Source: an optimization exercise on an open RTL-to-GDS flow (aim: small area and a short achievable clock period). Production flows keep margins and buffers that such runs may drop. RTL that was checked went through simulation tests only; none was proved equivalent to the original. Not every run is shown, and edits may drop behaviour that the tests do not exercise. No functional check of the RTL was part of runs 2 to 9. The flow treats the clock pin as an ideal source, which a real chip does not have. Power figures rest on the tool's default switching activity, not on a simulated workload.

## design/flow/design.v

```verilog
module dffr # (
    parameter DW = 1
) (
    input  wire          clk,
    input  wire          rst_n,
    input  wire [DW-1:0] d_i,
    output reg  [DW-1:0] q_o
);
always @(posedge clk) begin
    if (~rst_n)
        q_o <= {DW{1'b0}};
    else
        q_o <= d_i;
end
endmodule  
module mips_ex_alu_rglr (
    input wire [32-1:0] alu_rs,
    input wire [32-1:0] alu_rt,
    input wire [32-1:0] alu_imm,
    input wire [32-1:0] alu_pc_incr,
    input wire [0+2-1+1+1-1+1+1-1+1+1-1+1+1-1+1+1-1+1+1-1+1+1-1+1+1-1+1+1-1+1+1-1+1+1-1+1+1-1+1+1-1+1+1-1+1+1-1+1+1-1+1-1:0] alu_info,
    output wire [32-1:0] alu_req_alu_op1,
    output wire [32-1:0] alu_req_alu_op2,
    output wire alu_req_alu_add,
    output wire alu_req_alu_addu,
    output wire alu_req_alu_sub,
    output wire alu_req_alu_subu,
    output wire alu_req_alu_and,
    output wire alu_req_alu_or,
    output wire alu_req_alu_xor,
    output wire alu_req_alu_nor,
    output wire alu_req_alu_sll,
    output wire alu_req_alu_srl,
    output wire alu_req_alu_sra,
    output wire alu_req_alu_slt,
    output wire alu_req_alu_sltu,
    output wire alu_req_alu_lui
);
wire op2imm = alu_info [0+2-1+1+1-1+1+1-1+1+1-1+1+1-1+1+1-1+1+1-1+1+1-1+1+1-1+1+1-1+1+1-1+1+1-1+1+1-1+1+1-1+1+1-1+1+1-1:0+2-1+1+1-1+1+1-1+1+1-1+1+1-1+1+1-1+1+1-1+1+1-1+1+1-1+1+1-1+1+1-1+1+1-1+1+1-1+1+1-1+1+1-1+1];
wire op1pc  = alu_info [0+2-1+1+1-1+1+1-1+1+1-1+1+1-1+1+1-1+1+1-1+1+1-1+1+1-1+1+1-1+1+1-1+1+1-1+1+1-1+1+1-1+1+1-1+1+1-1+1+1-1:0+2-1+1+1-1+1+1-1+1+1-1+1+1-1+1+1-1+1+1-1+1+1-1+1+1-1+1+1-1+1+1-1+1+1-1+1+1-1+1+1-1+1+1-1+1+1-1+1];
assign alu_req_alu_op1 = op1pc ? alu_pc_incr : alu_rs;
assign alu_req_alu_op2 = op2imm ? alu_imm : alu_rt;
assign alu_req_alu_add  = alu_info [0+2-1+1+1-1:0+2-1+1];
assign alu_req_alu_addu = alu_info [0+2-1+1+1-1+1+1-1:0+2-1+1+1-1+1];
assign alu_req_alu_sub  = alu_info [0+2-1+1+1-1+1+1-1+1+1-1:0+2-1+1+1-1+1+1-1+1];
assign alu_req_alu_subu = alu_info [0+2-1+1+1-1+1+1-1+1+1-1+1+1-1:0+2-1+1+1-1+1+1-1+1+1-1+1];
assign alu_req_alu_and  = alu_info [0+2-1+1+1-1+1+1-1+1+1-1+1+1-1+1+1-1:0+2-1+1+1-1+1+1-1+1+1-1+1+1-1+1];
assign alu_req_alu_or   = alu_info [0+2-1+1+1-1+1+1-1+1+1-1+1+1-1+1+1-1+1+1-1:0+2-1+1+1-1+1+1-1+1+1-1+1+1-1+1+1-1+1];
assign alu_req_alu_xor  = alu_info [0+2-1+1+1-1+1+1-1+1+1-1+1+1-1+1+1-1+1+1-1+1+1-1:0+2-1+1+1-1+1+1-1+1+1-1+1+1-1+1+1-1+1+1-1+1];
assign alu_req_alu_nor  = alu_info [0+2-1+1+1-1+1+1-1+1+1-1+1+1-1+1+1-1+1+1-1+1+1-1+1+1-1:0+2-1+1+1-1+1+1-1+1+1-1+1+1-1+1+1-1+1+1-1+1+1-1+1];
assign alu_req_alu_sll  = alu_info [0+2-1+1+1-1+1+1-1+1+1-1+1+1-1+1+1-1+1+1-1+1+1-1+1+1-1+1+1-1:0+2-1+1+1-1+1+1-1+1+1-1+1+1-1+1+1-1+1+1-1+1+1-1+1+1-1+1];
assign alu_req_alu_srl  = alu_info [0+2-1+1+1-1+1+1-1+1+1-1+1+1-1+1+1-1+1+1-1+1+1-1+1+1-1+1+1-1+1+1-1:0+2-1+1+1-1+1+1-1+1+1-1+1+1-1+1+1-1+1+1-1+1+1-1+1+1-1+1+1-1+1];
assign alu_req_alu_sra  = alu_info [0+2-1+1+1-1+1+1-1+1+1-1+1+1-1+1+1-1+1+1-1+1+1-1+1+1-1+1+1-1+1+1-1+1+1-1:0+2-1+1+1-1+1+1-1+1+1-1+1+1-1+1+1-1+1+1-1+1+1-1+1+1-1+1+1-1+1+1-1+1];
assign alu_req_alu_slt  = alu_info [0+2-1+1+1-1+1+1-1+1+1-1+1+1-1+1+1-1+1+1-1+1+1-1+1+1-1+1+1-1+1+1-1+1+1-1+1+1-1:0+2-1+1+1-1+1+1-1+1+1-1+1+1-1+1+1-1+1+1-1+1+1-1+1+1-1+1+1-1+1+1-1+1+1-1+1];
assign alu_req_alu_sltu = alu_info [0+2-1+1+1-1+1+1-1+1+1-1+1+1-1+1+1-1+1+1-1+1+1-1+1+1-1+1+1-1+1+1-1+1+1-1+1+1-1+1+1-1:0+2-1+1+1-1+1+1-1+1+1-1+1+1-1+1+1-1+1+1-1+1+1-1+1+1-1+1+1-1+1+1-1+1+1-1+1+1-1+1];
assign alu_req_alu_lui  = alu_info [0+2-1+1+1-1+1+1-1+1+1-1+1+1-1+1+1-1+1+1-1+1+1-1+1+1-1+1+1-1+1+1-1+1+1-1+1+1-1+1+1-1+1+1-1:0+2-1+1+1-1+1+1-1+1+1-1+1+1-1+1+1-1+1+1-1+1+1-1+1+1-1+1+1-1+1+1-1+1+1-1+1+1-1+1+1-1+1];
endmodule   
module mips_ex_alu_agu (
    input wire [32-1:0] agu_rs,
    input wire [32-1:0] agu_rt,
    input wire [32-1:0] agu_imm,
    input wire [0+2-1+1+1-1+1+1-1+1+1-1+1+1-1+1+1-1+1+1-1+1+1-1+1+1-1+1+1-1+1+1-1+1+1-1+1+1-1+1+1-1+1+1-1+1+1-1+1+1-1+1-1:0] agu_info,
    output wire [32-1:0] agu_req_alu_op1,
    output wire [32-1:0] agu_req_alu_op2,
    output wire agu_req_alu_add,
    output wire agu_mem_read,
    output wire agu_mem_write,
    output wire [32-1:0] agu_mem_wdat
);
wire       agu_load  = agu_info [0+2-1+1+1-1:0+2-1+1];
wire       agu_store = agu_info [0+2-1+1+1-1+1+1-1:0+2-1+1+1-1+1];
wire [1:0] agu_size  = agu_info [0+2-1+1+1-1+1+1-1+1+2-1:0+2-1+1+1-1+1+1-1+1];
wire       agu_usign = agu_info [0+2-1+1+1-1+1+1-1+1+2-1+1+1-1:0+2-1+1+1-1+1+1-1+1+2-1+1];
assign agu_req_alu_op1 = agu_rs;
assign agu_req_alu_op2 = agu_imm;
assign agu_req_alu_add = agu_load | agu_store;
assign agu_mem_read    = agu_load;
assign agu_mem_write   = agu_store;
assign agu_mem_wdat    = agu_rt;
endmodule   
module mips_ex_alu_bjp (
    input wire [32-1:0] bjp_rs,
    input wire [32-1:0] bjp_rt,
    input wire [32-1:0] bjp_imm,
    input wire [32-1:0] bjp_pc_incr,
    input wire [0+2-1+1+1-1+1+1-1+1+1-1+1+1-1+1+1-1+1+1-1+1+1-1+1+1-1+1+1-1+1+1-1+1+1-1+1+1-1+1+1-1+1+1-1+1+1-1+1+1-1+1-1:0] bjp_info,
    output wire [32-1:0] bjp_req_alu_op1,
    output wire [32-1:0] bjp_req_alu_op2,
    output wire bjp_req_alu_cmp_gez,
    output wire bjp_req_alu_cmp_ltz,
    output wire bjp_req_alu_cmp_eq,
    output wire bjp_req_alu_cmp_ne,
    output wire bjp_req_alu_cmp_lez,
    output wire bjp_req_alu_cmp_gtz,
    output wire bjp_req_alu_add
);
assign bjp_req_alu_op1 = bjp_rs;
assign bjp_req_alu_op2 = bjp_rt;
wire bjp_bgez = bjp_info [0+2-1+1+1-1+1+1-1:0+2-1+1+1-1+1];
wire bjp_bltz = bjp_info [0+2-1+1+1-1+1+1-1+1+1-1:0+2-1+1+1-1+1+1-1+1];
wire bjp_beq  = bjp_info [0+2-1+1+1-1+1+1-1+1+1-1+1+1-1:0+2-1+1+1-1+1+1-1+1+1-1+1];
wire bjp_bne  = bjp_info [0+2-1+1+1-1+1+1-1+1+1-1+1+1-1+1+1-1:0+2-1+1+1-1+1+1-1+1+1-1+1+1-1+1];
wire bjp_blez = bjp_info [0+2-1+1+1-1+1+1-1+1+1-1+1+1-1+1+1-1+1+1-1:0+2-1+1+1-1+1+1-1+1+1-1+1+1-1+1+1-1+1];
wire bjp_bgtz = bjp_info [0+2-1+1+1-1+1+1-1+1+1-1+1+1-1+1+1-1+1+1-1+1+1-1:0+2-1+1+1-1+1+1-1+1+1-1+1+1-1+1+1-1+1+1-1+1];
assign bjp_req_alu_cmp_gez = bjp_bgez;
assign bjp_req_alu_cmp_ltz = bjp_bltz;
assign bjp_req_alu_cmp_eq  = bjp_beq;
assign bjp_req_alu_cmp_ne  = bjp_bne;
assign bjp_req_alu_cmp_lez = bjp_blez;
assign bjp_req_alu_cmp_gtz = bjp_bgtz;
assign bjp_req_alu_add = bjp_beq | bjp_bne;
endmodule   
module mips_ex_alu_dpath (
    input wire alu_req_alu,
    input wire [32-1:0] alu_req_alu_op1,
    input wire [32-1:0] alu_req_alu_op2,
    input wire alu_req_alu_add,
    input wire alu_req_alu_addu,
    input wire alu_req_alu_sub,
    input wire alu_req_alu_subu,
    input wire alu_req_alu_and,
    input wire alu_req_alu_or,
    input wire alu_req_alu_xor,
    input wire alu_req_alu_nor,
    input wire alu_req_alu_sll,
    input wire alu_req_alu_srl,
    input wire alu_req_alu_sra,
    input wire alu_req_alu_slt,
    input wire alu_req_alu_sltu,
    input wire alu_req_alu_lui,
    output wire [32-1:0] alu_req_alu_res,
    input wire agu_req_alu,
    input wire [32-1:0] agu_req_alu_op1,
    input wire [32-1:0] agu_req_alu_op2,
    input wire agu_req_alu_add,
    output wire [32-1:0] agu_req_alu_res,
    output wire agu_req_alu_mem_read_res,
    output wire agu_req_alu_mem_write_res,
    output wire [32-1:0] agu_req_alu_mem_addr_res,
    output wire [32-1:0] agu_req_alu_mem_wdata_res,
    input wire bjp_req_alu,
    input wire [32-1:0] bjp_req_alu_op1,
    input wire [32-1:0] bjp_req_alu_op2,
    input wire bjp_req_alu_cmp_gez,
    input wire bjp_req_alu_cmp_ltz,
    input wire bjp_req_alu_cmp_eq,
    input wire bjp_req_alu_cmp_ne,
    input wire bjp_req_alu_cmp_lez,
    input wire bjp_req_alu_cmp_gtz,
    input wire bjp_req_alu_add,
    output wire [32-1:0] bjp_req_alu_add_res,
    output wire bjp_req_alu_cmp_res
);
wire [32-1:0] mux_op1;
wire [32-1:0] mux_op2;
wire [32-1:0] misc_op1 = mux_op1;
wire [32-1:0] misc_op2 = mux_op2;
wire op_add;
wire op_addu;
wire op_sub;
wire op_subu;
wire op_addsub = op_add | op_addu | op_sub | op_subu;
wire op_and;
wire op_or;
wire op_xor;
wire op_nor;
wire op_sll;
wire op_srl;
wire op_sra;
wire op_shift = op_sll | op_srl | op_sra;
wire op_slt;
wire op_sltu;
wire op_slttu = op_slt | op_sltu;
wire op_lui;
wire op_cmp_gez;
wire op_cmp_ltz;
wire op_cmp_eq;
wire op_cmp_ne;
wire op_cmp_lez;
wire op_cmp_gtz;
wire op_usign = op_addu | op_subu | op_sltu;
wire [32+1-32-1:0] misc_op1_sign_ext = 
    {32+1-32{~op_usign & misc_op1[32-1]}};
wire [32+1-32-1:0] misc_op2_sign_ext = 
    {32+1-32{~op_usign & misc_op2[32-1]}};
wire [32+1-1:0] adder_op1 = {misc_op1_sign_ext, misc_op1};
wire [32+1-1:0] adder_op2 = {misc_op2_sign_ext, misc_op2};
wire adder_cin;
wire [32+1-1:0] adder_in1;
wire [32+1-1:0] adder_in2;
wire [32+1-1:0] adder_res;
wire adder_add = op_add | op_addu;
wire adder_sub = op_sub | op_subu | op_slt | op_sltu;
wire adder_addsub = adder_add | adder_sub;
assign adder_in1 = {32+1{1'b1}} & adder_op1;
assign adder_in2 = {32+1{1'b1}} & (adder_sub ? ~adder_op2 : adder_op2);
assign adder_cin = adder_sub;
assign adder_res = adder_in1 + adder_in2 + adder_cin;
wire [32-1:0] xorer_in1; 
wire [32-1:0] xorer_in2; 
wire [32-1:0] xorer_res; 
wire op_xorer = op_xor | op_cmp_eq | op_cmp_ne;
assign xorer_in1 = {32{op_xorer}} & misc_op1;
assign xorer_in2 = {32{op_xorer}} & misc_op2;
assign xorer_res = xorer_in1 ^ xorer_in2;
wire [32-1:0] ander_res = misc_op1 & misc_op2;
wire [32-1:0] orer_res  = misc_op1 | misc_op2;
wire [32-1:0] norer_res = ~(misc_op1 | misc_op2);
wire [32-1:0] shifter_op1 = alu_req_alu_op1;
wire [32-1:0] shifter_op2 = alu_req_alu_op2;
wire [32-1:0] shifter_op1_rev;
wire [32-1:0] shifter_in1;
wire [4:0] shifter_in2;
wire [32-1:0] shifter_res;
wire [32-1:0] sll_res;
wire [32-1:0] srl_res;
wire [32-1:0] sra_res;
genvar i;
generate
    for (i=0; i<32; i=i+1) 
        assign shifter_op1_rev[i] = shifter_op1[32-1-i];
endgenerate
assign shifter_in1 = {32{op_shift}} & 
    (op_srl | op_sra) ? shifter_op1_rev : 
    shifter_op1;
assign shifter_in2 = {5{op_shift}} & shifter_op2;
assign shifter_res = shifter_in1 << shifter_in2;
assign sll_res = shifter_res;
generate
    for (i=0; i<32; i=i+1)
        assign srl_res[i] = shifter_res[32-1-i];
endgenerate
wire [32-1:0] eff_mask = {32{1'b1}} >> shifter_in2;
assign sra_res = 
    srl_res & eff_mask | 
    {32{shifter_op1[32-1]}} & ~eff_mask;
wire slt_cmp_lt = op_slttu & adder_res[32+1-1];
wire [32-1:0] slttu_res = slt_cmp_lt ? 32'b1 : 32'b0;
wire [32-1:0] mover_res = misc_op2;
wire cmp_res;
wire cmp_neq = |xorer_res;
wire rs_neqz = |bjp_req_alu_op1;
wire rs_eqz = ~rs_neqz;
wire rs_gez = ~bjp_req_alu_op1[32-1];
wire rs_ltz = bjp_req_alu_op1[32-1];
wire cmp_res_gez = op_cmp_gez & rs_gez;
wire cmp_res_ltz = op_cmp_ltz & rs_ltz;
wire cmp_res_eq  = op_cmp_eq  & ~cmp_neq;
wire cmp_res_ne  = op_cmp_ne  & cmp_neq;
wire cmp_res_lez = op_cmp_lez & (rs_ltz | rs_eqz);
wire cmp_res_gtz = op_cmp_gtz & (rs_neqz & rs_gez);
assign cmp_res = cmp_res_gez | cmp_res_ltz | cmp_res_eq | cmp_res_ne | cmp_res_lez | cmp_res_gtz;
wire [32-1:0] alu_dpath_res = 
    {32 {op_addsub}} & adder_res | 
    {32 {   op_and}} & ander_res | 
    {32 {    op_or}} & orer_res | 
    {32 {   op_xor}} & xorer_res | 
    {32 {   op_nor}} & norer_res | 
    {32 {   op_sll}} & sll_res | 
    {32 {   op_srl}} & srl_res | 
    {32 {   op_sra}} & sra_res | 
    {32 {op_slttu}} & slttu_res | 
    {32 {   op_lui}} & mover_res;
assign mux_op1 = 
    {32 {alu_req_alu}} & alu_req_alu_op1 | 
    {32 {agu_req_alu}} & agu_req_alu_op1 | 
    {32 {bjp_req_alu}} & bjp_req_alu_op1; 
assign mux_op2 = 
    {32 {alu_req_alu}} & alu_req_alu_op2 | 
    {32 {agu_req_alu}} & agu_req_alu_op2 | 
    {32 {bjp_req_alu}} & bjp_req_alu_op2; 
assign op_add  = 
    alu_req_alu & alu_req_alu_add | 
    agu_req_alu & agu_req_alu_add |
    bjp_req_alu & bjp_req_alu_add;
assign op_addu = alu_req_alu & alu_req_alu_addu;
assign op_sub  = alu_req_alu & alu_req_alu_sub;
assign op_subu = alu_req_alu & alu_req_alu_subu;
assign op_and  = alu_req_alu & alu_req_alu_and;
assign op_or   = alu_req_alu & alu_req_alu_or;
assign op_xor  = alu_req_alu & alu_req_alu_xor;
assign op_nor  = alu_req_alu & alu_req_alu_nor;
assign op_sll  = alu_req_alu & alu_req_alu_sll;
assign op_srl  = alu_req_alu & alu_req_alu_srl;
assign op_sra  = alu_req_alu & alu_req_alu_sra;
assign op_slt  = alu_req_alu & alu_req_alu_slt;
assign op_sltu = alu_req_alu & alu_req_alu_sltu;
assign op_lui  = alu_req_alu & alu_req_alu_lui;
assign op_cmp_gez = bjp_req_alu & bjp_req_alu_cmp_gez;
assign op_cmp_ltz = bjp_req_alu & bjp_req_alu_cmp_ltz;
assign op_cmp_eq  = bjp_req_alu & bjp_req_alu_cmp_eq;
assign op_cmp_ne  = bjp_req_alu & bjp_req_alu_cmp_ne;
assign op_cmp_lez = bjp_req_alu & bjp_req_alu_cmp_lez;
assign op_cmp_gtz = bjp_req_alu & bjp_req_alu_cmp_gtz;
assign alu_req_alu_res = alu_dpath_res;
assign agu_req_alu_res = alu_dpath_res;
assign bjp_req_alu_add_res = alu_dpath_res;
assign bjp_req_alu_cmp_res = cmp_res;
endmodule   
module mips_ex_alu (
    input wire [32-1:0] id2ex_rs,
    input wire [32-1:0] id2ex_rt,
    input wire [32-1:0] id2ex_imm,
    input wire [32-1:0] id2ex_pc_incr,
    input wire [0+2-1+1+1-1+1+1-1+1+1-1+1+1-1+1+1-1+1+1-1+1+1-1+1+1-1+1+1-1+1+1-1+1+1-1+1+1-1+1+1-1+1+1-1+1+1-1+1+1-1+1-1:0] id2ex_dec_info,
    input wire [5-1:0] id2ex_rd_idx,
    input wire id2ex_rd_wen,
    output wire ex2mem_mem_read,
    output wire ex2mem_mem_write,
    output wire [32-1:0] ex2mem_mem_addr,
    output wire [32-1:0] ex2mem_mem_wdat,
    output wire [5-1:0] ex2mem_rd_idx,
    output wire [ 32-1:0] ex2mem_rd_wdat,
    output wire ex2mem_rd_wen
);
wire alu_op = id2ex_dec_info[0+2-1:0] == 2'd0;
wire agu_op = id2ex_dec_info[0+2-1:0] == 2'd1;
wire bjp_op = id2ex_dec_info[0+2-1:0] == 2'd2;
wire [32-1:0] alu_rs      = {32 {alu_op}} & id2ex_rs;
wire [32-1:0] alu_rt      = {32 {alu_op}} & id2ex_rt;
wire [32-1:0] alu_imm     = {32 {alu_op}} & id2ex_imm;
wire [32-1:0] alu_pc_incr = {32 {alu_op}} & id2ex_pc_incr;
wire [0+2-1+1+1-1+1+1-1+1+1-1+1+1-1+1+1-1+1+1-1+1+1-1+1+1-1+1+1-1+1+1-1+1+1-1+1+1-1+1+1-1+1+1-1+1+1-1+1+1-1+1-1:0] alu_info = {0+2-1+1+1-1+1+1-1+1+1-1+1+1-1+1+1-1+1+1-1+1+1-1+1+1-1+1+1-1+1+1-1+1+1-1+1+1-1+1+1-1+1+1-1+1+1-1+1+1-1+1 {alu_op}} & id2ex_dec_info;
wire [32-1:0] alu_req_alu_op1;
wire [32-1:0] alu_req_alu_op2;
wire alu_req_alu_add;
wire alu_req_alu_addu;
wire alu_req_alu_sub;
wire alu_req_alu_subu;
wire alu_req_alu_and;
wire alu_req_alu_or;
wire alu_req_alu_xor;
wire alu_req_alu_nor;
wire alu_req_alu_sll;
wire alu_req_alu_srl;
wire alu_req_alu_sra;
wire alu_req_alu_slt;
wire alu_req_alu_sltu;
wire alu_req_alu_lui;
mips_ex_alu_rglr mips_ex_alu_rglr_inst (
    .alu_rs      (alu_rs),
    .alu_rt      (alu_rt),
    .alu_imm     (alu_imm),
    .alu_pc_incr (alu_pc_incr),
    .alu_info    (alu_info),
    .alu_req_alu_op1 (alu_req_alu_op1),
    .alu_req_alu_op2 (alu_req_alu_op2),
    .alu_req_alu_add  (alu_req_alu_add),
    .alu_req_alu_addu (alu_req_alu_addu),
    .alu_req_alu_sub  (alu_req_alu_sub),
    .alu_req_alu_subu (alu_req_alu_subu),
    .alu_req_alu_and  (alu_req_alu_and),
    .alu_req_alu_or   (alu_req_alu_or),
    .alu_req_alu_xor  (alu_req_alu_xor),
    .alu_req_alu_nor  (alu_req_alu_nor),
    .alu_req_alu_sll  (alu_req_alu_sll),
    .alu_req_alu_srl  (alu_req_alu_srl),
    .alu_req_alu_sra  (alu_req_alu_sra),
    .alu_req_alu_slt  (alu_req_alu_slt),
    .alu_req_alu_sltu (alu_req_alu_sltu),
    .alu_req_alu_lui  (alu_req_alu_lui)
);
wire [32-1:0] agu_rs  = {32 {agu_op}} & id2ex_rs;
wire [32-1:0] agu_rt  = {32 {agu_op}} & id2ex_rt;
wire [32-1:0] agu_imm = {32 {agu_op}} & id2ex_imm;
wire [0+2-1+1+1-1+1+1-1+1+1-1+1+1-1+1+1-1+1+1-1+1+1-1+1+1-1+1+1-1+1+1-1+1+1-1+1+1-1+1+1-1+1+1-1+1+1-1+1+1-1+1-1:0] agu_info = {0+2-1+1+1-1+1+1-1+1+1-1+1+1-1+1+1-1+1+1-1+1+1-1+1+1-1+1+1-1+1+1-1+1+1-1+1+1-1+1+1-1+1+1-1+1+1-1+1+1-1+1 {agu_op}} & id2ex_dec_info;
wire [32-1:0] agu_req_alu_op1;
wire [32-1:0] agu_req_alu_op2;
wire agu_req_alu_add;
wire agu_mem_read;
wire agu_mem_write;
wire [32-1:0] agu_mem_wdat;
mips_ex_alu_agu mips_ex_alu_agu_inst (
    .agu_rs   (agu_rs),
    .agu_rt   (agu_rt),
    .agu_imm  (agu_imm),
    .agu_info (agu_info),
    .agu_req_alu_op1 (agu_req_alu_op1),
    .agu_req_alu_op2 (agu_req_alu_op2),
    .agu_req_alu_add  (agu_req_alu_add),
    .agu_mem_read     (agu_mem_read),
    .agu_mem_write    (agu_mem_write),
    .agu_mem_wdat     (agu_mem_wdat)
);
wire [32-1:0] bjp_rs      = {32 {bjp_op}} & id2ex_rs;
wire [32-1:0] bjp_rt      = {32 {bjp_op}} & id2ex_rt;
wire [32-1:0] bjp_imm     = {32 {bjp_op}} & id2ex_imm;
wire [32-1:0] bjp_pc_incr = {32 {bjp_op}} & id2ex_pc_incr;
wire [0+2-1+1+1-1+1+1-1+1+1-1+1+1-1+1+1-1+1+1-1+1+1-1+1+1-1+1+1-1+1+1-1+1+1-1+1+1-1+1+1-1+1+1-1+1+1-1+1+1-1+1-1:0] bjp_info = {0+2-1+1+1-1+1+1-1+1+1-1+1+1-1+1+1-1+1+1-1+1+1-1+1+1-1+1+1-1+1+1-1+1+1-1+1+1-1+1+1-1+1+1-1+1+1-1+1+1-1+1 {bjp_op}} & id2ex_dec_info;
wire [32-1:0] bjp_req_alu_op1;
wire [32-1:0] bjp_req_alu_op2;
wire bjp_req_alu_cmp_gez;
wire bjp_req_alu_cmp_ltz;
wire bjp_req_alu_cmp_eq;
wire bjp_req_alu_cmp_ne;
wire bjp_req_alu_cmp_lez;
wire bjp_req_alu_cmp_gtz;
wire bjp_req_alu_add;
mips_ex_alu_bjp mips_ex_alu_bjp_inst (
    .bjp_rs      (bjp_rs),
    .bjp_rt      (bjp_rt),
    .bjp_imm     (bjp_imm),
    .bjp_pc_incr (bjp_pc_incr),
    .bjp_info    (bjp_info),
    .bjp_req_alu_op1 (bjp_req_alu_op1),
    .bjp_req_alu_op2 (bjp_req_alu_op2),
    .bjp_req_alu_cmp_gez (bjp_req_alu_cmp_gez),
    .bjp_req_alu_cmp_ltz (bjp_req_alu_cmp_ltz),
    .bjp_req_alu_cmp_eq  (bjp_req_alu_cmp_eq),
    .bjp_req_alu_cmp_ne  (bjp_req_alu_cmp_ne),
    .bjp_req_alu_cmp_lez (bjp_req_alu_cmp_lez),
    .bjp_req_alu_cmp_gtz (bjp_req_alu_cmp_gtz),
    .bjp_req_alu_add     (bjp_req_alu_add)
);
wire alu_req_alu = alu_op & id2ex_rd_wen;
wire agu_req_alu = agu_op;
wire bjp_req_alu = bjp_op;
wire [32-1:0] alu_req_alu_res;
wire [32-1:0] agu_req_alu_res;
wire [32-1:0] bjp_req_alu_add_res;
wire bjp_req_alu_cmp_res;
mips_ex_alu_dpath mips_ex_alu_dpath_inst (
    .alu_req_alu         (alu_req_alu),
    .alu_req_alu_op1     (alu_req_alu_op1),
    .alu_req_alu_op2     (alu_req_alu_op2),
    .alu_req_alu_add     (alu_req_alu_add),
    .alu_req_alu_addu    (alu_req_alu_addu),
    .alu_req_alu_sub     (alu_req_alu_sub),
    .alu_req_alu_subu    (alu_req_alu_subu),
    .alu_req_alu_and     (alu_req_alu_and),
    .alu_req_alu_or      (alu_req_alu_or),
    .alu_req_alu_xor     (alu_req_alu_xor),
    .alu_req_alu_nor     (alu_req_alu_nor),
    .alu_req_alu_sll     (alu_req_alu_sll),
    .alu_req_alu_srl     (alu_req_alu_srl),
    .alu_req_alu_sra     (alu_req_alu_sra),
    .alu_req_alu_slt     (alu_req_alu_slt),
    .alu_req_alu_sltu    (alu_req_alu_sltu),
    .alu_req_alu_lui     (alu_req_alu_lui),
    .alu_req_alu_res     (alu_req_alu_res),
    .agu_req_alu         (agu_req_alu),
    .agu_req_alu_op1     (agu_req_alu_op1),
    .agu_req_alu_op2     (agu_req_alu_op2),
    .agu_req_alu_add     (agu_req_alu_add),
    .agu_req_alu_res     (agu_req_alu_res),
    .bjp_req_alu         (bjp_req_alu),
    .bjp_req_alu_op1     (bjp_req_alu_op1),
    .bjp_req_alu_op2     (bjp_req_alu_op2),
    .bjp_req_alu_cmp_gez (bjp_req_alu_cmp_gez),
    .bjp_req_alu_cmp_ltz (bjp_req_alu_cmp_ltz),
    .bjp_req_alu_cmp_eq  (bjp_req_alu_cmp_eq),
    .bjp_req_alu_cmp_ne  (bjp_req_alu_cmp_ne),
    .bjp_req_alu_cmp_lez (bjp_req_alu_cmp_lez),
    .bjp_req_alu_cmp_gtz (bjp_req_alu_cmp_gtz),
    .bjp_req_alu_add     (bjp_req_alu_add),
    .bjp_req_alu_add_res (bjp_req_alu_add_res),
    .bjp_req_alu_cmp_res (bjp_req_alu_cmp_res)
);
assign ex2mem_mem_read = agu_mem_read;
assign ex2mem_mem_write = agu_mem_write;
assign ex2mem_mem_addr = {32 {agu_op}} & agu_req_alu_res;
assign ex2mem_mem_wdat = agu_mem_wdat;
assign ex2mem_rd_idx = id2ex_rd_idx;
assign ex2mem_rd_wdat = 
    {32 {alu_op}} & alu_req_alu_res |
    {32 {bjp_op}} & bjp_req_alu_add_res;
assign ex2mem_rd_wen = id2ex_rd_wen;
endmodule
module mips_ex (
    input wire clk,
    input wire rst_n,
    input wire [32-1:0] id2ex_rs,
    input wire [32-1:0] id2ex_rt,
    input wire [32-1:0] id2ex_imm,
    input wire [32-1:0] id2ex_pc_incr,
    input wire [0+2-1+1+1-1+1+1-1+1+1-1+1+1-1+1+1-1+1+1-1+1+1-1+1+1-1+1+1-1+1+1-1+1+1-1+1+1-1+1+1-1+1+1-1+1+1-1+1+1-1+1-1:0] id2ex_dec_info,
    input wire [5-1:0] id2ex_rd_idx,
    input wire id2ex_rd_wen,
    output wire ex2mem_mem_read,
    output wire ex2mem_mem_write,
    output wire [32-1:0] ex2mem_mem_addr,
    output wire [32-1:0] ex2mem_mem_wdat,
    output wire [5-1:0] ex2mem_rd_idx,
    output wire [ 32-1:0] ex2mem_rd_wdat,
    output wire ex2mem_rd_wen
);
wire ex2mem_mem_read_nxt;
wire ex2mem_mem_write_nxt;
wire [32-1:0] ex2mem_mem_addr_nxt;
wire [32-1:0] ex2mem_mem_wdat_nxt;
wire [5-1:0] ex2mem_rd_idx_nxt;
wire [ 32-1:0] ex2mem_rd_wdat_nxt;
wire ex2mem_rd_wen_nxt;
wire ex2mem_mem_read_reg;
wire ex2mem_mem_write_reg;
wire [32-1:0] ex2mem_mem_addr_reg;
wire [32-1:0] ex2mem_mem_wdat_reg;
wire [5-1:0] ex2mem_rd_idx_reg;
wire [ 32-1:0] ex2mem_rd_wdat_reg;
wire ex2mem_rd_wen_reg;
mips_ex_alu mips_ex_alu_inst (
    .id2ex_rs       (id2ex_rs),
    .id2ex_rt       (id2ex_rt),
    .id2ex_imm      (id2ex_imm),
    .id2ex_pc_incr  (id2ex_pc_incr),
    .id2ex_dec_info (id2ex_dec_info),
    .id2ex_rd_idx   (id2ex_rd_idx),
    .id2ex_rd_wen   (id2ex_rd_wen),
    .ex2mem_mem_read  (ex2mem_mem_read_nxt),
    .ex2mem_mem_write (ex2mem_mem_write_nxt),
    .ex2mem_mem_addr  (ex2mem_mem_addr_nxt),
    .ex2mem_mem_wdat  (ex2mem_mem_wdat_nxt),
    .ex2mem_rd_idx    (ex2mem_rd_idx_nxt),
    .ex2mem_rd_wdat   (ex2mem_rd_wdat_nxt),
    .ex2mem_rd_wen    (ex2mem_rd_wen_nxt)
);
dffr dffr_mem_read (
    .clk   (clk), 
    .rst_n (rst_n), 
    .d_i   (ex2mem_mem_read_nxt), 
    .q_o   (ex2mem_mem_read_reg)
);
dffr dffr_mem_write (
    .clk   (clk), 
    .rst_n (rst_n),
    .d_i   (ex2mem_mem_write_nxt),
    .q_o   (ex2mem_mem_write_reg)
);
dffr #(32 ) dffr_mem_addr (
    .clk   (clk), 
    .rst_n (rst_n), 
    .d_i   (ex2mem_mem_addr_nxt), 
    .q_o   (ex2mem_mem_addr_reg)
);
dffr #(32 ) dffr_mem_wdat (
    .clk   (clk), 
    .rst_n (rst_n), 
    .d_i   (ex2mem_mem_wdat_nxt), 
    .q_o   (ex2mem_mem_wdat_reg)
);
dffr #(5 ) dffr_rd_idx (
    .clk   (clk), 
    .rst_n (rst_n), 
    .d_i   (ex2mem_rd_idx_nxt), 
    .q_o   (ex2mem_rd_idx_reg)
);
dffr #(32 ) dffr_rd_wdat (
    .clk   (clk), 
    .rst_n (rst_n), 
    .d_i   (ex2mem_rd_wdat_nxt), 
    .q_o   (ex2mem_rd_wdat_reg)
);
dffr dffr_rd_wen (
    .clk   (clk), 
    .rst_n (rst_n), 
    .d_i   (ex2mem_rd_wen_nxt), 
    .q_o   (ex2mem_rd_wen_reg)
);
assign ex2mem_mem_read  = ex2mem_mem_read_reg;
assign ex2mem_mem_write = ex2mem_mem_write_reg;
assign ex2mem_mem_addr  = ex2mem_mem_addr_reg;
assign ex2mem_mem_wdat  = ex2mem_mem_wdat_reg;
assign ex2mem_rd_idx    = ex2mem_rd_idx_reg;
assign ex2mem_rd_wdat   = ex2mem_rd_wdat_reg;
assign ex2mem_rd_wen    = ex2mem_rd_wen_reg;
endmodule  
```

## design/flow/run.sh

```bash
#!/bin/bash
# synth_recipe.tcl (not shown) runs the flow's synth.tcl, then flattens the netlist and writes it again
# the make line also repeats each setting of config.mk as NAME=value (left out here)
make -C /OpenROAD-flow-scripts/flow DESIGN_CONFIG=/design/flow/config.mk WORK_HOME=/design/flow/orfs CLKGATE_MAP_FILE= SYNTH_SCRIPT=/design/flow/synth_recipe.tcl finish
```

## design/flow/config.mk

```make
export PLATFORM = sky130hd
export DESIGN_NAME = mips_ex
export DESIGN_NICKNAME = mips_ex
export VERILOG_FILES = /design/flow/design.v
export SDC_FILE = /design/flow/constraint.sdc
export NUM_CORES = 4
export LEC_CHECK = 0
export CAP_MARGIN = 20
export CORE_MARGIN = 2
export CORE_UTILIZATION = 40
export SLEW_MARGIN = 20
```

## design/flow/constraint.sdc

```tcl
create_clock -name core_clock -period 7.0 [get_ports {clk}]
set_input_delay 1.4000 -clock core_clock [delete_from_list [all_inputs] [get_ports {clk}]]
set_output_delay 1.4000 -clock core_clock [all_outputs]
set_load 0.01 [all_outputs]
```

==> results.ini, run 1 <==
[logic_synthesis]
postSynth.asyncResetShare_pct = 0
ys_ff_latch = 104
synth_cells = 1521
synth_cell_types = 89
syn-mean-instance-area_sq_um = 7.27
syn_area_sq_um = 11100
synth_edf_count = 0
syn_nets = 1707
synth-seq-area-share_pct = 18.8
yosysWarnings = 3
synthFlopType = dfxtp_1

[timing]
slew-limit-headroom_pct = 25.5
hold-worst-slack_ns = 1.60
finalHoldViolations = 0
max_freq_mhz = 158
final_max_slew_viol_count = 0
fin_crit_ns = 6.32
fin_crit_sh_pct = 90.2
finalSetupViolations = 0
tightest_slew_ns = 1.12
worst_slack_ns = 0.684
rsz0062_at_grt = false
tns_ns = 0

[routing]
routedWlPerCell_um = 27.9
drt_iter0_drc = 1541
drc = 0
wirelength_mm = 57.9
avgViaCountPerCell = 6.68
dr.pass1.iters = 6
vias = 13900
final_antenna_net_count = 0

[floorplan]
fp.dieW_um = 170
core-area_sq_um = 27000
dieArea_sq_um = 29000
rows = 60
start_util_pct = 40.9

[setup_path]
end_kind = register
cp.required_ns = 7.22
cp_max_fo = 13
worstSetupPathType = in2reg
arrival_ns = 6.54
start_kind = input port

[min_path]
whs_path_depth = 2
hold_path.startpoint = id2ex_rd_idx[0]
hp-class = in2reg
hold_end = dffr_rd_idx.q_o[0]

[clock_tree]
clk_pin_slew_ns = 0.09
ctsLongestPathBuffers = 2
ctsResizeCount = 0
cts_buffers = 9
htreeDepth = 3
clock_sinks = 104
cts-root-buf = clkbuf_16
post_cts_buffers = 0
cts_tree = built
cts_hold_buf = 0

[cells_and_area]
nNetsFinal = 1915
area_growth_pct = 29.3
diodes = 0
drive_above_1_share_pct = 6.75

[grt]
grt_max_degree = 55
grt_pass1_wl_mm = 84.9
grt-ovfl-total = 0
gr-usage-met2_pct = 62.9
grt_util_met1_pct = 48.9
grtUsageTotal_pct = 39.5
grt_pass1_vias = 13500
use_met3_pct = 8.23
antenna_found_initial = 0
grt.busiest_layer = met2

[power_and_ir_drop]
combPwrFrac_pct = 49.0
vdd_drop_max_v = 0.000127
p_clk_share_pct = 23.7
power.leakage_uw = 0.00549
swShare_pct = 43.0
pwr-share-seq_pct = 27.2

[placed_design]
port_buffers = 257
place.gp.congestion = 1.04
place_ws_ns = 0.423
dp_hpwl_mm = 47.2

[status]
outcome = finished clean

[flow_run]
drv_cap = 0

-- run 1: cell families (layout without fill, tap and decap cells) --
| logic type | count (synthesis) | in the layout | synth area share (%) |
|---|---|---|---|
| AOI/OAI and AO/OA | 565 | 565 | 35.3 |
| and+or+nand+nor | 550 | 550 | 24.8 |
| buffers and inverters | 132 | 345 | 5.27 |
| DFF | 104 | 104 | 18.8 |
| muxes | 71 | 71 | 6.69 |
| xor gates and xnor gates | 56 | 56 | 4.43 |
| adders and majority gates | 43 | 43 | 4.68 |
-- run 1: state kept, by name (all words and copies together), names as in the netlist --
name,flops
dffr_mem_addr.q_o,32
dffr_mem_read.q_o,1
dffr_mem_wdat.q_o,32
dffr_mem_write.q_o,1
dffr_rd_idx.q_o,5
dffr_rd_wdat.q_o,32
dffr_rd_wen.q_o,1
-- run 1: how the worst max path moves through the flow --
| stage | cells past startpoint | endpoint | start | slack, ns |
|---|---|---|---|---|
| 2_1_floorplan | 17 | dffr_mem_addr.q_o[26] | id2ex_dec_info[16] | 1.39 |
| 3_5_place_dp | 18 | dffr_mem_addr.q_o[26] | id2ex_rd_wen | 0.42 |
| 5_1_grt | 18 | dffr_mem_addr.q_o[26] | id2ex_rd_wen | 0.44 |
| 6_report | 18 | dffr_mem_addr.q_o[26] | id2ex_rd_wen | 0.68 |
| 4_1_cts | 18 | dffr_mem_addr.q_o[26] | id2ex_rd_wen | 0.81 |
| 3_3_place_gp | 18 | dffr_mem_addr.q_o[26] | id2ex_rd_wen | 0.49 |
-- run 1: stage by stage --
step	power (uW)	std cells	cell area, sq um
CTS	2300	2075	14300
floorplan	1280	1521	11100
global placement	1760	2059	14000
detailed placement	1760	2059	14000
finish	2330	2075	14300
global route	2420	2075	14300
-- run 1: final cells by class --
| class | count | area [sq um] |
|---|---|---|
| sequential | 104 | 2080 |
| timing repair buffer | 309 | 2970 |
| inverter | 20 | 75.1 |
| tap | 341 | 427 |
| multi-input combinational | 1285 | 8430 |
| fill | 2620 | 12700 |
| clock inverter | 7 | 91.3 |
| clock buffer | 9 | 225 |
-- run 1: power by group through the flow --
stage,sequential [uW],combinational [uW],clock [uW]
6_report,635,1140,554
5_1_grt,638,1210,573
4_1_cts,635,1110,553
3_5_place_dp,649,1110,0
3_3_place_gp,648,1110,0
2_1_floorplan,666,612,0
-- run 1: Yosys cell counts (10+ instances only) --
cell | number | area (sq um)
a211oi_1 | 75 | 563
a21o_1 | 19 | 143
a21oi_1 | 145 | 726
a22o_1 | 42 | 368
a22oi_1 | 23 | 173
a31oi_1 | 15 | 93.8
and2_1 | 93 | 582
and3_1 | 13 | 81.3
buf_2 | 31 | 155
clkbuf_1 | 62 | 233
dfxtp_1 | 104 | 2080
ha_1 | 31 | 388
inv_1 | 20 | 75.1
maj3_1 | 11 | 110
mux2_2 | 13 | 146
mux2i_1 | 57 | 571
nand2_1 | 132 | 495
nand3_1 | 24 | 120
nand4_1 | 10 | 62.6
nor2_1 | 117 | 439
nor3_1 | 85 | 425
nor4_1 | 25 | 156
o2111ai_1 | 11 | 96.3
o211ai_1 | 25 | 188
o21ai_0 | 75 | 375
o31ai_1 | 12 | 90.1
xnor2_1 | 27 | 236
xor2_1 | 29 | 254
-- run 1: per-layer routing --
| metal | vias to the layer above | share of wire, % |
|---|---|---|
| met4 | 0 | 6.9 |
| met3 | 180 | 10 |
| met5 | - | 0 |
| met2 | 933 | 44 |
| met1 | 6540 | 39 |
| li1 | 6211 | - |
-- run 1: worst max-delay path, cell delays in order --
cell	delay [ns]
clkdlybuf4s50_1	0.58
nor2b_1	0.24
or3_1	0.48
and2_1	0.37
buf_4	0.23
a22o_1	0.23
ha_1	0.35
a21o_1	0.21
a221oi_1	0.45
o21ai_1	0.21
a22o_1	0.30
a21oi_1	0.19
buf_4	0.17
o211ai_1	0.11
xor2_1	0.16
a2111oi_0	0.58
buf_4	0.21
a21oi_1	0.05
-- run 1: cells in the final DEF, fill, tap and decap left out, types with 42 or more instances in the layout --
cell and count:
a21oi_1 144, clkdlybuf4s50_1 256, nor2_1 117, buf_4 51, nand2_1 132, nor3_1 82
a211oi_1 75, mux2i_1 57, o21ai_0 75, dfxtp_1 104, and2_1 93, a22o_1 42
Figure 1. Final layout (run 1).
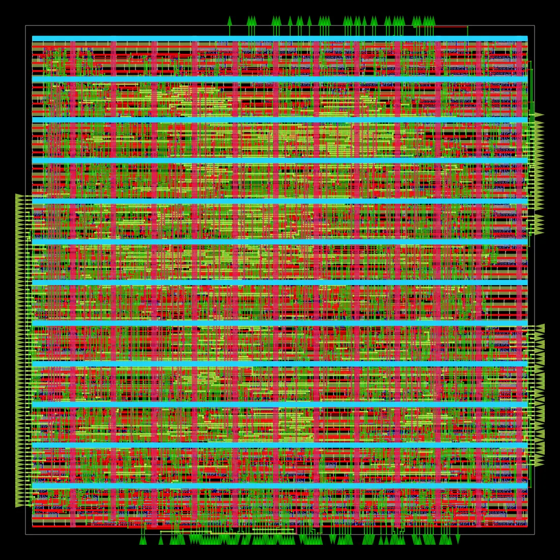
Die H: 170 um
Final Core Density: 52.9%
I/O pin count: 258

Figure 2. Signal wires on met1 (run 1).
Cells faint in the background.
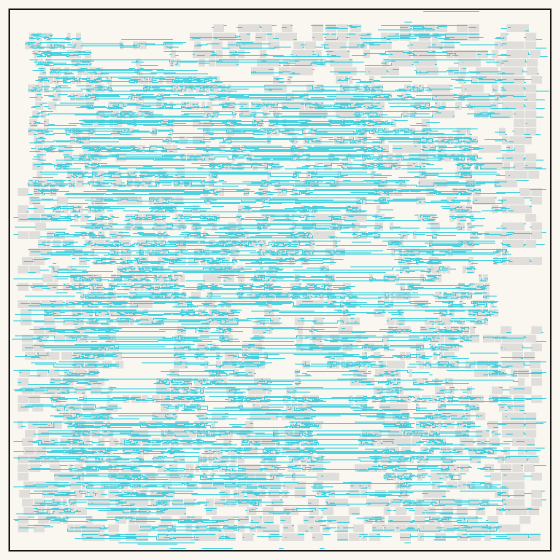
nets with wire on the layer: 1764
wire length on this layer: 22.5 mm
main direction: horizontal

Figure 3. Sequential cells grouped by signal name (run 1).
Bar = 50 um.
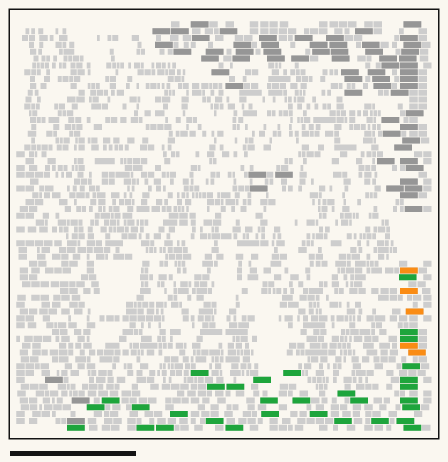
[green] dffr_mem_wdat.q_o | flops: 32 | where: a band across the bottom
[orange] dffr_rd_idx.q_o | flops: 5
not coloured: 67

Figure 4. Supply voltage drop heat map (run 1).
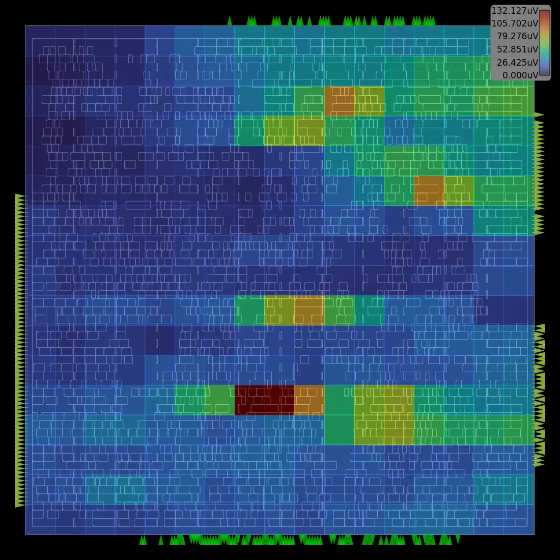
Tot Pwr: 2330 uW
Psw: 1000 uW
pwr/cell area: 163 nW/um^2
Pint: 1330 uW

Figure 5. Wiring heat map (run 1).
The die is cut into 34 by 34 equal tiles; white is low, dark blue is high, scaled to the fullest tile. Values are wire area over tile area, all layers added.
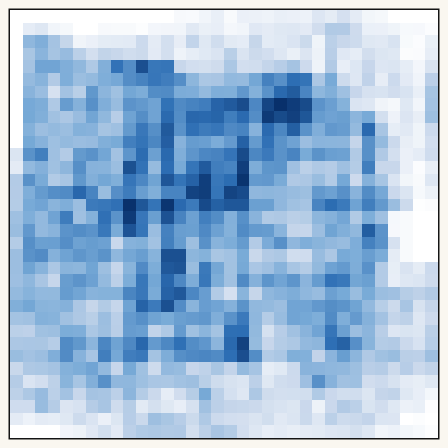

## Run 2: files that changed since run 1, shown whole
==> design/flow/design.v <==
module mips_ex (
    input wire clk,
    input wire rst_n,
    input wire [32-1:0] id2ex_rs,
    input wire [32-1:0] id2ex_rt,
    input wire [32-1:0] id2ex_imm,
    input wire [32-1:0] id2ex_pc_incr,
    input wire [0+2-1+1+1-1+1+1-1+1+1-1+1+1-1+1+1-1+1+1-1+1+1-1+1+1-1+1+1-1+1+1-1+1+1-1+1+1-1+1+1-1+1+1-1+1+1-1+1+1-1+1-1:0] id2ex_dec_info,
    input wire [5-1:0] id2ex_rd_idx,
    input wire id2ex_rd_wen,
    output wire ex2mem_mem_read,
    output wire ex2mem_mem_write,
    output wire [32-1:0] ex2mem_mem_addr,
    output wire [32-1:0] ex2mem_mem_wdat,
    output wire [5-1:0] ex2mem_rd_idx,
    output wire [ 32-1:0] ex2mem_rd_wdat,
    output wire ex2mem_rd_wen
);
wire [17:0] di = id2ex_dec_info;
wire alu = di[1:0] == 2'd0;
wire agu = di[1:0] == 2'd1;
wire bjp = di[1:0] == 2'd2;
wire op_add  = di[2] | di[3] | di[4] | di[5];
wire op_sub  = di[4] | di[5] | di[13] | di[14];
wire op_and  = di[6];
wire op_or   = di[7];
wire op_xor  = di[8];
wire op_nor  = di[9];
wire op_sll  = di[10];
wire op_srl  = di[11];
wire op_sra  = di[12];
wire op_slt  = di[13];
wire op_sltu = di[14];
wire op_lui  = di[15];
wire op_any  = |di[15:2];
wire [31:0] a = (alu & di[17]) ? id2ex_pc_incr : id2ex_rs;
wire [31:0] b = (agu | alu & di[16]) ? id2ex_imm : id2ex_rt;
wire        sub = alu & op_sub;
wire [31:0] sum;
wire        cout;
assign {cout, sum} = {1'b0, a} + {1'b0, b ^ {32{sub}}} + {32'd0, sub};
wire ltu = ~cout;
wire lts = (a[31] ^ b[31]) ? a[31] : sum[31];
wire lt  = op_slt ? lts : ltu;
wire [4:0]  sh = b[4:0];
wire [31:0] a_rev;
genvar i;
generate
    for (i = 0; i < 32; i = i + 1) begin : g_rev_in
        assign a_rev[i] = a[31-i];
    end
endgenerate
wire [31:0] sx   = op_sll ? a_rev : a;
wire        fill = op_sra & a[31];
wire [31:0] sr   = $signed({fill, sx}) >>> sh;
wire [31:0] sl;
generate
    for (i = 0; i < 32; i = i + 1) begin : g_rev_out
        assign sl[i] = sr[31-i];
    end
endgenerate
wire sel_sum = ~alu | op_add;
wire sel_and = alu & op_and;
wire sel_or  = alu & op_or;
wire sel_xor = alu & op_xor;
wire sel_nor = alu & op_nor;
wire sel_sl  = alu & op_sll;
wire sel_sr  = alu & (op_srl | op_sra);
wire sel_lt  = alu & (op_slt | op_sltu);
wire sel_lui = alu & op_lui;
wire [31:0] res =
    {32{sel_sum}} & sum |
    {32{sel_and}} & (a & b) |
    {32{sel_or }} & (a | b) |
    {32{sel_xor}} & (a ^ b) |
    {32{sel_nor}} & ~(a | b) |
    {32{sel_sl }} & sl |
    {32{sel_sr }} & sr |
    {32{sel_lui}} & b |
    {31'd0, sel_lt & lt};
wire addr_v = agu & (di[2] | di[3]);
wire rd_v   = alu & id2ex_rd_wen & op_any | bjp & (di[5] | di[6]);
reg [31:0] res_q;
reg [31:0] rt_q;
reg        addr_v_q, wdat_v_q, rd_v_q;
reg        mem_read_q, mem_write_q, rd_wen_q;
reg [4:0]  rd_idx_q;
always @(posedge clk) begin
    res_q <= res;
    rt_q  <= id2ex_rt;
end
always @(posedge clk) begin
    if (~rst_n) begin
        addr_v_q    <= 1'b0;
        wdat_v_q    <= 1'b0;
        rd_v_q      <= 1'b0;
        mem_read_q  <= 1'b0;
        mem_write_q <= 1'b0;
        rd_wen_q    <= 1'b0;
        rd_idx_q    <= 5'd0;
    end else begin
        addr_v_q    <= addr_v;
        wdat_v_q    <= agu;
        rd_v_q      <= rd_v;
        mem_read_q  <= agu & di[2];
        mem_write_q <= agu & di[3];
        rd_wen_q    <= id2ex_rd_wen;
        rd_idx_q    <= id2ex_rd_idx;
    end
end
assign ex2mem_mem_read  = mem_read_q;
assign ex2mem_mem_write = mem_write_q;
assign ex2mem_mem_addr  = res_q & {32{addr_v_q}};
assign ex2mem_mem_wdat  = rt_q & {32{wdat_v_q}};
assign ex2mem_rd_idx    = rd_idx_q;
assign ex2mem_rd_wdat   = res_q & {32{rd_v_q}};
assign ex2mem_rd_wen    = rd_wen_q;
endmodule  
Figure 6. Wiring heat map (run 2).
The die is cut into 35 by 35 equal tiles; white is low, dark blue is high, scaled to the fullest tile. Values are wire area over tile area, all layers added.
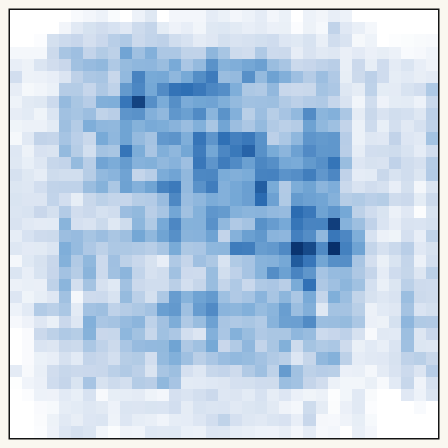
mean over tiles: 0.28
fullest tile: 1.0
nearly empty tiles: 5.2%

Figure 7. Sequential cells grouped by signal name (run 2).
Bar = 50 um.
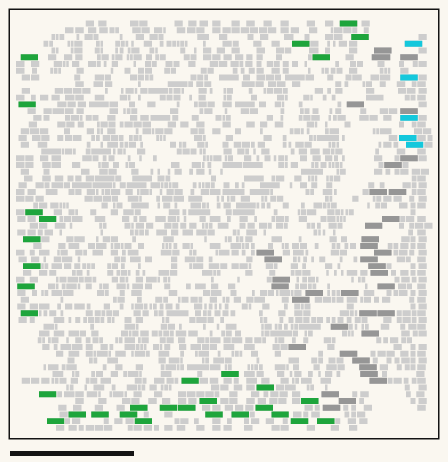
[cyan] rd_idx_q | flops: 5 | where: top right
[green] rt_q | flops: 32 | where: spread over the die
not coloured: 38

==> results.ini, run 2 <==
[timing]
rsz0062_at_grt = false
slew-limit-headroom_pct = 29.8
fin_crit_sh_pct = 84.7
fin_crit_ns = 5.93
final_max_slew_viol_count = 0
tightest_slew_ns = 1.05
finalSetupViolations = 0
tns_ns = 0
finalHoldViolations = 0
max_freq_mhz = 169

[cells_and_area]
ff_latch_area_sq_um = 1500
nNetsFinal = 1962
final_area_sq_um = 14700
reg.largest.list = res_q (32), rt_q (32), rd_idx_q (5)
nFillCells = 2805
layout.cells.non_filler = 2088
multi_input_area_sq_um = 9150
drive_above_1_share_pct = 7.90
layout_common_cells = clkdlybuf4s50_1 (257), mux2i_1 (132), nand2_1 (125)
area_growth_pct = 29.4
layout.cells.most_common = clkdlybuf4s50_1

[logic_synthesis]
postSynth.asyncResetShare_pct = 0
syn_area_sq_um = 11400
synthAdderAreaFrac_pct = 11.5
synthFlopType = dfxtp_1
syn-mean-instance-area_sq_um = 7.68
synth_most_common_cell = mux2i_1
synth_edf_count = 0
ys_ff_latch = 75
synthTopCellsByCount = mux2i_1 (132), nand2_1 (125), a21oi_1 (111)
synth_compound_area_share_pct = 25.5
synth_cell_types = 79
synth.area.top_cells = dfxtp_1 (13%), mux2i_1 (12%), ha_1 (11%)
syn_nets = 1740
yosysTopAreaCellShare_pct = 13.2
synth_cells = 1482
yosysWarnings = 1
synth_xor_xnor_area_share_pct = 4.54
synth_top_family_by_area = compound AO/OA/AOI/OAI gates
yosys-mux-area-fraction_pct = 18.5
yosys.area_share.simple_pct = 20.2
synth-seq-area-share_pct = 13.2

[min_path]
hold_path.startpoint = id2ex_rt[8]
hold_end = rt_q[8]
whs_path_depth = 1
hp-class = in2reg

[status]
outcome = finished clean

[clock_tree]
clock_sinks = 75
cts_buffers = 9
clk_pin_slew_ns = 0.09
cts_tree = built
ctsResizeCount = 0
cts-root-buf = clkbuf_16
ctsLongestPathBuffers = 2
htreeDepth = 3
post_cts_buffers = 0
cts_hold_buf = 0

[placed_design]
place_area_sq_um = 14400
dpl.cell_count = 2071
port_buffers = 257
place.gp.congestion = 0.990
dp_hpwl_mm = 39.2

[setup_path]
worst-path-stages = 15
end_kind = register
cp_max_fo = 14
cp.required_ns = 7.26
critical_path.cell_chain = clkdlybuf4s50_1 > o21ba_2 > buf_4 > mux2i_1 > xnor2_1 > ha_1 > nand3_1 > or3_1 > o221a_2 > or2_2 > o211a_1 > o31a_1 > xor2_1 > nor2_1 > or4_1
cp_top_family = simple AND/OR/NAND/NOR gates
start_kind = input port
worstSetupPathType = in2reg
slowest_delay_ns = 0.61
arrival_ns = 6.18
crit_buf_inv = 2
critPathSlowestCell = clkdlybuf4s50_1

[routing]
dr.pass1.iters = 6
avgViaCountPerCell = 6.19
wirelength_mm = 50.5
drt_iter0_drc = 1577
drc = 0
vias = 12900
routedWlPerCell_um = 24.2
final_antenna_net_count = 0

[grt]
grt_pass1_vias = 12200
grt_max_degree = 44
antenna_found_initial = 1
grtUsageTotal_pct = 32.6
grt-ovfl-total = 0
grt_pass1_wl_mm = 75.8

[floorplan]
ios = 258
dieArea_sq_um = 29800
die_h_um = 173
fp.dieW_um = 173
start_util_pct = 40.8
core-area_sq_um = 27900

[flow_run]
drv_cap = 0

[power_and_ir_drop]
power.leakage_uw = 0.00627
power_uw = 2520
p_per_area_nw_per_um2 = 171
vdd_drop_max_v = 0.000120

run 2: cell count changes in the layout (fill, tap and decap cells not counted), moves of 20 or more:
cell,delta
mux2i_1,+75
dfxtp_1,-30
inv_1,+50
a22o_1,-37
a221oi_1,+34
ha_1,+72
a21oi_1,-33
nor4_1,-20
nor3_1,-62
a211oi_1,-60
run 2: cell type report:
type,count,share of cell area [%]
multi-input cells,1229,62.1
repair buffers,316,20.5
flip-flops and latches,75,10.2
well taps,378,3.21
inverters,73,1.88
clock buffers,9,1.53
clock inverters,7,0.518
diodes,1,0.0170
run 2: kinds of logic (layout without fill, tap and decap cells):
kind of cell	Yosys count	in the layout
XOR/XNOR	59	59
flip-flops	75	75
AND/OR/NAND/NOR	464	464
multiplexers	180	180
buffers and inverters	178	405
other	0	1
AO/OA/AOI/OAI	422	422
adder cells (fa/ha/maj)	104	104
run 2: through the flow:
stage	setup WS (ns)	hold WS, ns	utilization (%)
after floorplan	0.845	1.43	-
after global placement	0.906	1.88	51.7
after detailed placement	0.788	1.88	51.7
after CTS	1.18	1.48	52.7
after global routing	0.769	1.50	52.7
final	1.07	1.49	52.8
run 2: how the worst max path moves through the flow:
| stage | from | end | slack [ns] |
|---|---|---|---|
| 6_report | id2ex_dec_info[1] | res_q[21] | 1.07 |
| 5_1_grt | id2ex_dec_info[1] | res_q[30] | 0.77 |
| 4_1_cts | id2ex_dec_info[1] | res_q[21] | 1.18 |
| 3_5_place_dp | id2ex_dec_info[1] | res_q[21] | 0.79 |
| 3_3_place_gp | id2ex_dec_info[1] | res_q[21] | 0.91 |
| 2_1_floorplan | id2ex_dec_info[0] | res_q[21] | 0.85 |
run 2: report_power, final:
group | internal [uW] | total (uW) | switching (uW) | leakage, uW
Sequential | 503 | 551 | 48.2 | 0.000629
Clock | 255 | 513 | 257 | 0.000149
Combinational | 612 | 1460 | 846 | 0.00549
run 2: routing by layer:
layer / up-vias / GRT usage (%) / share of wire, %
met4: 0 / 12.6 / 4.3
li1: 5910 / - / -
met2: 833 / 51.4 / 44
met3: 140 / 5.69 / 9.1
met1: 6044 / 44.3 / 43
met5: - / 0 / 0
Figure 8. Gate-type map (run 2).
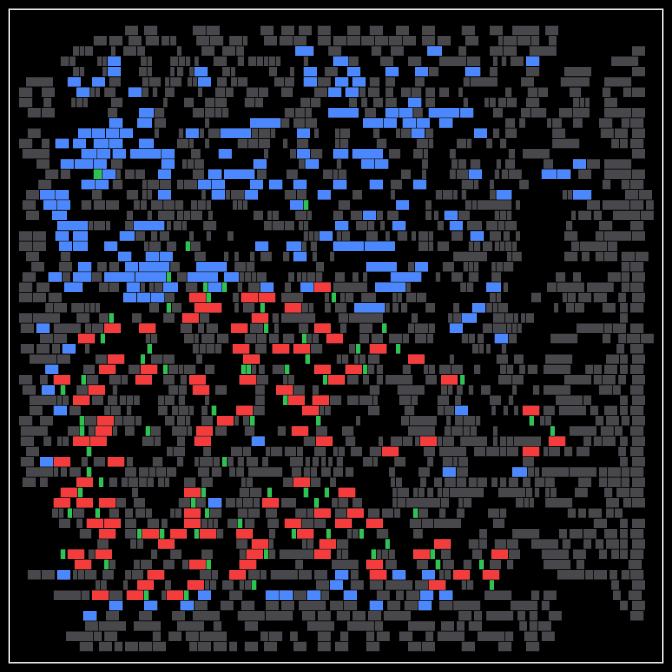

--- run 3 (diff from run 2) ---
--- a/design/flow/config.mk
+++ b/design/flow/config.mk
@@ -5,6 +5,7 @@
 export SDC_FILE = /design/flow/constraint.sdc
 export NUM_CORES = 4
 export LEC_CHECK = 0
+export ABC_AREA = 1
 export CAP_MARGIN = 20
 export CORE_MARGIN = 2
 export CORE_UTILIZATION = 40
Figure 9. Gate-type map (run 3).
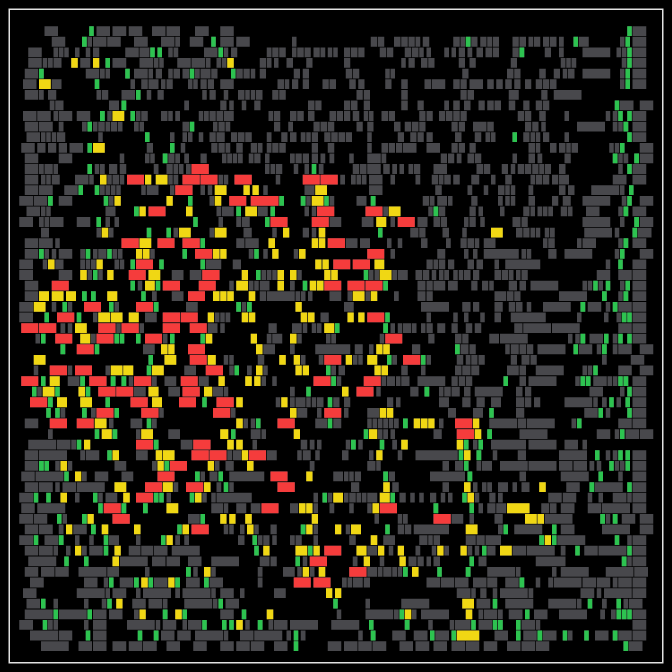
[red] fa/ha/maj cells | cells: 104 | most used: ha_1
[yellow] aoi and oai cells | cells: 218 | most used: o21ai_0
[green] inv cells | cells: 293 | most used: inv_1 | where: spread over the die

==> results.ini, run 3 <==
[cells_and_area]
layout.cells.most_common = nand2_1
area_growth_pct = 28.6
nFillCells = 2749
diodes = 0
nNetsFinal = 2318
multi_input_area_sq_um = 7630
ff_latch_area_sq_um = 1500

[timing]
finalSetupViolations = 0
final_max_slew_viol_count = 0
tns_ns = 0
worst_slack_ns = 1.65
rsz0062_at_grt = false
fin_crit_ns = 5.35

[status]
outcome = finished clean

[grt]
grt-ovfl-total = 0
grtUsageTotal_pct = 34.2
antenna_found_initial = 0
grt_max_degree = 40

[floorplan]
fp.dieW_um = 167
ios = 258
core-area_sq_um = 26100
dieArea_sq_um = 28000

[min_path]
hp-class = in2reg

[logic_synthesis]
synth_most_common_cell = nand2_1
syn_nets = 2115
synth-seq-area-share_pct = 14.1
synth_cells = 1857
syn-mean-instance-area_sq_um = 5.74
synthFlopType = dfxtp_1
syn_area_sq_um = 10700

[placed_design]
port_buffers = 257
dp_hpwl_mm = 40.1

[setup_path]
cp_max_fo = 37
arrival_ns = 5.56

[clock_tree]
ctsLongestPathBuffers = 2
cts-root-buf = clkbuf_16
cts_hold_buf = 0
htreeDepth = 3
cts_buffers = 9
cts_tree = built

[routing]
final_antenna_net_count = 0
drc = 0
avgViaCountPerCell = 5.58
vias = 13400

[flow_run]
drv_cap = 0

[power_and_ir_drop]
swShare_pct = 47.3
p_per_area_nw_per_um2 = 174
internal_power_uw = 1260
p_clk_share_pct = 20.7
combPwrFrac_pct = 56.1
power.leakage_uw = 0.00715

Figure 10. Signal wires on met1 (run 3).
Cells faint in the background.
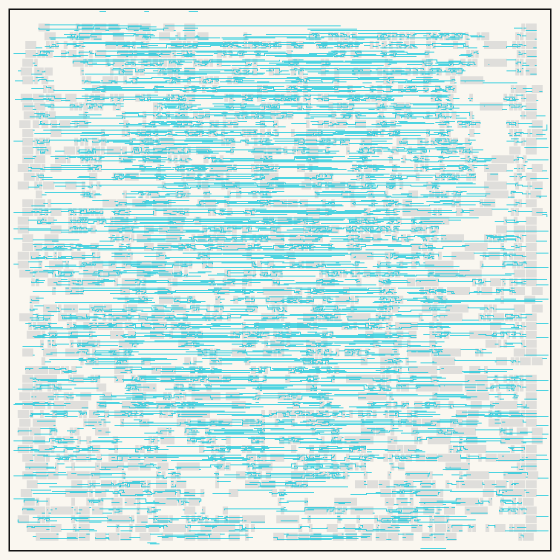
share of all routed wire: 42%
main direction: horizontal
wire length on this layer: 21.0 mm
nets with wire on the layer: 2130
longest straight run: 69.5 um

==> run 3: changes by cell type in the layout (fill, tap and decap cells not counted), sizes merged, moves of 23 or more <==
cell / previous run / this run
nand2: 125 / 546
nand3: 24 / 342
inv: 76 / 295
mux2i: 137 / 0
and2: 112 / 0
a21oi: 111 / 60
o21ai: 65 / 103
nor2: 110 / 73
buf: 59 / 24
nand4: 10 / 37
mux2: 23 / 0
o221ai: 27 / 4
==> run 3: power by group through the flow <==
stage	logic, uW	registers (uW)	clock network, uW
6_report	1340	552	493
3_3_place_gp	1290	560	0
3_5_place_dp	1290	563	0
2_1_floorplan	797	534	0
4_1_cts	1300	554	501
5_1_grt	1450	559	518
==> run 3: kinds of logic (layout without fill, tap and decap cells) <==
kind of cell / after synthesis / count (layout) / share of synthesized area [%]
XOR/XNOR: 32 / 32 / 2.63
AO/OA/AOI/OAI: 236 / 236 / 13.5
flip-flops: 75 / 75 / 14.1
adder cells (fa/ha/maj): 104 / 104 / 12.3
AND/OR/NAND/NOR: 1028 / 1028 / 43.0
buffers and inverters: 382 / 590 / 14.5
==> run 3: layout make-up <==
type | count | share of cell area (%)
timing repair buffer | 281 | 20.1
inverter | 293 | 8.02
tap | 335 | 3.06
sequential | 75 | 11.0
multi-input combinational | 1400 | 55.7
clock buffer | 10 | 1.67
clock inverter | 6 | 0.520
==> run 3: final timing paths <==
path,end,cells after the start,startpoint
worst max-delay path,res_q[30],16,id2ex_dec_info[0]
worst min-delay path,rt_q[23],1,id2ex_rt[23]
==> run 3: routing by layer <==
metal | global-route usage (%) | vias up | wire length [um]
li1 | - | 6455 | -
met1 | 47.6 | 6067 | 21000
met2 | 53.3 | 797 | 21200
met3 | 7.30 | 69 | 5840
met4 | 9.26 | 0 | 1440
met5 | 0 | - | 0
==> run 3: critical path: stages <==
cell and delay (ns):
clkdlybuf4s50_1 0.53, o21ai_4 0.72, buf_4 0.34, o21ai_0 0.26, xnor2_1 0.43, ha_1 0.39, nand2_1 0.16, inv_1 0.05
a21oi_1 0.23, nand2_1 0.08, a21oi_1 0.19, nand3_1 0.10, nand3_1 0.16, nand4_1 0.11, nor2_1 0.23, nand4_1 0.15
==> run 3: per-stage QoR <==
stage          instance area (sq um)  utilization (%)  total power [uW]  instances  hold WS, ns
2_1_floorplan                  10700                -              1330       1857         1.43
3_3_place_gp                   13400             51.3              1850       2384         1.88
3_5_place_dp                   13400             51.3              1850       2384         1.88
4_1_cts                        13700             52.5              2350       2400         1.50
5_1_grt                        13700             52.5              2520       2400         1.49
6_report                       13700             52.5              2380       2400         1.50
Figure 11. Sequential cells grouped by signal name (run 3).
Bar = 50 um.
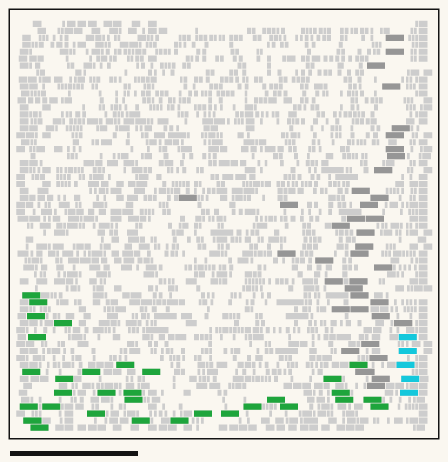

--- run 4 (diff from run 3) ---
--- a/design/flow/design.v
+++ b/design/flow/design.v
@@ -36,15 +36,36 @@
 wire [31:0] a = (alu & di[17]) ? id2ex_pc_incr : id2ex_rs;
 wire [31:0] b = (agu | alu & di[16]) ? id2ex_imm : id2ex_rt;
 wire        sub = alu & op_sub;
-wire [31:0] sum;
-wire        cout;
-assign {cout, sum} = {1'b0, a} + {1'b0, b ^ {32{sub}}} + {32'd0, sub};
+wire [31:0] bb  = b ^ {32{sub}};
+wire [31:0] p   = a ^ bb;
+wire [31:0] g   = a & bb;
+wire [32*6-1:0] gk;
+wire [32*6-1:0] pk;
+assign gk[31:0] = {g[31:1], g[0] | p[0] & sub};
+assign pk[31:0] = p;
+genvar i, l;
+generate
+    for (l = 0; l < 5; l = l + 1) begin : g_lvl
+        for (i = 0; i < 32; i = i + 1) begin : g_bit
+            if ((i >> l) & 1) begin : g_op
+                localparam integer J = ((i >> l) << l) - 1;
+                assign gk[32*(l+1)+i] = gk[32*l+i] | pk[32*l+i] & gk[32*l+J];
+                assign pk[32*(l+1)+i] = pk[32*l+i] & pk[32*l+J];
+            end else begin : g_pass
+                assign gk[32*(l+1)+i] = gk[32*l+i];
+                assign pk[32*(l+1)+i] = pk[32*l+i];
+            end
+        end
+    end
+endgenerate
+wire [32:0] c   = {gk[32*5+31:32*5], sub};
+wire [31:0] sum = p ^ c[31:0];
+wire        cout = c[32];
 wire ltu = ~cout;
 wire lts = (a[31] ^ b[31]) ? a[31] : sum[31];
 wire lt  = op_slt ? lts : ltu;
 wire [4:0]  sh = b[4:0];
 wire [31:0] a_rev;
-genvar i;
 generate
     for (i = 0; i < 32; i = i + 1) begin : g_rev_in
         assign a_rev[i] = a[31-i];
@@ -70,10 +91,10 @@
 wire sel_lui = alu & op_lui;
 wire [31:0] res =
     {32{sel_sum}} & sum |
-    {32{sel_and}} & (a & b) |
-    {32{sel_or }} & (a | b) |
-    {32{sel_xor}} & (a ^ b) |
-    {32{sel_nor}} & ~(a | b) |
+    {32{sel_and}} & g |
+    {32{sel_or }} & (p | g) |
+    {32{sel_xor}} & p |
+    {32{sel_nor}} & ~(p | g) |
     {32{sel_sl }} & sl |
     {32{sel_sr }} & sr |
     {32{sel_lui}} & b |
==> design/flow/flow/run.sh (new file) <==
#!/bin/bash
# Own layout flow: the standard flow (standard.sh), with the input and
# output ports buffered by the small sky130_fd_sc_hd__buf_1 instead of the
# delay buffer buffer_ports picks by default. Each step's output goes to a
# log of its own in the work folder.
set -euo pipefail
export BUFFER_PORTS_ARGS="-buffer_cell sky130_fd_sc_hd__buf_1"
bash standard.sh synth > synth.log 2>&1
bash standard.sh floorplan > floorplan.log 2>&1
bash standard.sh place > place.log 2>&1
bash standard.sh cts > cts.log 2>&1
bash standard.sh route > route.log 2>&1
bash standard.sh finish > finish.log 2>&1
==> design/flow/standard.sh (new file) <==
#!/bin/bash
# synth_recipe.tcl (not shown) runs the flow's synth.tcl, then flattens the netlist and writes it again
# the make line also repeats each setting of config.mk as NAME=value (left out here)
make -C /OpenROAD-flow-scripts/flow DESIGN_CONFIG=/design/flow/config.mk WORK_HOME=/design/flow/orfs CLKGATE_MAP_FILE= SYNTH_SCRIPT=/design/flow/synth_recipe.tcl "${@:-finish}"
--- a/design/flow/config.mk
+++ b/design/flow/config.mk
@@ -5,7 +5,6 @@
 export SDC_FILE = /design/flow/constraint.sdc
 export NUM_CORES = 4
 export LEC_CHECK = 0
-export ABC_AREA = 1
 export CAP_MARGIN = 20
 export CORE_MARGIN = 2
 export CORE_UTILIZATION = 40
removed: design/flow/run.sh
Figure 12. Sequential cells grouped by signal name (run 4).
Bar = 50 um.
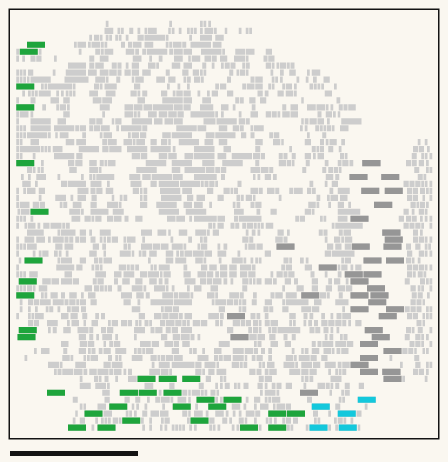
[green] rt_q | flops: 32
[cyan] rd_idx_q | flops: 5 | where: bottom right

Figure 13. Signal wires on met1 (run 4).
Cells faint in the background.
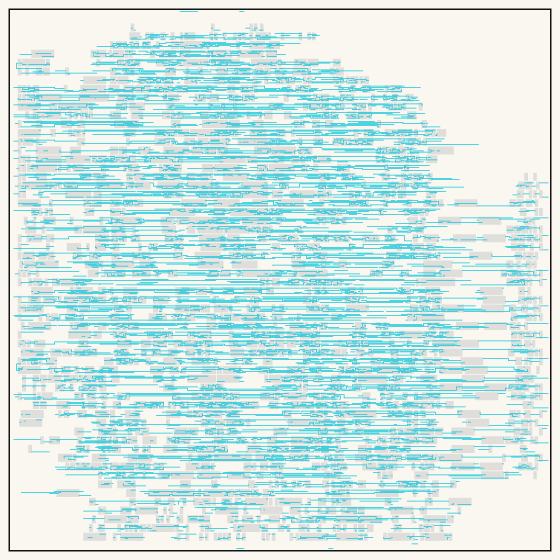
main direction: horizontal
longest straight run: 51.5 um
wire length on this layer: 19300 um
share of all routed wire: 39%

==> results.ini, run 4 <==
[status]
outcome = finished clean

[cells_and_area]
drive_above_1_share_pct = 8.76
diodes = 0
fin_util_pct = 47.0
layout_common_cells = buf_1 (256), nand2_1 (124), and2_1 (109)
nNetsFinal = 1793
area_growth_pct = 15.2
layout.cells.most_common = buf_1
layout.cells.non_filler = 1910
reg.largest.list = res_q (32), rt_q (32), rd_idx_q (5)

[clock_tree]
cts_hold_buf = 0
ctsResizeCount = 0
clk_pin_slew_ns = 0.08
ctsLongestPathBuffers = 2
htreeDepth = 3
post_cts_buffers = 0
cts-root-buf = clkbuf_16
cts_buffers = 9
clock_sinks = 75
cts_tree = built

[placed_design]
port_buffers = 257
place.gp.congestion = 1.01
place_ws_ns = 0.906
dpl.cell_count = 1894
dp_hpwl_mm = 38.8

[setup_path]
slowest_delay_ns = 0.51
worstSetupPathType = in2reg
cp_top_family = compound AO/OA/AOI/OAI gates
critical_path.cell_chain = buf_1 > o21ba_4 > buf_4 > mux2i_1 > xnor2_1 > ha_1 > a21oi_1 > nor3b_1 > a211o_1 > o21ai_0 > fa_1 > nor3b_1 > a211oi_1 > o21ai_0 > a221oi_1 > o211ai_1
start_kind = input port
critPathSlowestCell = fa_1
end_kind = register
cp.required_ns = 7.22
cp_max_fo = 26
crit_buf_inv = 2
arrival_ns = 6.05

[timing]
worst_slack_ns = 1.17
rsz0062_at_grt = false
tns_ns = 0
max_freq_mhz = 171
final_max_slew_viol_count = 0
slew-limit-headroom_pct = 23.0
finalHoldViolations = 0
finalSetupViolations = 0
tightest_slew_ns = 1.12
fin_crit_ns = 5.83
fin_crit_sh_pct = 83.3

[logic_synthesis]
synth_most_common_cell = nand2_1
synth_edf_count = 0
synth_top_area_cell = dfxtp_1
yosysWarnings = 1
synth_cells = 1356
ys_ff_latch = 75
synth-seq-area-share_pct = 14.1
yosysTopAreaCellShare_pct = 14.1
synth.area.top_cells = dfxtp_1 (14%), mux2i_1 (10%), ha_1 (7.5%)
postSynth.asyncResetShare_pct = 0
syn_nets = 1579
syn_area_sq_um = 10700
synthTopCellsByCount = nand2_1 (124), and2_1 (109), mux2i_1 (109)
synthFlopType = dfxtp_1
synth_cell_types = 80
syn-mean-instance-area_sq_um = 7.86

[min_path]
whs_path_depth = 1
hp-class = in2reg
hold_end = rt_q[26]
hold_path.startpoint = id2ex_rt[26]

[power_and_ir_drop]
swShare_pct = 47.2
internal_power_uw = 1270
p_per_area_nw_per_um2 = 196
p_clk_share_pct = 21.7
vdd_drop_max_v = 0.000128
p_switching_uw = 1140
pwr-share-seq_pct = 22.8
power_uw = 2410
combPwrFrac_pct = 55.5
power.leakage_uw = 0.00496

[floorplan]
fp.dieW_um = 167
ios = 258
rows = 59
core-area_sq_um = 26100
start_util_pct = 40.8
dieArea_sq_um = 28000
die_h_um = 167

[routing]
dr.pass1.iters = 24
avgViaCountPerCell = 6.45
final_antenna_net_count = 0
drt_iter0_drc = 1754
wirelength_mm = 49.2
drc = 0
vias = 12300
routedWlPerCell_um = 25.8

[grt]
antenna_found_initial = 1
grt_max_degree = 52
grtUsageTotal_pct = 34.3
grt-ovfl-total = 0
grt_pass1_wl_mm = 72.5
grt_pass1_vias = 11400

[flow_run]
drv_cap = 0

run 4: cell types whose count changed after synthesis, sizes merged, moves of 23 or more:
cell,delta
a211oi,+23
a21oi,+32
and2,+109
ha,-39
inv,-220
mux2i,+123
mux4,+34
nand2,-422
nand3,-316
nand4,-25
nor2,+27
o21ai,-34
run 4: cells by family (layout without fill, tap and decap cells):
kind of cell | Yosys count | in the layout | share of synthesized area, %
DFF | 75 | 75 | 14.1
buffers and inverters | 170 | 389 | 6.95
adders and majority gates | 69 | 69 | 8.45
xor gates and xnor gates | 49 | 49 | 4.03
AOI/OAI and AO/OA | 378 | 378 | 24.3
muxes | 172 | 172 | 21.6
and+or+nand+nor | 443 | 443 | 20.6
run 4: layer usage:
metal	vias to the layer above	track usage, %	share of wire (%)
li1	5450	-	-
met1	5711	45.8	39
met2	976	50.9	41
met3	173	7.42	12
met4	0	19.9	6.8
met5	-	0	0
run 4: layout make-up:
| class | instances | area, sq um |
|---|---|---|
| clock inverter | 7 | 85.1 |
| inverter | 73 | 274 |
| tap | 335 | 419 |
| clock buffer | 9 | 225 |
| fill | 2685 | 13900 |
| timing repair buffer | 300 | 1300 |
| multi-input combinational | 1111 | 8470 |
| sequential | 75 | 1500 |
run 4: through the flow:
step	hold WS, ns	area, sq um
after floorplan	1.43	10700
after global placement	1.52	12000
after CTS	1.16	12300
final	1.16	12300
after detailed placement	1.53	12000
after global routing	1.16	12300
run 4: power groups by stage:
| stage | Clock (uW) | Sequential [uW] | Combinational (uW) |
|---|---|---|---|
| 6_report | 522 | 549 | 1340 |
| 5_1_grt | 543 | 559 | 1410 |
| 4_1_cts | 523 | 550 | 1280 |
| 3_5_place_dp | 0 | 560 | 1270 |
| 3_3_place_gp | 0 | 556 | 1270 |
| 2_1_floorplan | 0 | 531 | 854 |
run 4: how the worst max path moves through the flow:
stage                                   from   endpoint  cells after the start  slack, ns
after floorplan            id2ex_dec_info[0]  res_q[16]                     19       1.15
after global placement    id2ex_dec_info[13]  res_q[16]                     16       0.53
after detailed placement   id2ex_dec_info[4]  res_q[16]                     16       0.91
after CTS                  id2ex_dec_info[0]  res_q[17]                     16       1.27
after global routing       id2ex_dec_info[0]  res_q[17]                     16       0.92
final                      id2ex_dec_info[0]  res_q[17]                     16       1.17
Figure 14. Final layout (run 4).
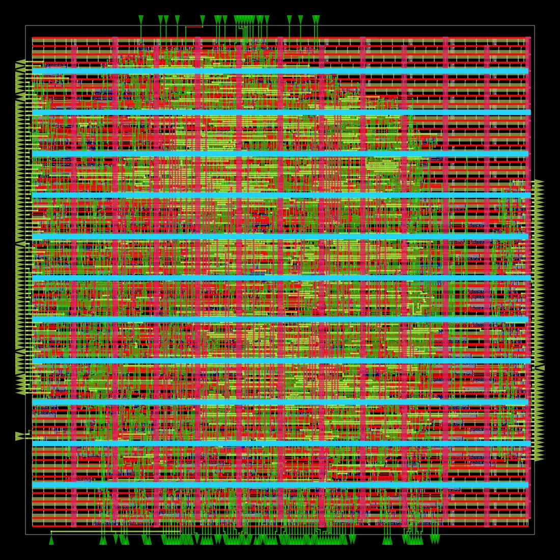

--- run 5 (diff from run 4) ---
--- a/design/flow/design.v
+++ b/design/flow/design.v
@@ -61,9 +61,7 @@
 wire [32:0] c   = {gk[32*5+31:32*5], sub};
 wire [31:0] sum = p ^ c[31:0];
 wire        cout = c[32];
-wire ltu = ~cout;
-wire lts = (a[31] ^ b[31]) ? a[31] : sum[31];
-wire lt  = op_slt ? lts : ltu;
+wire lt = cout ^ (op_slt ? p[31] : 1'b1);
 wire [4:0]  sh = b[4:0];
 wire [31:0] a_rev;
 generate
@@ -101,28 +99,29 @@
     {31'd0, sel_lt & lt};
 wire addr_v = agu & (di[2] | di[3]);
 wire rd_v   = alu & id2ex_rd_wen & op_any | bjp & (di[5] | di[6]);
-reg [31:0] res_q;
+reg [31:0] res_n_q;   
 reg [31:0] rt_q;
-reg        addr_v_q, wdat_v_q, rd_v_q;
+reg        addr_n_q, rd_n_q;   
+reg        wdat_v_q;
 reg        mem_read_q, mem_write_q, rd_wen_q;
 reg [4:0]  rd_idx_q;
 always @(posedge clk) begin
-    res_q <= res;
+    res_n_q <= ~res;
     rt_q  <= id2ex_rt;
 end
 always @(posedge clk) begin
     if (~rst_n) begin
-        addr_v_q    <= 1'b0;
+        addr_n_q    <= 1'b1;
         wdat_v_q    <= 1'b0;
-        rd_v_q      <= 1'b0;
+        rd_n_q      <= 1'b1;
         mem_read_q  <= 1'b0;
         mem_write_q <= 1'b0;
         rd_wen_q    <= 1'b0;
         rd_idx_q    <= 5'd0;
     end else begin
-        addr_v_q    <= addr_v;
+        addr_n_q    <= ~addr_v;
         wdat_v_q    <= agu;
-        rd_v_q      <= rd_v;
+        rd_n_q      <= ~rd_v;
         mem_read_q  <= agu & di[2];
         mem_write_q <= agu & di[3];
         rd_wen_q    <= id2ex_rd_wen;
@@ -131,9 +130,9 @@
 end
 assign ex2mem_mem_read  = mem_read_q;
 assign ex2mem_mem_write = mem_write_q;
-assign ex2mem_mem_addr  = res_q & {32{addr_v_q}};
+assign ex2mem_mem_addr  = ~(res_n_q | {32{addr_n_q}});
 assign ex2mem_mem_wdat  = rt_q & {32{wdat_v_q}};
 assign ex2mem_rd_idx    = rd_idx_q;
-assign ex2mem_rd_wdat   = res_q & {32{rd_v_q}};
+assign ex2mem_rd_wdat   = ~(res_n_q | {32{rd_n_q}});
 assign ex2mem_rd_wen    = rd_wen_q;
 endmodule  
--- a/design/flow/config.mk
+++ b/design/flow/config.mk
@@ -6,6 +6,7 @@
 export NUM_CORES = 4
 export LEC_CHECK = 0
 export CAP_MARGIN = 20
-export CORE_MARGIN = 2
+export CORE_MARGIN = 5
 export CORE_UTILIZATION = 40
+export SETUP_SLACK_MARGIN = 2.5
 export SLEW_MARGIN = 20
Figure 15. Final layout (run 5).
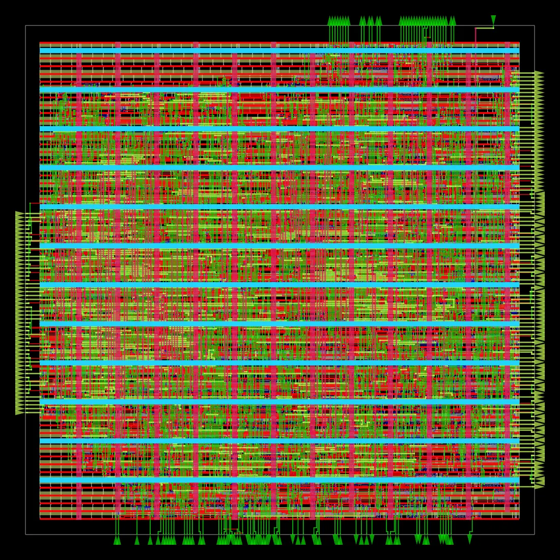
post-route insts no fill: 2150
Final Core Density: 52.0%
die width: 177 um
std cell rows: 61
Final Cell Area: 14400 sq um

Figure 16. Gate-type map (run 5).
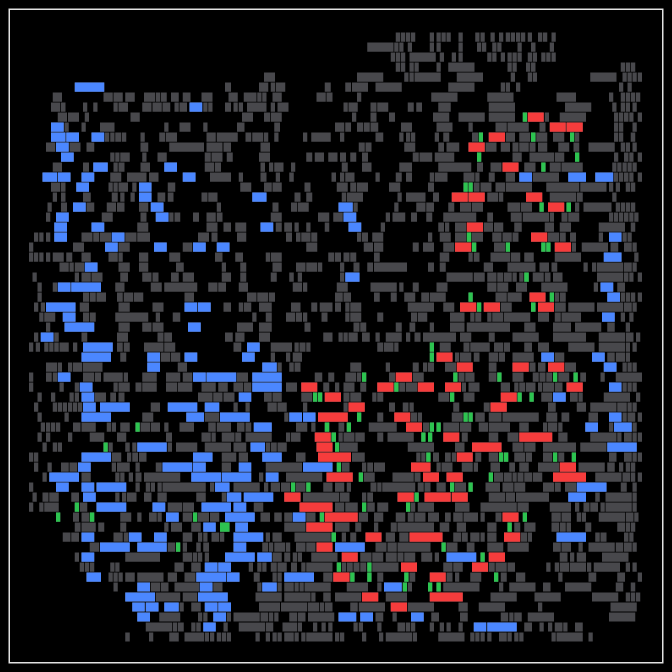
[green] inv cells | cells: 83 | most used: inv_1
[blue] mux cells | cells: 158 | most used: mux2i_1 | where: spread over the die
[red] fa/ha/maj cells | cells: 69 | most used: ha_1

==> results.ini, run 5 <==
[clock_tree]
cts_hold_buf = 0
cts-root-buf = clkbuf_16
cts_buffers = 9
clk_pin_slew_ns = 0.06
cts_tree = built
clock_sinks = 75
htreeDepth = 3
ctsLongestPathBuffers = 2

[setup_path]
worst-path-stages = 19
slowest_delay_ns = 0.36
startpoint = id2ex_dec_info[1]
arrival_ns = 4.87
critPathSlowestCell = fa_2
critical_path.cell_chain = buf_12 > o21ba_4 > buf_6 > mux2i_4 > xnor2_4 > inv_2 > fa_2 > nand2b_4 > a21o_1 > nand3b_1 > buf_6 > a2111oi_4 > buf_4 > o31a_1 > buf_6 > buf_4 > xnor2_1 > a221o_1 > a211oi_2
cp.required_ns = 7.27
worstSetupPathType = in2reg
cp_top_family = compound AO/OA/AOI/OAI gates
start_kind = input port
cpMostUsedCell = buf_6
end_kind = register
crit_buf_inv = 7
cp_max_fo = 9

[timing]
finalHoldViolations = 0
final_max_slew_viol_count = 0
hold-worst-slack_ns = 1.16
tns_ns = 0
fin_crit_sh_pct = 65.6
slew-limit-headroom_pct = 33.8
finalSetupViolations = 0
tightest_slew_ns = 0.992
rsz0062_at_grt = true
max_freq_mhz = 218

[min_path]
hold_path.startpoint = id2ex_rt[5]
whs_path_depth = 1

[routing]
dr.pass1.iters = 6
final_antenna_net_count = 0
avgViaCountPerCell = 6.54
drt_iter0_drc = 1712
routedWlPerCell_um = 27.7
wirelength_mm = 59.5
drc = 0
vias = 14100

[cells_and_area]
reg.largest.list = res_n_q (32), rt_q (32), rd_idx_q (5)
multi_input_area_sq_um = 9760
layout.cells.most_common = buf_1
drive_above_1_share_pct = 17.2
area_growth_pct = 28.5
ff_latch_area_sq_um = 1500
nNetsFinal = 1990

[placed_design]
dp_hpwl_mm = 43.9
dpl.cell_count = 2065
place_area_sq_um = 12600
port_buffers = 257

[logic_synthesis]
synth_cells = 1506
syn_area_sq_um = 11200
synth_top_area_cell = dfxtp_1
synth.area.top_cells = dfxtp_1 (13%), mux2i_1 (10%), ha_1 (7.1%)
synth_top_family_by_area = compound AO/OA/AOI/OAI gates
syn_nets = 1729
synth_edf_count = 0
synth_xor_xnor_area_share_pct = 4.06
syn-mean-instance-area_sq_um = 7.44
yosys-mux-area-fraction_pct = 17.1
yosysTopAreaCellShare_pct = 13.4
ys_ff_latch = 75
synth_most_common_cell = nor2_1
synth-seq-area-share_pct = 13.4
synthAdderAreaFrac_pct = 8.04
yosysWarnings = 1
synth_cell_types = 81
synthFlopType = dfxtp_1
postSynth.asyncResetShare_pct = 0
synth_compound_area_share_pct = 31.0
synthTopCellsByCount = nor2_1 (166), nand2_1 (144), mux2i_1 (115)

[power_and_ir_drop]
p_per_area_nw_per_um2 = 180
power.leakage_uw = 0.00583
p_switching_uw = 1220
combPwrFrac_pct = 60.8
pwr-share-seq_pct = 21.8
p_clk_share_pct = 17.4
vdd_drop_max_v = 0.000117
internal_power_uw = 1370

[flow_run]
drv_cap = 0

[grt]
grt_pass1_wl_mm = 85.2
grt_max_degree = 60
grtUsageTotal_pct = 35.7
antenna_found_initial = 0
grt-ovfl-total = 0
grt_pass1_vias = 13000

[floorplan]
core-area_sq_um = 27700
dieArea_sq_um = 31500
start_util_pct = 40.5
ios = 258

[status]
outcome = finished clean

==> run 5: kinds of logic (layout without fill, tap and decap cells) <==
kind of cell | Yosys count | after routing
simple gates | 466 | 468
compound gates | 486 | 489
flops | 75 | 75
fa+ha+maj | 69 | 69
buf+inv | 200 | 461
xor+xnor | 52 | 52
mux | 158 | 158
==> run 5: final timing paths <==
kind	end	slack, ns
worst max-delay path	res_n_q[20]	2.41
worst min-delay path	rt_q[5]	1.16
==> run 5: repair_timing <==
item                                    4_1_cts  5_1_grt
pin swaps                                    28       23
gates resized for setup                      85       69
buffers inserted                             40       19
endpoints found under the hold margin         0        0
endpoints found under the setup margin       32       32
gates cloned                                  7        3
==> run 5: per-layer routing <==
layer | wire length, um | GRT usage (%)
met3 | 6220 | 6.39
met4 | 4190 | 19.2
met1 | 23200 | 46.4
met5 | 0 | 0
met2 | 25800 | 56.2
==> run 5: power by group through the flow <==
| stage | Combinational, uW | Clock (uW) | Sequential, uW |
|---|---|---|---|
| 2_1_floorplan | 902 | 0 | 540 |
| 6_report | 1570 | 452 | 564 |
| 5_1_grt | 1660 | 474 | 573 |
| 4_1_cts | 1430 | 459 | 564 |
| 3_3_place_gp | 1310 | 0 | 572 |
| 3_5_place_dp | 1320 | 0 | 574 |
==> run 5: metrics by stage <==
| step | power [uW] | setup slack, ns |
|---|---|---|
| floorplan | 1440 | 2.05 |
| CTS | 2450 | 2.50 |
| detailed placement | 1890 | 0.865 |
| global placement | 1880 | 0.902 |
| finish | 2590 | 2.41 |
| global route | 2710 | 2.33 |
==> run 5: layout make-up <==
type	count	area share, %
sequential	75	10.4
tap	378	3.28
timing repair buffer	362	14.4
inverter	83	2.19
multi-input combinational	1236	67.8
clock buffer	11	1.69
clock inverter	5	0.261
Figure 17. Signal wires on met1 (run 5).
Cells faint in the background.
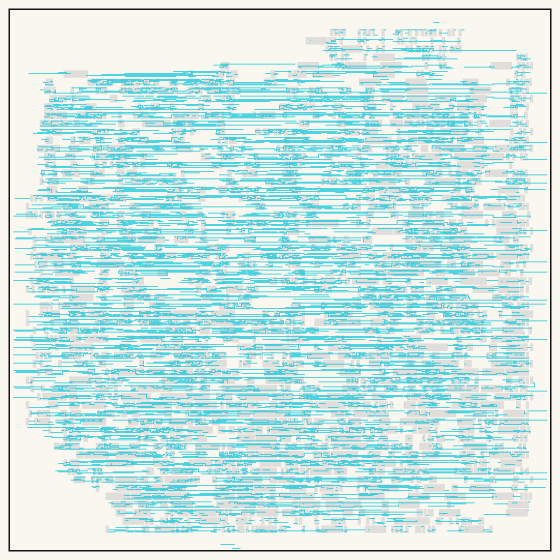

--- run 6 (diff from run 5) ---
--- a/design/flow/config.mk
+++ b/design/flow/config.mk
@@ -8,5 +8,4 @@
 export CAP_MARGIN = 20
 export CORE_MARGIN = 5
 export CORE_UTILIZATION = 40
-export SETUP_SLACK_MARGIN = 2.5
 export SLEW_MARGIN = 20
Figure 18. Signal wires on met1 (run 6).
Cells faint in the background.
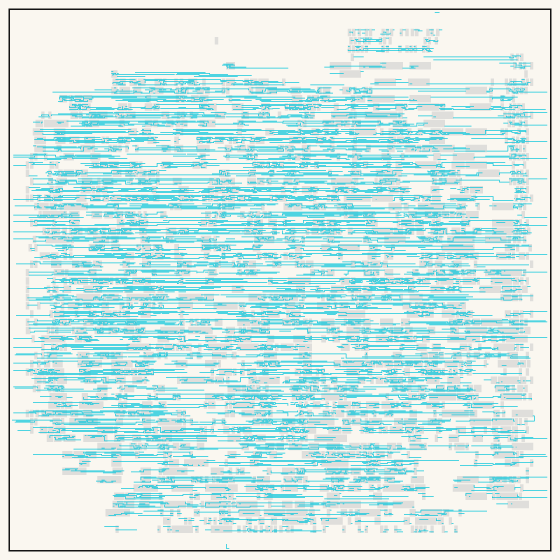
longest straight run: 104 um
nets with wire on the layer: 1706

Figure 19. Supply voltage drop heat map (run 6).
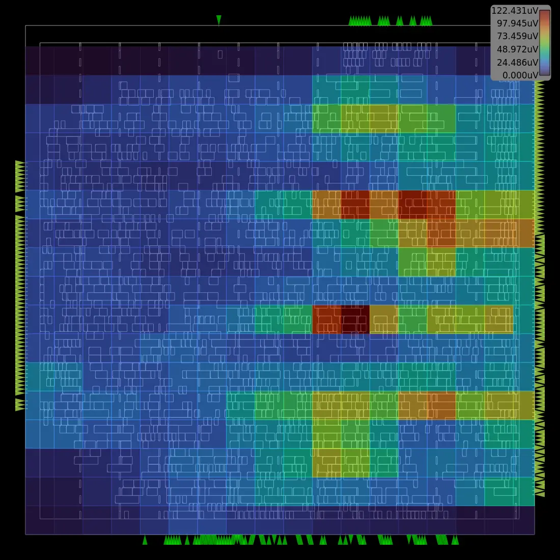
Pint: 1370 uW
Tot Pwr: 2490 uW
Psw: 1120 uW
pwr/cell area: 194 nW/um^2

==> results.ini, run 6 <==
[flow_run]
drv_cap = 0

[power_and_ir_drop]
p_clk_share_pct = 23.5
combPwrFrac_pct = 54.1
pwr-share-seq_pct = 22.5
vdd_drop_max_v = 0.000119
swShare_pct = 45.0

[cells_and_area]
area_growth_pct = 14.2
ff_latch_area_sq_um = 1500
reg.largest.list = res_n_q (32), rt_q (32), rd_idx_q (5)
layout_common_cells = buf_1 (256), nor2_1 (166), nand2_1 (144)
nNetsFinal = 1920
nFillCells = 2913
layout.cells.most_common = buf_1
diodes = 0
multi_input_area_sq_um = 8890
drive_above_1_share_pct = 7.41

[logic_synthesis]
synth-seq-area-share_pct = 13.4
ys_ff_latch = 75
synth_cells = 1506
synth_cell_types = 81
postSynth.asyncResetShare_pct = 0
synth.area.top_cells = dfxtp_1 (13%), mux2i_1 (10%), ha_1 (7.1%)
synthFlopType = dfxtp_1
synth_most_common_cell = nor2_1
syn-mean-instance-area_sq_um = 7.44
syn_area_sq_um = 11200
synthTopCellsByCount = nor2_1 (166), nand2_1 (144), mux2i_1 (115)
syn_nets = 1729

[clock_tree]
cts_tree = built
clk_pin_slew_ns = 0.07
cts_buffers = 9
cts_hold_buf = 0
htreeDepth = 3
cts-root-buf = clkbuf_16
post_cts_buffers = 0
ctsLongestPathBuffers = 2
ctsResizeCount = 0
clock_sinks = 75

[min_path]
hp-class = in2reg
hold_path.startpoint = id2ex_rt[11]
whs_path_depth = 1

[grt]
gr-usage-met2_pct = 52.1
grt_pass1_vias = 12400
grtUsageTotal_pct = 33.3
grt.busiest_layer = met2
grt_util_met1_pct = 43.1
antenna_found_initial = 1
grt_pass1_wl_mm = 79.5
grt_max_degree = 59

[placed_design]
place.gp.congestion = 1.05
place_ws_ns = 0.873
port_buffers = 257
dp_hpwl_mm = 43.1

[setup_path]
critPathSlowestCell = o21ba_4
arrival_ns = 6.17
startpoint = id2ex_dec_info[0]
worstSetupPathType = in2reg
start_kind = input port
critical_path.cell_chain = buf_1 > o21ba_4 > mux2i_1 > xnor2_1 > ha_1 > and3_1 > a21o_1 > o21a_1 > a211oi_1 > o21bai_1 > fa_1 > a32oi_1 > o21ai_0 > a211oi_1 > o221a_2
slowest_delay_ns = 0.81
end_kind = register
cp.required_ns = 7.30
cpMostUsedCell = a211oi_1
cp_max_fo = 46

[timing]
slew-limit-headroom_pct = 24.9
finalHoldViolations = 0
max_freq_mhz = 170
rsz0062_at_grt = false
final_max_slew_viol_count = 0
finalSetupViolations = 0
tns_ns = 0

[floorplan]
rows = 61
ios = 258
fp.dieW_um = 177
start_util_pct = 40.5
dieArea_sq_um = 31500
die_h_um = 177

[routing]
drc = 0
wirelength_mm = 54.8
dr.pass1.iters = 5
drt_iter0_drc = 1717
routedWlPerCell_um = 26.4
final_antenna_net_count = 0
vias = 13300
avgViaCountPerCell = 6.40

[status]
outcome = finished clean

## run 6: routing by layer
| layer | routed length [um] | share of wire, % |
|---|---|---|
| met4 | 3420 | 6.2 |
| met5 | 0 | 0 |
| met3 | 6160 | 11 |
| met2 | 23600 | 43 |
| met1 | 21600 | 39 |
## run 6: logic make-up after synthesis
| family | share of synthesized area (%) |
|---|---|
| compound gates | 31.0 |
| xor+xnor | 4.06 |
| fa+ha+maj | 8.04 |
| buf+inv | 7.81 |
| flops | 13.4 |
| mux | 17.1 |
| simple gates | 18.7 |
## run 6: final timing paths
check                     end  slack (ns)
setup / recovery  res_n_q[17]        1.12
hold / removal       rt_q[11]        1.17
## run 6: through the flow
stage / utilization [%] / hold slack [ns] / power, uW / area [sq um] / instances
2_1_floorplan: - / 1.43 / 1400 / 11200 / 1506
3_3_place_gp: 44.9 / 1.52 / 1860 / 12400 / 2064
3_5_place_dp: 44.9 / 1.52 / 1860 / 12400 / 2064
4_1_cts: 46.2 / 1.17 / 2450 / 12800 / 2079
5_1_grt: 46.2 / 1.18 / 2600 / 12800 / 2079
6_report: 46.2 / 1.17 / 2490 / 12800 / 2079
## run 6: power by group through the flow
stage / clock network, uW / registers, uW / logic [uW]
final: 584 / 559 / 1350
after global routing: 608 / 569 / 1430
after CTS: 587 / 559 / 1300
after detailed placement: 0 / 569 / 1300
after global placement: 0 / 567 / 1290
after floorplan: 0 / 540 / 862
## run 6: layout make-up
class / count / share of cell area [%]
Clock inverter: 6 / 1.07
Inverter: 83 / 2.43
Timing Repair Buffer: 297 / 9.89
Multi-Input combinational cell: 1231 / 69.4
Clock buffer: 9 / 1.76
Tap cell: 378 / 3.69
Sequential cell: 75 / 11.7
## run 6: critical path: cells and delay by family
kind                     cells  cell delay (ns)
AO/OA/AOI/OAI                9             2.72
multiplexers                 1             0.36
buffers and inverters        1             0.42
AND/OR/NAND/NOR              1             0.23
XOR/XNOR                     1             0.13
adder cells (fa/ha/maj)      2             0.86
Figure 20. Gate-type map (run 6).
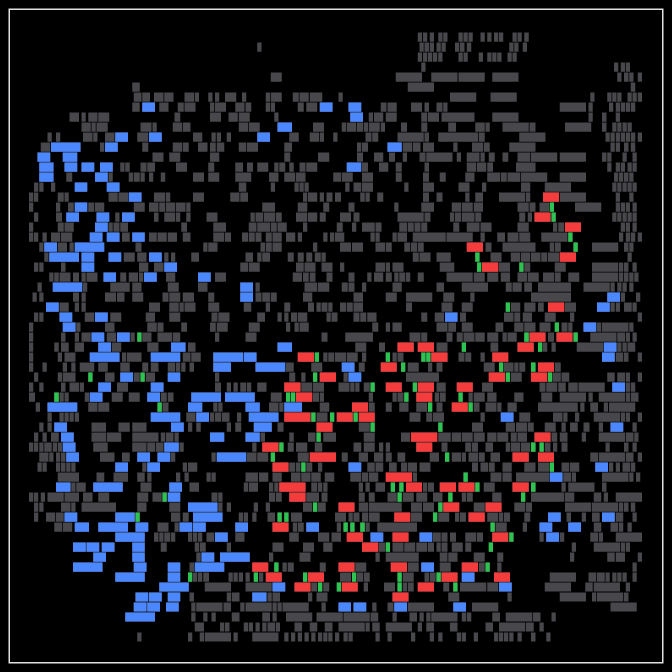

--- run 7 (diff from run 6) ---
==> design/flow/flow/run.sh (replaced) <==
#!/bin/bash
# Own layout flow. It is the standard flow (standard.sh) with two changes:
#  1. After the standard synthesis, the combinational logic is mapped again
#     with ABC using flow/remap.abc. The flip-flops are kept as they are
#     (same instances, names and cells). The new netlist is proved equivalent
#     to the standard one before it is used.
#  2. The input and output ports are buffered with sky130_fd_sc_hd__buf_1
#     instead of the delay buffer that buffer_ports picks by default.
# Each tool's output goes to a log of its own in the work folder.
set -euo pipefail
W=$(pwd)
F=$W/flow
export BUFFER_PORTS_ARGS="-buffer_cell sky130_fd_sc_hd__buf_1"

bash standard.sh synth > 1_synth_standard.log 2>&1

R=$W/orfs/results/$FLOW_PLATFORM/mips_ex/base
L=$W/orfs/logs/$FLOW_PLATFORM/mips_ex/base
LIB=$(ls $FLOW_HOME/platforms/$FLOW_PLATFORM/lib/sky130_fd_sc_hd__tt_025C_1v80.lib)
YOSYS=$(command -v yosys || echo $FLOW_HOME/../tools/install/yosys/bin/yosys)
DU=$(grep -o -- "-dont_use [A-Za-z0-9_]*" $L/1_2_yosys.log | sort -u | tr '\n' ' ')
cp $R/1_2_yosys.v $W/standard_netlist.v

$YOSYS -p "
read_liberty -ignore_miss_func $LIB;
read_verilog $W/standard_netlist.v;
hierarchy -top $FLOW_TOP;
blackbox sky130_fd_sc_hd__df* sky130_fd_sc_hd__edf* sky130_fd_sc_hd__sdf* sky130_fd_sc_hd__sedf* sky130_fd_sc_hd__dl*;
flatten;
opt_clean;
abc -liberty $LIB $DU -script $F/remap.abc;
setundef -zero;
splitnets;
opt_clean -purge;
hilomap -singleton -hicell sky130_fd_sc_hd__conb_1 HI -locell sky130_fd_sc_hd__conb_1 LO;
insbuf -buf sky130_fd_sc_hd__buf_4 A X;
stat -liberty $LIB;
write_verilog -noattr -nohex -nodec $W/remapped_netlist.v
" > 1_remap_yosys.log 2>&1

# Prove the remapped netlist equivalent to the standard one (registers
# matched by instance name).
$YOSYS -p "
read_liberty -ignore_miss_func $LIB;
read_verilog $W/standard_netlist.v; rename $FLOW_TOP gold;
read_verilog $W/remapped_netlist.v; rename $FLOW_TOP gate;
flatten gold gate; opt_clean;
rename -hide gold/w:_* gate/w:_*;
equiv_make gold gate equiv;
hierarchy -top equiv;
equiv_simple -undef; equiv_induct -undef; equiv_status -assert
" > 1_remap_equiv.log 2>&1

cp $W/remapped_netlist.v $R/1_2_yosys.v
rm -f $R/1_synth.odb
bash standard.sh synth > 1_synth_odb.log 2>&1
bash standard.sh floorplan > 2_floorplan.log 2>&1
bash standard.sh place > 3_place.log 2>&1
bash standard.sh cts > 4_cts.log 2>&1
bash standard.sh route > 5_route.log 2>&1
bash standard.sh finish > 6_finish.log 2>&1
==> design/flow/flow/remap.abc (new file) <==
strash
dch -f
map
buffer -p
upsize -D 2500
dnsize -D 2500
topo
stime -c
--- a/design/flow/config.mk
+++ b/design/flow/config.mk
@@ -8,4 +8,5 @@
 export CAP_MARGIN = 20
 export CORE_MARGIN = 5
 export CORE_UTILIZATION = 40
+export SETUP_SLACK_MARGIN = 3.2
 export SLEW_MARGIN = 20
Figure 21. Gate-type map (run 7).
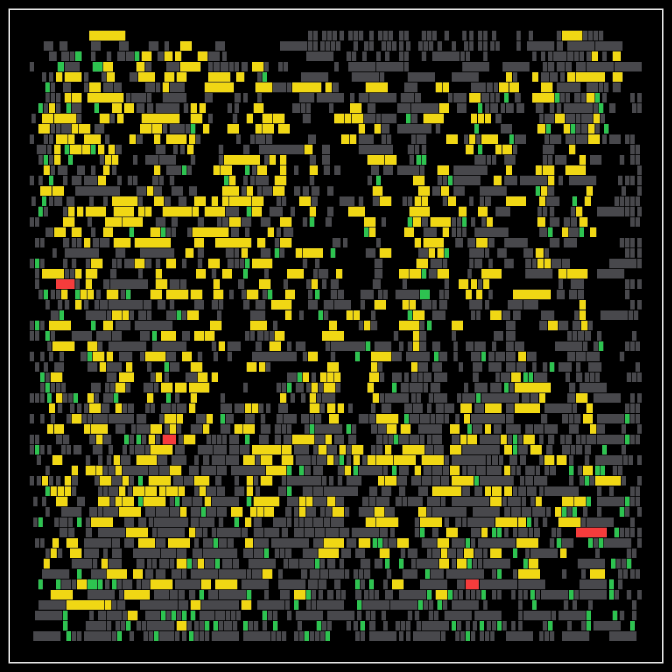
[green] inv cells | cells: 207 | most used: inv_1 | where: spread over the die
[red] mux cells | cells: 4 | most used: mux2i_1
[yellow] aoi and oai cells | cells: 530 | most used: o21ai_0 | where: spread over the die

==> results.ini, run 7 <==
[flow_run]
drv_cap = 0

[clock_tree]
cts_buffers = 9
htreeDepth = 3
clock_sinks = 75
cts-root-buf = clkbuf_16
ctsLongestPathBuffers = 2
cts_tree = built
clk_pin_slew_ns = 0.08
cts_hold_buf = 0

[timing]
max_freq_mhz = 248
finalHoldViolations = 0
fin_crit_sh_pct = 57.7
final_max_slew_viol_count = 0
slew-limit-headroom_pct = 30.3
rsz0062_at_grt = true
fin_crit_ns = 4.04
tightest_slew_ns = 1.04
finalSetupViolations = 0
tns_ns = 0

[min_path]
whs_path_depth = 1
hold_path.startpoint = id2ex_rt[30]
hp-class = in2reg
hold_end = rt_q[30]

[setup_path]
cp.required_ns = 7.26
worstSetupPathType = in2reg
start_kind = input port
arrival_ns = 4.29
end_kind = register
slowest_delay_ns = 0.74
cp_max_fo = 4
critPathSlowestCell = o32ai_1
critical_path.cell_chain = buf_2 > nor4_1 > o2bb2ai_1 > nand3_1 > o21ai_2 > buf_4 > nand2_1 > nor2_1 > o32ai_1 > o221ai_1 > nor3_1

[grt]
grtUsageTotal_pct = 44.6
antenna_found_initial = 0
grt_max_degree = 54
grt_pass1_vias = 15900
grt-ovfl-total = 0
grt_pass1_wl_mm = 99.1

[power_and_ir_drop]
p_per_area_nw_per_um2 = 172
vdd_drop_max_v = 0.000128
power.leakage_uw = 0.00708

[cells_and_area]
reg.largest.list = res_n_q (32), rt_q (32), rd_idx_q (5)
area_growth_pct = 55.8
diodes = 0
nNetsFinal = 2467
layout_common_cells = nand2_1 (385), buf_1 (249), nor2_1 (215)
layout.cells.most_common = nand2_1
drive_above_1_share_pct = 26.7
final_area_sq_um = 16200

[routing]
drc = 0
avgViaCountPerCell = 6.62
wirelength_mm = 71.7
final_antenna_net_count = 0
dr.pass1.iters = 9
vias = 17600
routedWlPerCell_um = 27.0
drt_iter0_drc = 2697

[logic_synthesis]
synth_cells = 1913
syn_area_sq_um = 10400
syn_nets = 2067
syn-mean-instance-area_sq_um = 5.44
yosysWarnings = 1

[placed_design]
dp_hpwl_mm = 49.5
place.gp.congestion = 1.07
port_buffers = 257
place_area_sq_um = 11800

[floorplan]
start_util_pct = 40.3
core-area_sq_um = 25800
dieArea_sq_um = 29300
die_h_um = 171
ios = 258
rows = 59
fp.dieW_um = 171

[status]
outcome = finished clean

Figure 22. Signal wires on met1 (run 7).
Cells faint in the background.
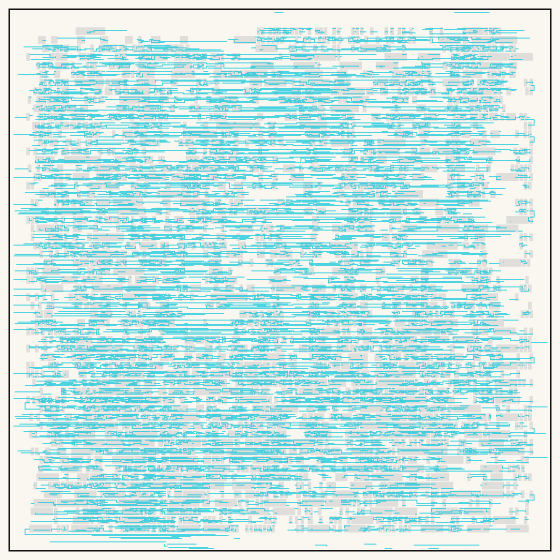
main direction: horizontal
nets with wire on the layer: 2261
longest straight run: 60.3 um
wire length on this layer: 24.9 mm
share of all routed wire: 35%

-- run 7: where the power goes --
part | leakage (uW) | switching, uW | internal [uW]
Sequential | 0.000628 | 30.0 | 488
Combinational | 0.00631 | 1130 | 634
Clock | 0.000139 | 249 | 251
Total | 0.00708 | 1410 | 1370
-- run 7: through the flow --
stage | hold WS (ns) | power, uW | instances | setup WS (ns) | utilization [%]
floorplan | 1.43 | 1250 | 1913 | 3.18 | -
global placement | 1.53 | 1690 | 2457 | 1.32 | 45.8
detailed placement | 1.53 | 1700 | 2457 | 1.21 | 45.8
CTS | 1.16 | 2480 | 2591 | 3.15 | 56.7
global route | 1.16 | 2870 | 2653 | 2.88 | 62.8
finish | 1.16 | 2780 | 2653 | 2.96 | 62.8
-- run 7: layout make-up --
| cell class | instances | area (sq um) |
|---|---|---|
| flip-flops and latches | 75 | 1500 |
| repair buffers | 479 | 3410 |
| fillers | 2512 | 9620 |
| multi-input cells | 1541 | 9800 |
| well taps | 335 | 419 |
| clock inverters | 7 | 71.3 |
| clock buffers | 9 | 225 |
| inverters | 207 | 791 |
-- run 7: critical path, delay by kind of cell --
family	cells	cell delay, ns
AOI/OAI and AO/OA	4	1.28
buffers and inverters	2	0.33
and+or+nand+nor	5	1.27
-- run 7: worst max path at each step --
stage / cells past startpoint / end / slack [ns] / from
final: 11 / res_n_q[2] / 2.96 / id2ex_dec_info[13]
after global routing: 16 / res_n_q[0] / 2.88 / id2ex_dec_info[1]
after global placement: 13 / res_n_q[28] / 1.32 / id2ex_dec_info[0]
after CTS: 16 / res_n_q[28] / 3.15 / id2ex_dec_info[17]
after floorplan: 14 / res_n_q[31] / 3.18 / id2ex_dec_info[13]
after detailed placement: 13 / res_n_q[29] / 1.21 / id2ex_dec_info[0]
-- run 7: metal layers --
| layer | vias to the layer above | global-route usage (%) | share of wire, % |
|---|---|---|---|
| li1 | 7493 | - | - |
| met5 | - | 0 | 0 |
| met2 | 1561 | 68.0 | 41 |
| met3 | 491 | 8.50 | 13 |
| met1 | 8017 | 54.4 | 35 |
| met4 | 0 | 36.2 | 11 |
-- run 7: what timing repair did --
| item | 4_1_cts | 5_1_grt |
|---|---|---|
| resized for setup | 367 | 236 |
| setup buffers | 98 | 50 |
| setup endpoints to repair | 32 | 32 |
| cloned | 20 | 12 |
| endpoints found under the hold margin | 0 | 0 |
| pin swaps | 88 | 117 |
Figure 23. Supply voltage drop heat map (run 7).
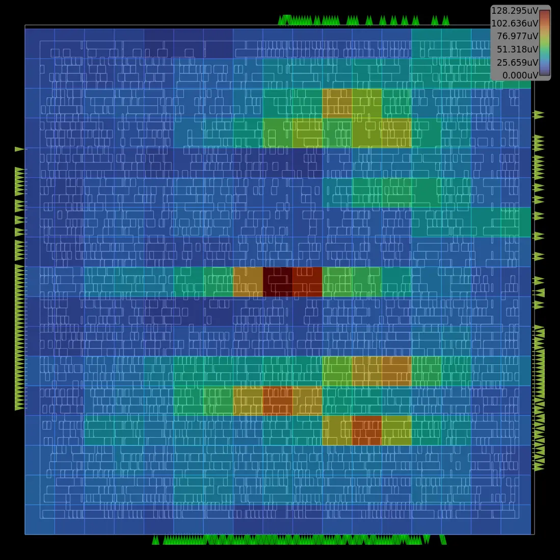

--- run 8 (diff from run 7) ---
--- a/design/flow/config.mk
+++ b/design/flow/config.mk
@@ -8,5 +8,5 @@
 export CAP_MARGIN = 20
 export CORE_MARGIN = 5
 export CORE_UTILIZATION = 40
-export SETUP_SLACK_MARGIN = 3.2
+export SETUP_SLACK_MARGIN = 2.5
 export SLEW_MARGIN = 20
Figure 24. Supply voltage drop heat map (run 8).
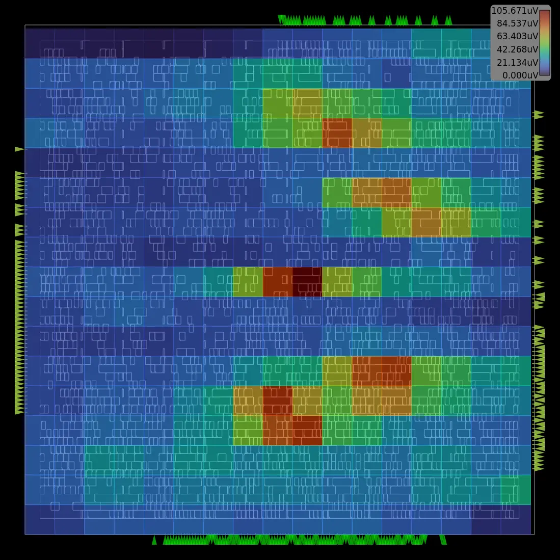
Pint: 1120 uW
Psw: 1170 uW

Figure 25. Gate-type map (run 8).
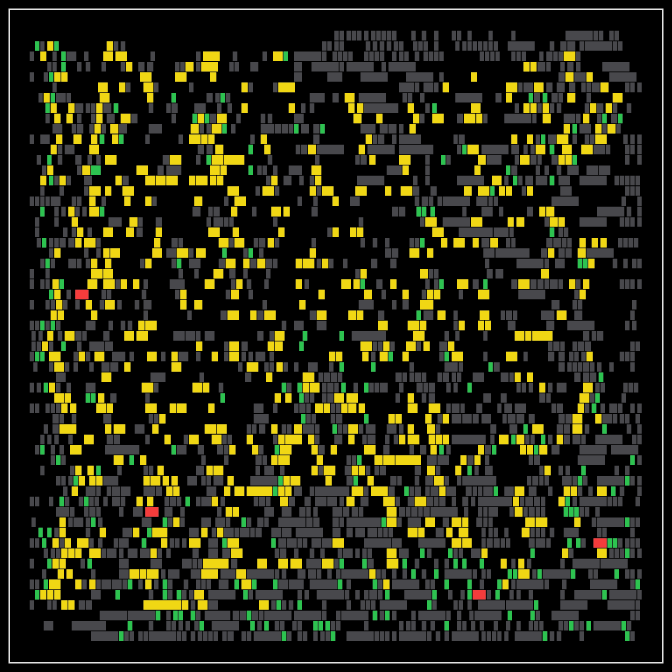
[green] inv cells | cells: 207 | most used: inv_1 | where: spread over the die
[yellow] aoi and oai cells | cells: 530 | most used: o21ai_0 | where: spread over the die
[red] mux cells | cells: 4 | most used: mux2i_1

==> results.ini, run 8 <==
[cells_and_area]
nNetsFinal = 2308
layout.cells.most_common = nand2_1
fin_util_pct = 48.8
drive_above_1_share_pct = 6.90
ff_latch_area_sq_um = 1500
reg.largest.list = res_n_q (32), rt_q (32), rd_idx_q (5)
area_growth_pct = 21.0
nFillCells = 2915
multi_input_area_sq_um = 8020
layout.cells.non_filler = 2495
layout_common_cells = nand2_1 (453), buf_1 (254), nor2_1 (231)

[timing]
fin_crit_ns = 4.46
slew-limit-headroom_pct = 22.1
final_max_slew_viol_count = 0
finalHoldViolations = 0
tns_ns = 0
max_freq_mhz = 224
finalSetupViolations = 0
tightest_slew_ns = 1.16
hold-worst-slack_ns = 1.16
fin_crit_sh_pct = 63.7
rsz0062_at_grt = true

[setup_path]
end_kind = register
start_kind = input port
arrival_ns = 4.72
cp_max_fo = 35
cp.required_ns = 7.27
worstSetupPathType = in2reg

[floorplan]
dieArea_sq_um = 29300
rows = 59
ios = 258
die_h_um = 171
core-area_sq_um = 25800
fp.dieW_um = 171
start_util_pct = 40.3

[grt]
grt_pass1_wl_mm = 88.7
grt_pass1_vias = 14100
grt-ovfl-total = 0
antenna_found_initial = 1
grt_max_degree = 107
grtUsageTotal_pct = 40.2

[clock_tree]
cts_buffers = 9
cts_hold_buf = 0
ctsLongestPathBuffers = 2
clk_pin_slew_ns = 0.08
cts-root-buf = clkbuf_16
cts_tree = built
htreeDepth = 3
clock_sinks = 75

[logic_synthesis]
syn-mean-instance-area_sq_um = 5.44
syn_area_sq_um = 10400
synth_cells = 1913
yosysWarnings = 1
syn_nets = 2067

[routing]
routedWlPerCell_um = 25.1
drt_iter0_drc = 2205
vias = 15700
final_antenna_net_count = 0
dr.pass1.iters = 8
drc = 0
wirelength_mm = 62.7

[power_and_ir_drop]
vdd_drop_max_v = 0.000108
power.leakage_uw = 0.00562
p_per_area_nw_per_um2 = 181

[flow_run]
drv_cap = 0

[placed_design]
dp_hpwl_mm = 49.4
dpl.cell_count = 2458
port_buffers = 257
place.gp.congestion = 1.13

[min_path]
whs_path_depth = 1
hp-class = in2reg

[status]
outcome = finished clean

==> run 8: path summary, 6_finish.rpt <==
check,from,to,slack [ns]
max,id2ex_dec_info[17],res_n_q[0],2.54
min,id2ex_rt[31],rt_q[31],1.16
==> run 8: worst max-delay path, cell delays in order <==
cell and delay, ns:
buf_1 0.19, nor3b_4 0.28, buf_12 0.23, buf_6 0.23, nand2_1 0.11, o21ai_0 0.21, nand3_1 0.19, a22oi_2 0.26
nand4_1 0.16, o211ai_1 0.14, o21ai_1 0.10, buf_4 0.17, nand4_1 0.25, nand4_1 0.18, nand2_1 0.12, nand4_1 0.16
a221oi_1 0.30
==> run 8: layout make-up <==
| cell class | instances | share of cell area (%) |
|---|---|---|
| tap | 335 | 3.33 |
| multi-input combinational | 1539 | 63.7 |
| clock inverter | 7 | 0.566 |
| sequential | 75 | 11.9 |
| inverter | 207 | 6.20 |
| timing repair buffer | 322 | 12.5 |
| clock buffer | 9 | 1.79 |
| antenna | 1 | 0.0199 |
==> run 8: through the flow <==
stage | setup slack (ns) | cell area, sq um | total power, uW
after global routing | 2.42 | 12600 | 2380
after CTS | 2.48 | 12300 | 2200
after global placement | 1.56 | 11800 | 1690
final | 2.54 | 12600 | 2280
after floorplan | 3.04 | 10400 | 1250
after detailed placement | 1.41 | 11800 | 1690
==> run 8: power by group <==
group          leakage (uW)  switching, uW  total (uW)  internal [uW]
Sequential         0.000628           32.0         520            488
Clock              0.000139            242         493            251
Combinational       0.00486            892        1270            377
Total               0.00562           1170        2280           1120
==> run 8: repair_timing <==
action / 4_1_cts / 5_1_grt
pin swaps: 1 / 6
setup endpoints to repair: 32 / 27
setup buffers: 7 / 8
resized for setup: 32 / 62
gates cloned: 1 / 4
==> run 8: metal layers <==
layer,GRT usage (%),vias up,routed length [um]
met5,0,-,0
met4,29.1,0,5550
met3,6.60,251,6590
met2,64.1,1087,27300
met1,48.9,7203,23300
li1,-,7138,-
--- run 9 (diff from run 8) ---
--- a/design/flow/design.v
+++ b/design/flow/design.v
@@ -39,17 +39,16 @@
 wire [31:0] bb  = b ^ {32{sub}};
 wire [31:0] p   = a ^ bb;
 wire [31:0] g   = a & bb;
+genvar i, l;
 wire [32*6-1:0] gk;
 wire [32*6-1:0] pk;
 assign gk[31:0] = {g[31:1], g[0] | p[0] & sub};
 assign pk[31:0] = p;
-genvar i, l;
 generate
     for (l = 0; l < 5; l = l + 1) begin : g_lvl
         for (i = 0; i < 32; i = i + 1) begin : g_bit
             if ((i >> l) & 1) begin : g_op
-                localparam integer J = ((i >> l) << l) - 1;
-                assign gk[32*(l+1)+i] = gk[32*l+i] | pk[32*l+i] & gk[32*l+J];
+                localparam integer J = ((i >> l) << l) - 1;                assign gk[32*(l+1)+i] = gk[32*l+i] | pk[32*l+i] & gk[32*l+J];
                 assign pk[32*(l+1)+i] = pk[32*l+i] & pk[32*l+J];
             end else begin : g_pass
                 assign gk[32*(l+1)+i] = gk[32*l+i];
@@ -58,26 +57,18 @@
         end
     end
 endgenerate
-wire [32:0] c   = {gk[32*5+31:32*5], sub};
-wire [31:0] sum = p ^ c[31:0];
+wire [32:0] c    = {gk[32*5+31:32*5], sub};
+wire [31:0] sum  = p ^ c[31:0];
 wire        cout = c[32];
 wire lt = cout ^ (op_slt ? p[31] : 1'b1);
-wire [4:0]  sh = b[4:0];
-wire [31:0] a_rev;
-generate
-    for (i = 0; i < 32; i = i + 1) begin : g_rev_in
-        assign a_rev[i] = a[31-i];
-    end
-endgenerate
-wire [31:0] sx   = op_sll ? a_rev : a;
+wire [4:0]  sh   = b[4:0];
 wire        fill = op_sra & a[31];
-wire [31:0] sr   = $signed({fill, sx}) >>> sh;
-wire [31:0] sl;
-generate
-    for (i = 0; i < 32; i = i + 1) begin : g_rev_out
-        assign sl[i] = sr[31-i];
-    end
-endgenerate
+wire [31:0] sr   = $signed({fill, a}) >>> sh;
+wire [31:0] sl   = a << sh;
+wire [31:0] r_and = g;
+wire [31:0] r_or  = p | g;
+wire [31:0] r_xor = p;
+wire [31:0] r_nor = ~(p | g);
 wire sel_sum = ~alu | op_add;
 wire sel_and = alu & op_and;
 wire sel_or  = alu & op_or;
@@ -89,10 +80,10 @@
 wire sel_lui = alu & op_lui;
 wire [31:0] res =
     {32{sel_sum}} & sum |
-    {32{sel_and}} & g |
-    {32{sel_or }} & (p | g) |
-    {32{sel_xor}} & p |
-    {32{sel_nor}} & ~(p | g) |
+    {32{sel_and}} & r_and |
+    {32{sel_or }} & r_or |
+    {32{sel_xor}} & r_xor |
+    {32{sel_nor}} & r_nor |
     {32{sel_sl }} & sl |
     {32{sel_sr }} & sr |
     {32{sel_lui}} & b |
--- a/design/flow/flow/run.sh
+++ b/design/flow/flow/run.sh
@@ -21,6 +21,7 @@
 DU=$(grep -o -- "-dont_use [A-Za-z0-9_]*" $L/1_2_yosys.log | sort -u | tr '\n' ' ')
 cp $R/1_2_yosys.v $W/standard_netlist.v
 
+remap_ok=1
 $YOSYS -p "
 read_liberty -ignore_miss_func $LIB;
 read_verilog $W/standard_netlist.v;
@@ -36,10 +37,11 @@
 insbuf -buf sky130_fd_sc_hd__buf_4 A X;
 stat -liberty $LIB;
 write_verilog -noattr -nohex -nodec $W/remapped_netlist.v
-" > 1_remap_yosys.log 2>&1
+" > 1_remap_yosys.log 2>&1 || remap_ok=0
 
 # Prove the remapped netlist equivalent to the standard one (registers
 # matched by instance name).
+remap_ok=1
 $YOSYS -p "
 read_liberty -ignore_miss_func $LIB;
 read_verilog $W/standard_netlist.v; rename $FLOW_TOP gold;
@@ -49,11 +51,13 @@
 equiv_make gold gate equiv;
 hierarchy -top equiv;
 equiv_simple -undef; equiv_induct -undef; equiv_status -assert
-" > 1_remap_equiv.log 2>&1
+" > 1_remap_equiv.log 2>&1 || remap_ok=0
 
-cp $W/remapped_netlist.v $R/1_2_yosys.v
-rm -f $R/1_synth.odb
-bash standard.sh synth > 1_synth_odb.log 2>&1
+if [[ $remap_ok == 1 ]]; then
+  cp $W/remapped_netlist.v $R/1_2_yosys.v
+  rm -f $R/1_synth.odb
+  bash standard.sh synth > 1_synth_odb.log 2>&1
+fi
 bash standard.sh floorplan > 2_floorplan.log 2>&1
 bash standard.sh place > 3_place.log 2>&1
 bash standard.sh cts > 4_cts.log 2>&1
==> design/flow/flow/remap.abc (replaced) <==
strash
dc2
dch -f
map
topo
buffer -p
upsize -D 2500
dnsize -D 2500
topo
stime -c
--- a/design/flow/config.mk
+++ b/design/flow/config.mk
@@ -7,6 +7,7 @@
 export LEC_CHECK = 0
 export CAP_MARGIN = 20
 export CORE_MARGIN = 5
-export CORE_UTILIZATION = 40
-export SETUP_SLACK_MARGIN = 2.5
+export CORE_UTILIZATION = 60
+export CTS_BUF_LIST = sky130_fd_sc_hd__clkbuf_8
+export SETUP_SLACK_MARGIN = 3.0
 export SLEW_MARGIN = 20
==> results.ini, run 9 <==
[clock_tree]
cts-root-buf = clkbuf_8
cts_hold_buf = 0
htreeDepth = 3
ctsLongestPathBuffers = 2
cts_buffers = 9

[status]
error = [ERROR GRT-0232] Routing congestion too high. Check the congestion heatmap in the GUI.
stop_stage = global routing
outcome = stopped before the end

[floorplan]
fp.dieW_um = 131
ios = 258
die_h_um = 131
rows = 44
start_util_pct = 60.5

[logic_synthesis]
syn_area_sq_um = 8730
yosysWarnings = 1
synth_cells = 1586
syn-mean-instance-area_sq_um = 5.51
syn_nets = 1740

[timing]
worst_endpoint = res_n_q[31]$_DFF_P_/D
worst_endpoint_kind = sequential cell input

[grt]
grt_max_degree = 51
grtUsageTotal_pct = 76.6
antenna_found_initial = 10
grt-ovfl-total = 40

[placed_design]
port_buffers = 257
place.gp.congestion = 1.22
dp_hpwl_mm = 33.1

[run 9: power by group through the flow]
stage	clock network, uW	registers (uW)	logic (uW)
detailed placement	0	544	897
global placement	0	541	888
floorplan	0	531	608
CTS	388	534	1020
[run 9: worst min path at each step]
stage          cells past startpoint    startpoint  slack, ns       end
2_1_floorplan                      0   id2ex_rt[0]       1.43   rt_q[0]
3_3_place_gp                       1  id2ex_rt[30]       1.52  rt_q[30]
3_5_place_dp                       1   id2ex_rt[7]       1.53   rt_q[7]
4_1_cts                            1   id2ex_rt[2]       1.13   rt_q[2]
[run 9: metal layers]
layer | overflow | GRT usage (%)
met2 | 15 | 89.4
met3 | 3 | 67.8
met5 | 0 | 41.5
met1 | 4 | 76.8
met4 | 18 | 70.5
[run 9: per-stage QoR]
| step | instances | util, % | setup slack [ns] | hold WS (ns) | cell area [sq um] |
|---|---|---|---|---|---|
| floorplan | 1586 | - | 3.00 | 1.43 | 8740 |
| global placement | 1985 | 68.3 | 1.70 | 1.52 | 9850 |
| detailed placement | 1985 | 68.3 | 1.58 | 1.53 | 9850 |
| CTS | 2059 | 76.4 | 2.91 | 1.13 | 11000 |
[run 9: repair_timing]
action                                  CTS
setup buffers                            55
pin swaps                                23
endpoints found under the setup margin   32
hold endpoints to repair                  0
gates cloned                              3
gates resized for setup                 139

## Gallery

Final layout.
Plate I
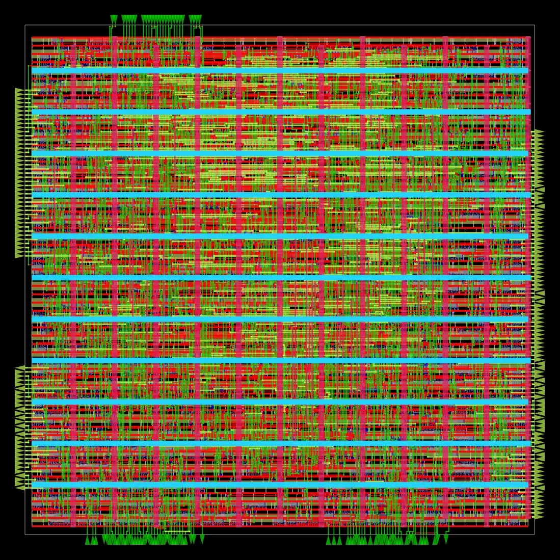
Plate II
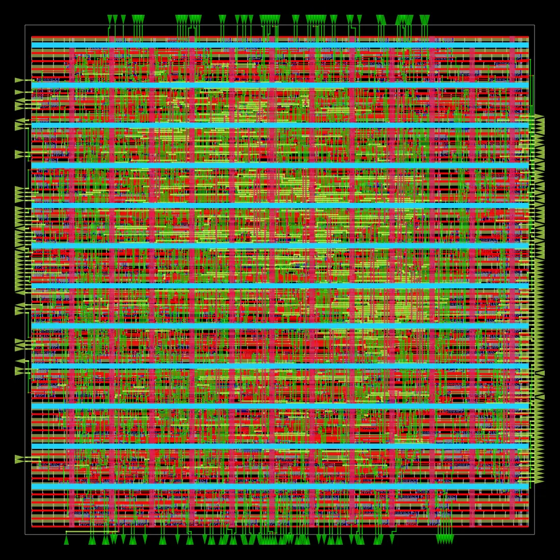
Plate III
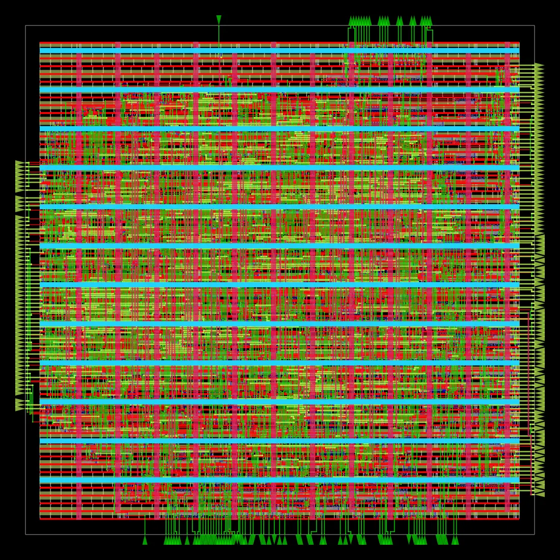
Plate IV
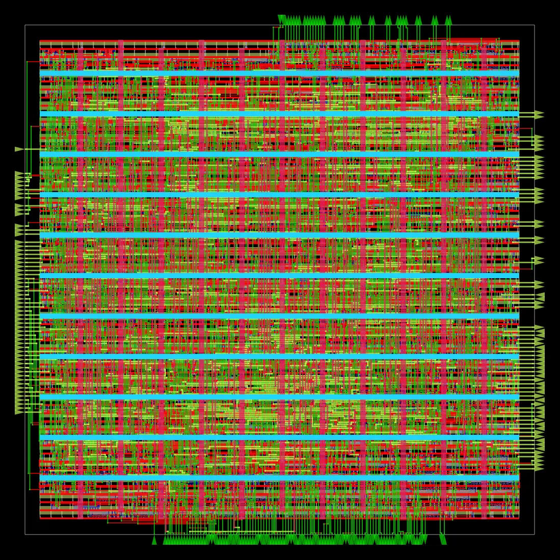
Plate IV is run 8.
Plate III is run 6.
Plate I is run 3.
Plate II is run 2.


==> gallery <==
Wiring heat map.
image #1
The die is cut into 35 by 35 equal tiles; white is low, dark blue is high, scaled to the fullest tile. Values are wire area over tile area, all layers added.
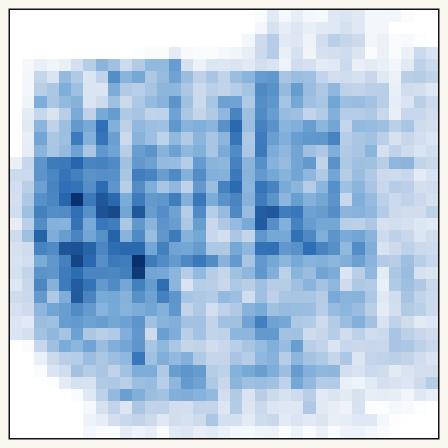
image #2
The die is cut into 34 by 34 equal tiles; white is low, dark blue is high, scaled to the fullest tile. Values are wire area over tile area, all layers added.
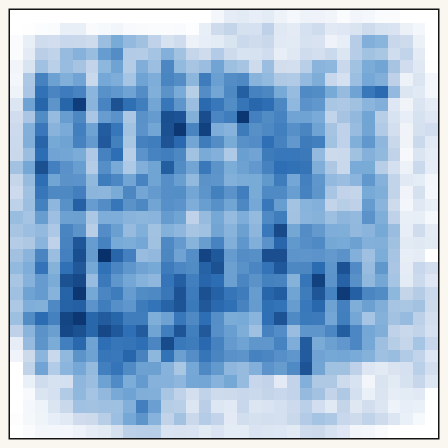
image #3
The die is cut into 35 by 35 equal tiles; white is low, dark blue is high, scaled to the fullest tile. Values are wire area over tile area, all layers added.
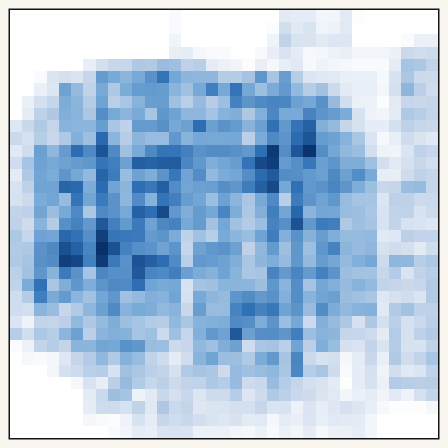
image #4
The die is cut into 33 by 33 equal tiles; white is low, dark blue is high, scaled to the fullest tile. Values are wire area over tile area, all layers added.
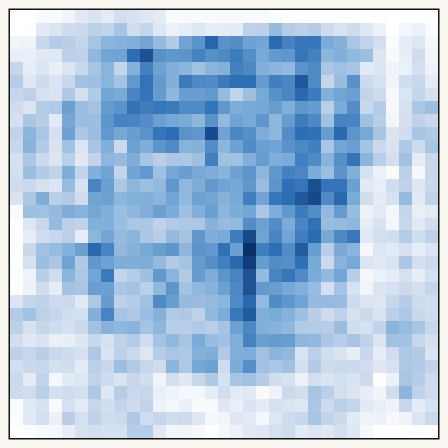
image #5
The die is cut into 33 by 33 equal tiles; white is low, dark blue is high, scaled to the fullest tile. Values are wire area over tile area, all layers added.
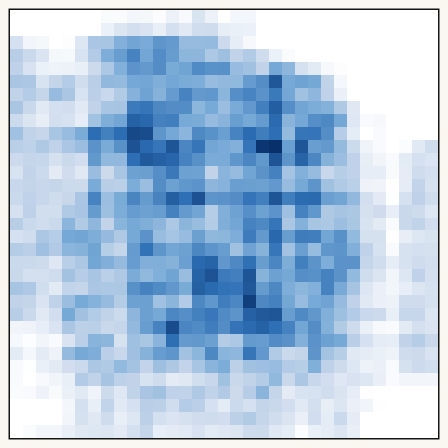
Image #3 is run 6.
Image #5 is run 4.
Image #4 is run 3.
Image #1 is run 5.
Image #2 is run 7.

[separate check: timing with driven ports]
The flow's constraints put no driver on any port. The routed layouts listed below were extracted and timed again, unchanged, in two steps. Step 1 assumes that a clkbuf_16 drives the clock port and a buf_2 every other input. Step 2 adds t to the input delays and takes it off the output delays; t is the mean of the earliest and latest rising clock arrival at the registers after step 1. Input paths then give back, and output paths get back, about the clock's delay inside the block. Slacks: ideal / step 1 / step 2; pairs: ideal / step 1.
run	t (ns)	slack for setup (ns)	worst hold slack (ns)	cell pins on the clock port's net
run 1	0.410	0.684 / 0.705 / 0.294	1.599 / 1.588 / 1.998	1
run 2	0.417	1.073 / 1.100 / 0.683	1.486 / 1.453 / 1.870	1
run 3	0.388	1.646 / 1.664 / 1.276	1.503 / 1.494 / 1.882	1
run 4	0.404	1.168 / 1.186 / 0.782	1.157 / 1.132 / 1.536	1
run 5	0.397	2.408 / 2.410 / 2.013	1.164 / 1.139 / 1.536	1
run 6	0.393	1.122 / 1.143 / 0.751	1.169 / 1.147 / 1.540	1
run 7	0.406	2.963 / 2.934 / 2.528	1.160 / 1.138 / 1.544	1
run 8	0.404	2.542 / 2.557 / 2.153	1.159 / 1.143 / 1.547	1
After both steps every run listed still meets setup and hold. For run 7, which loses most, drivers alone change the setup slack by -0.029 ns; drivers and shift together by -0.435 ns.
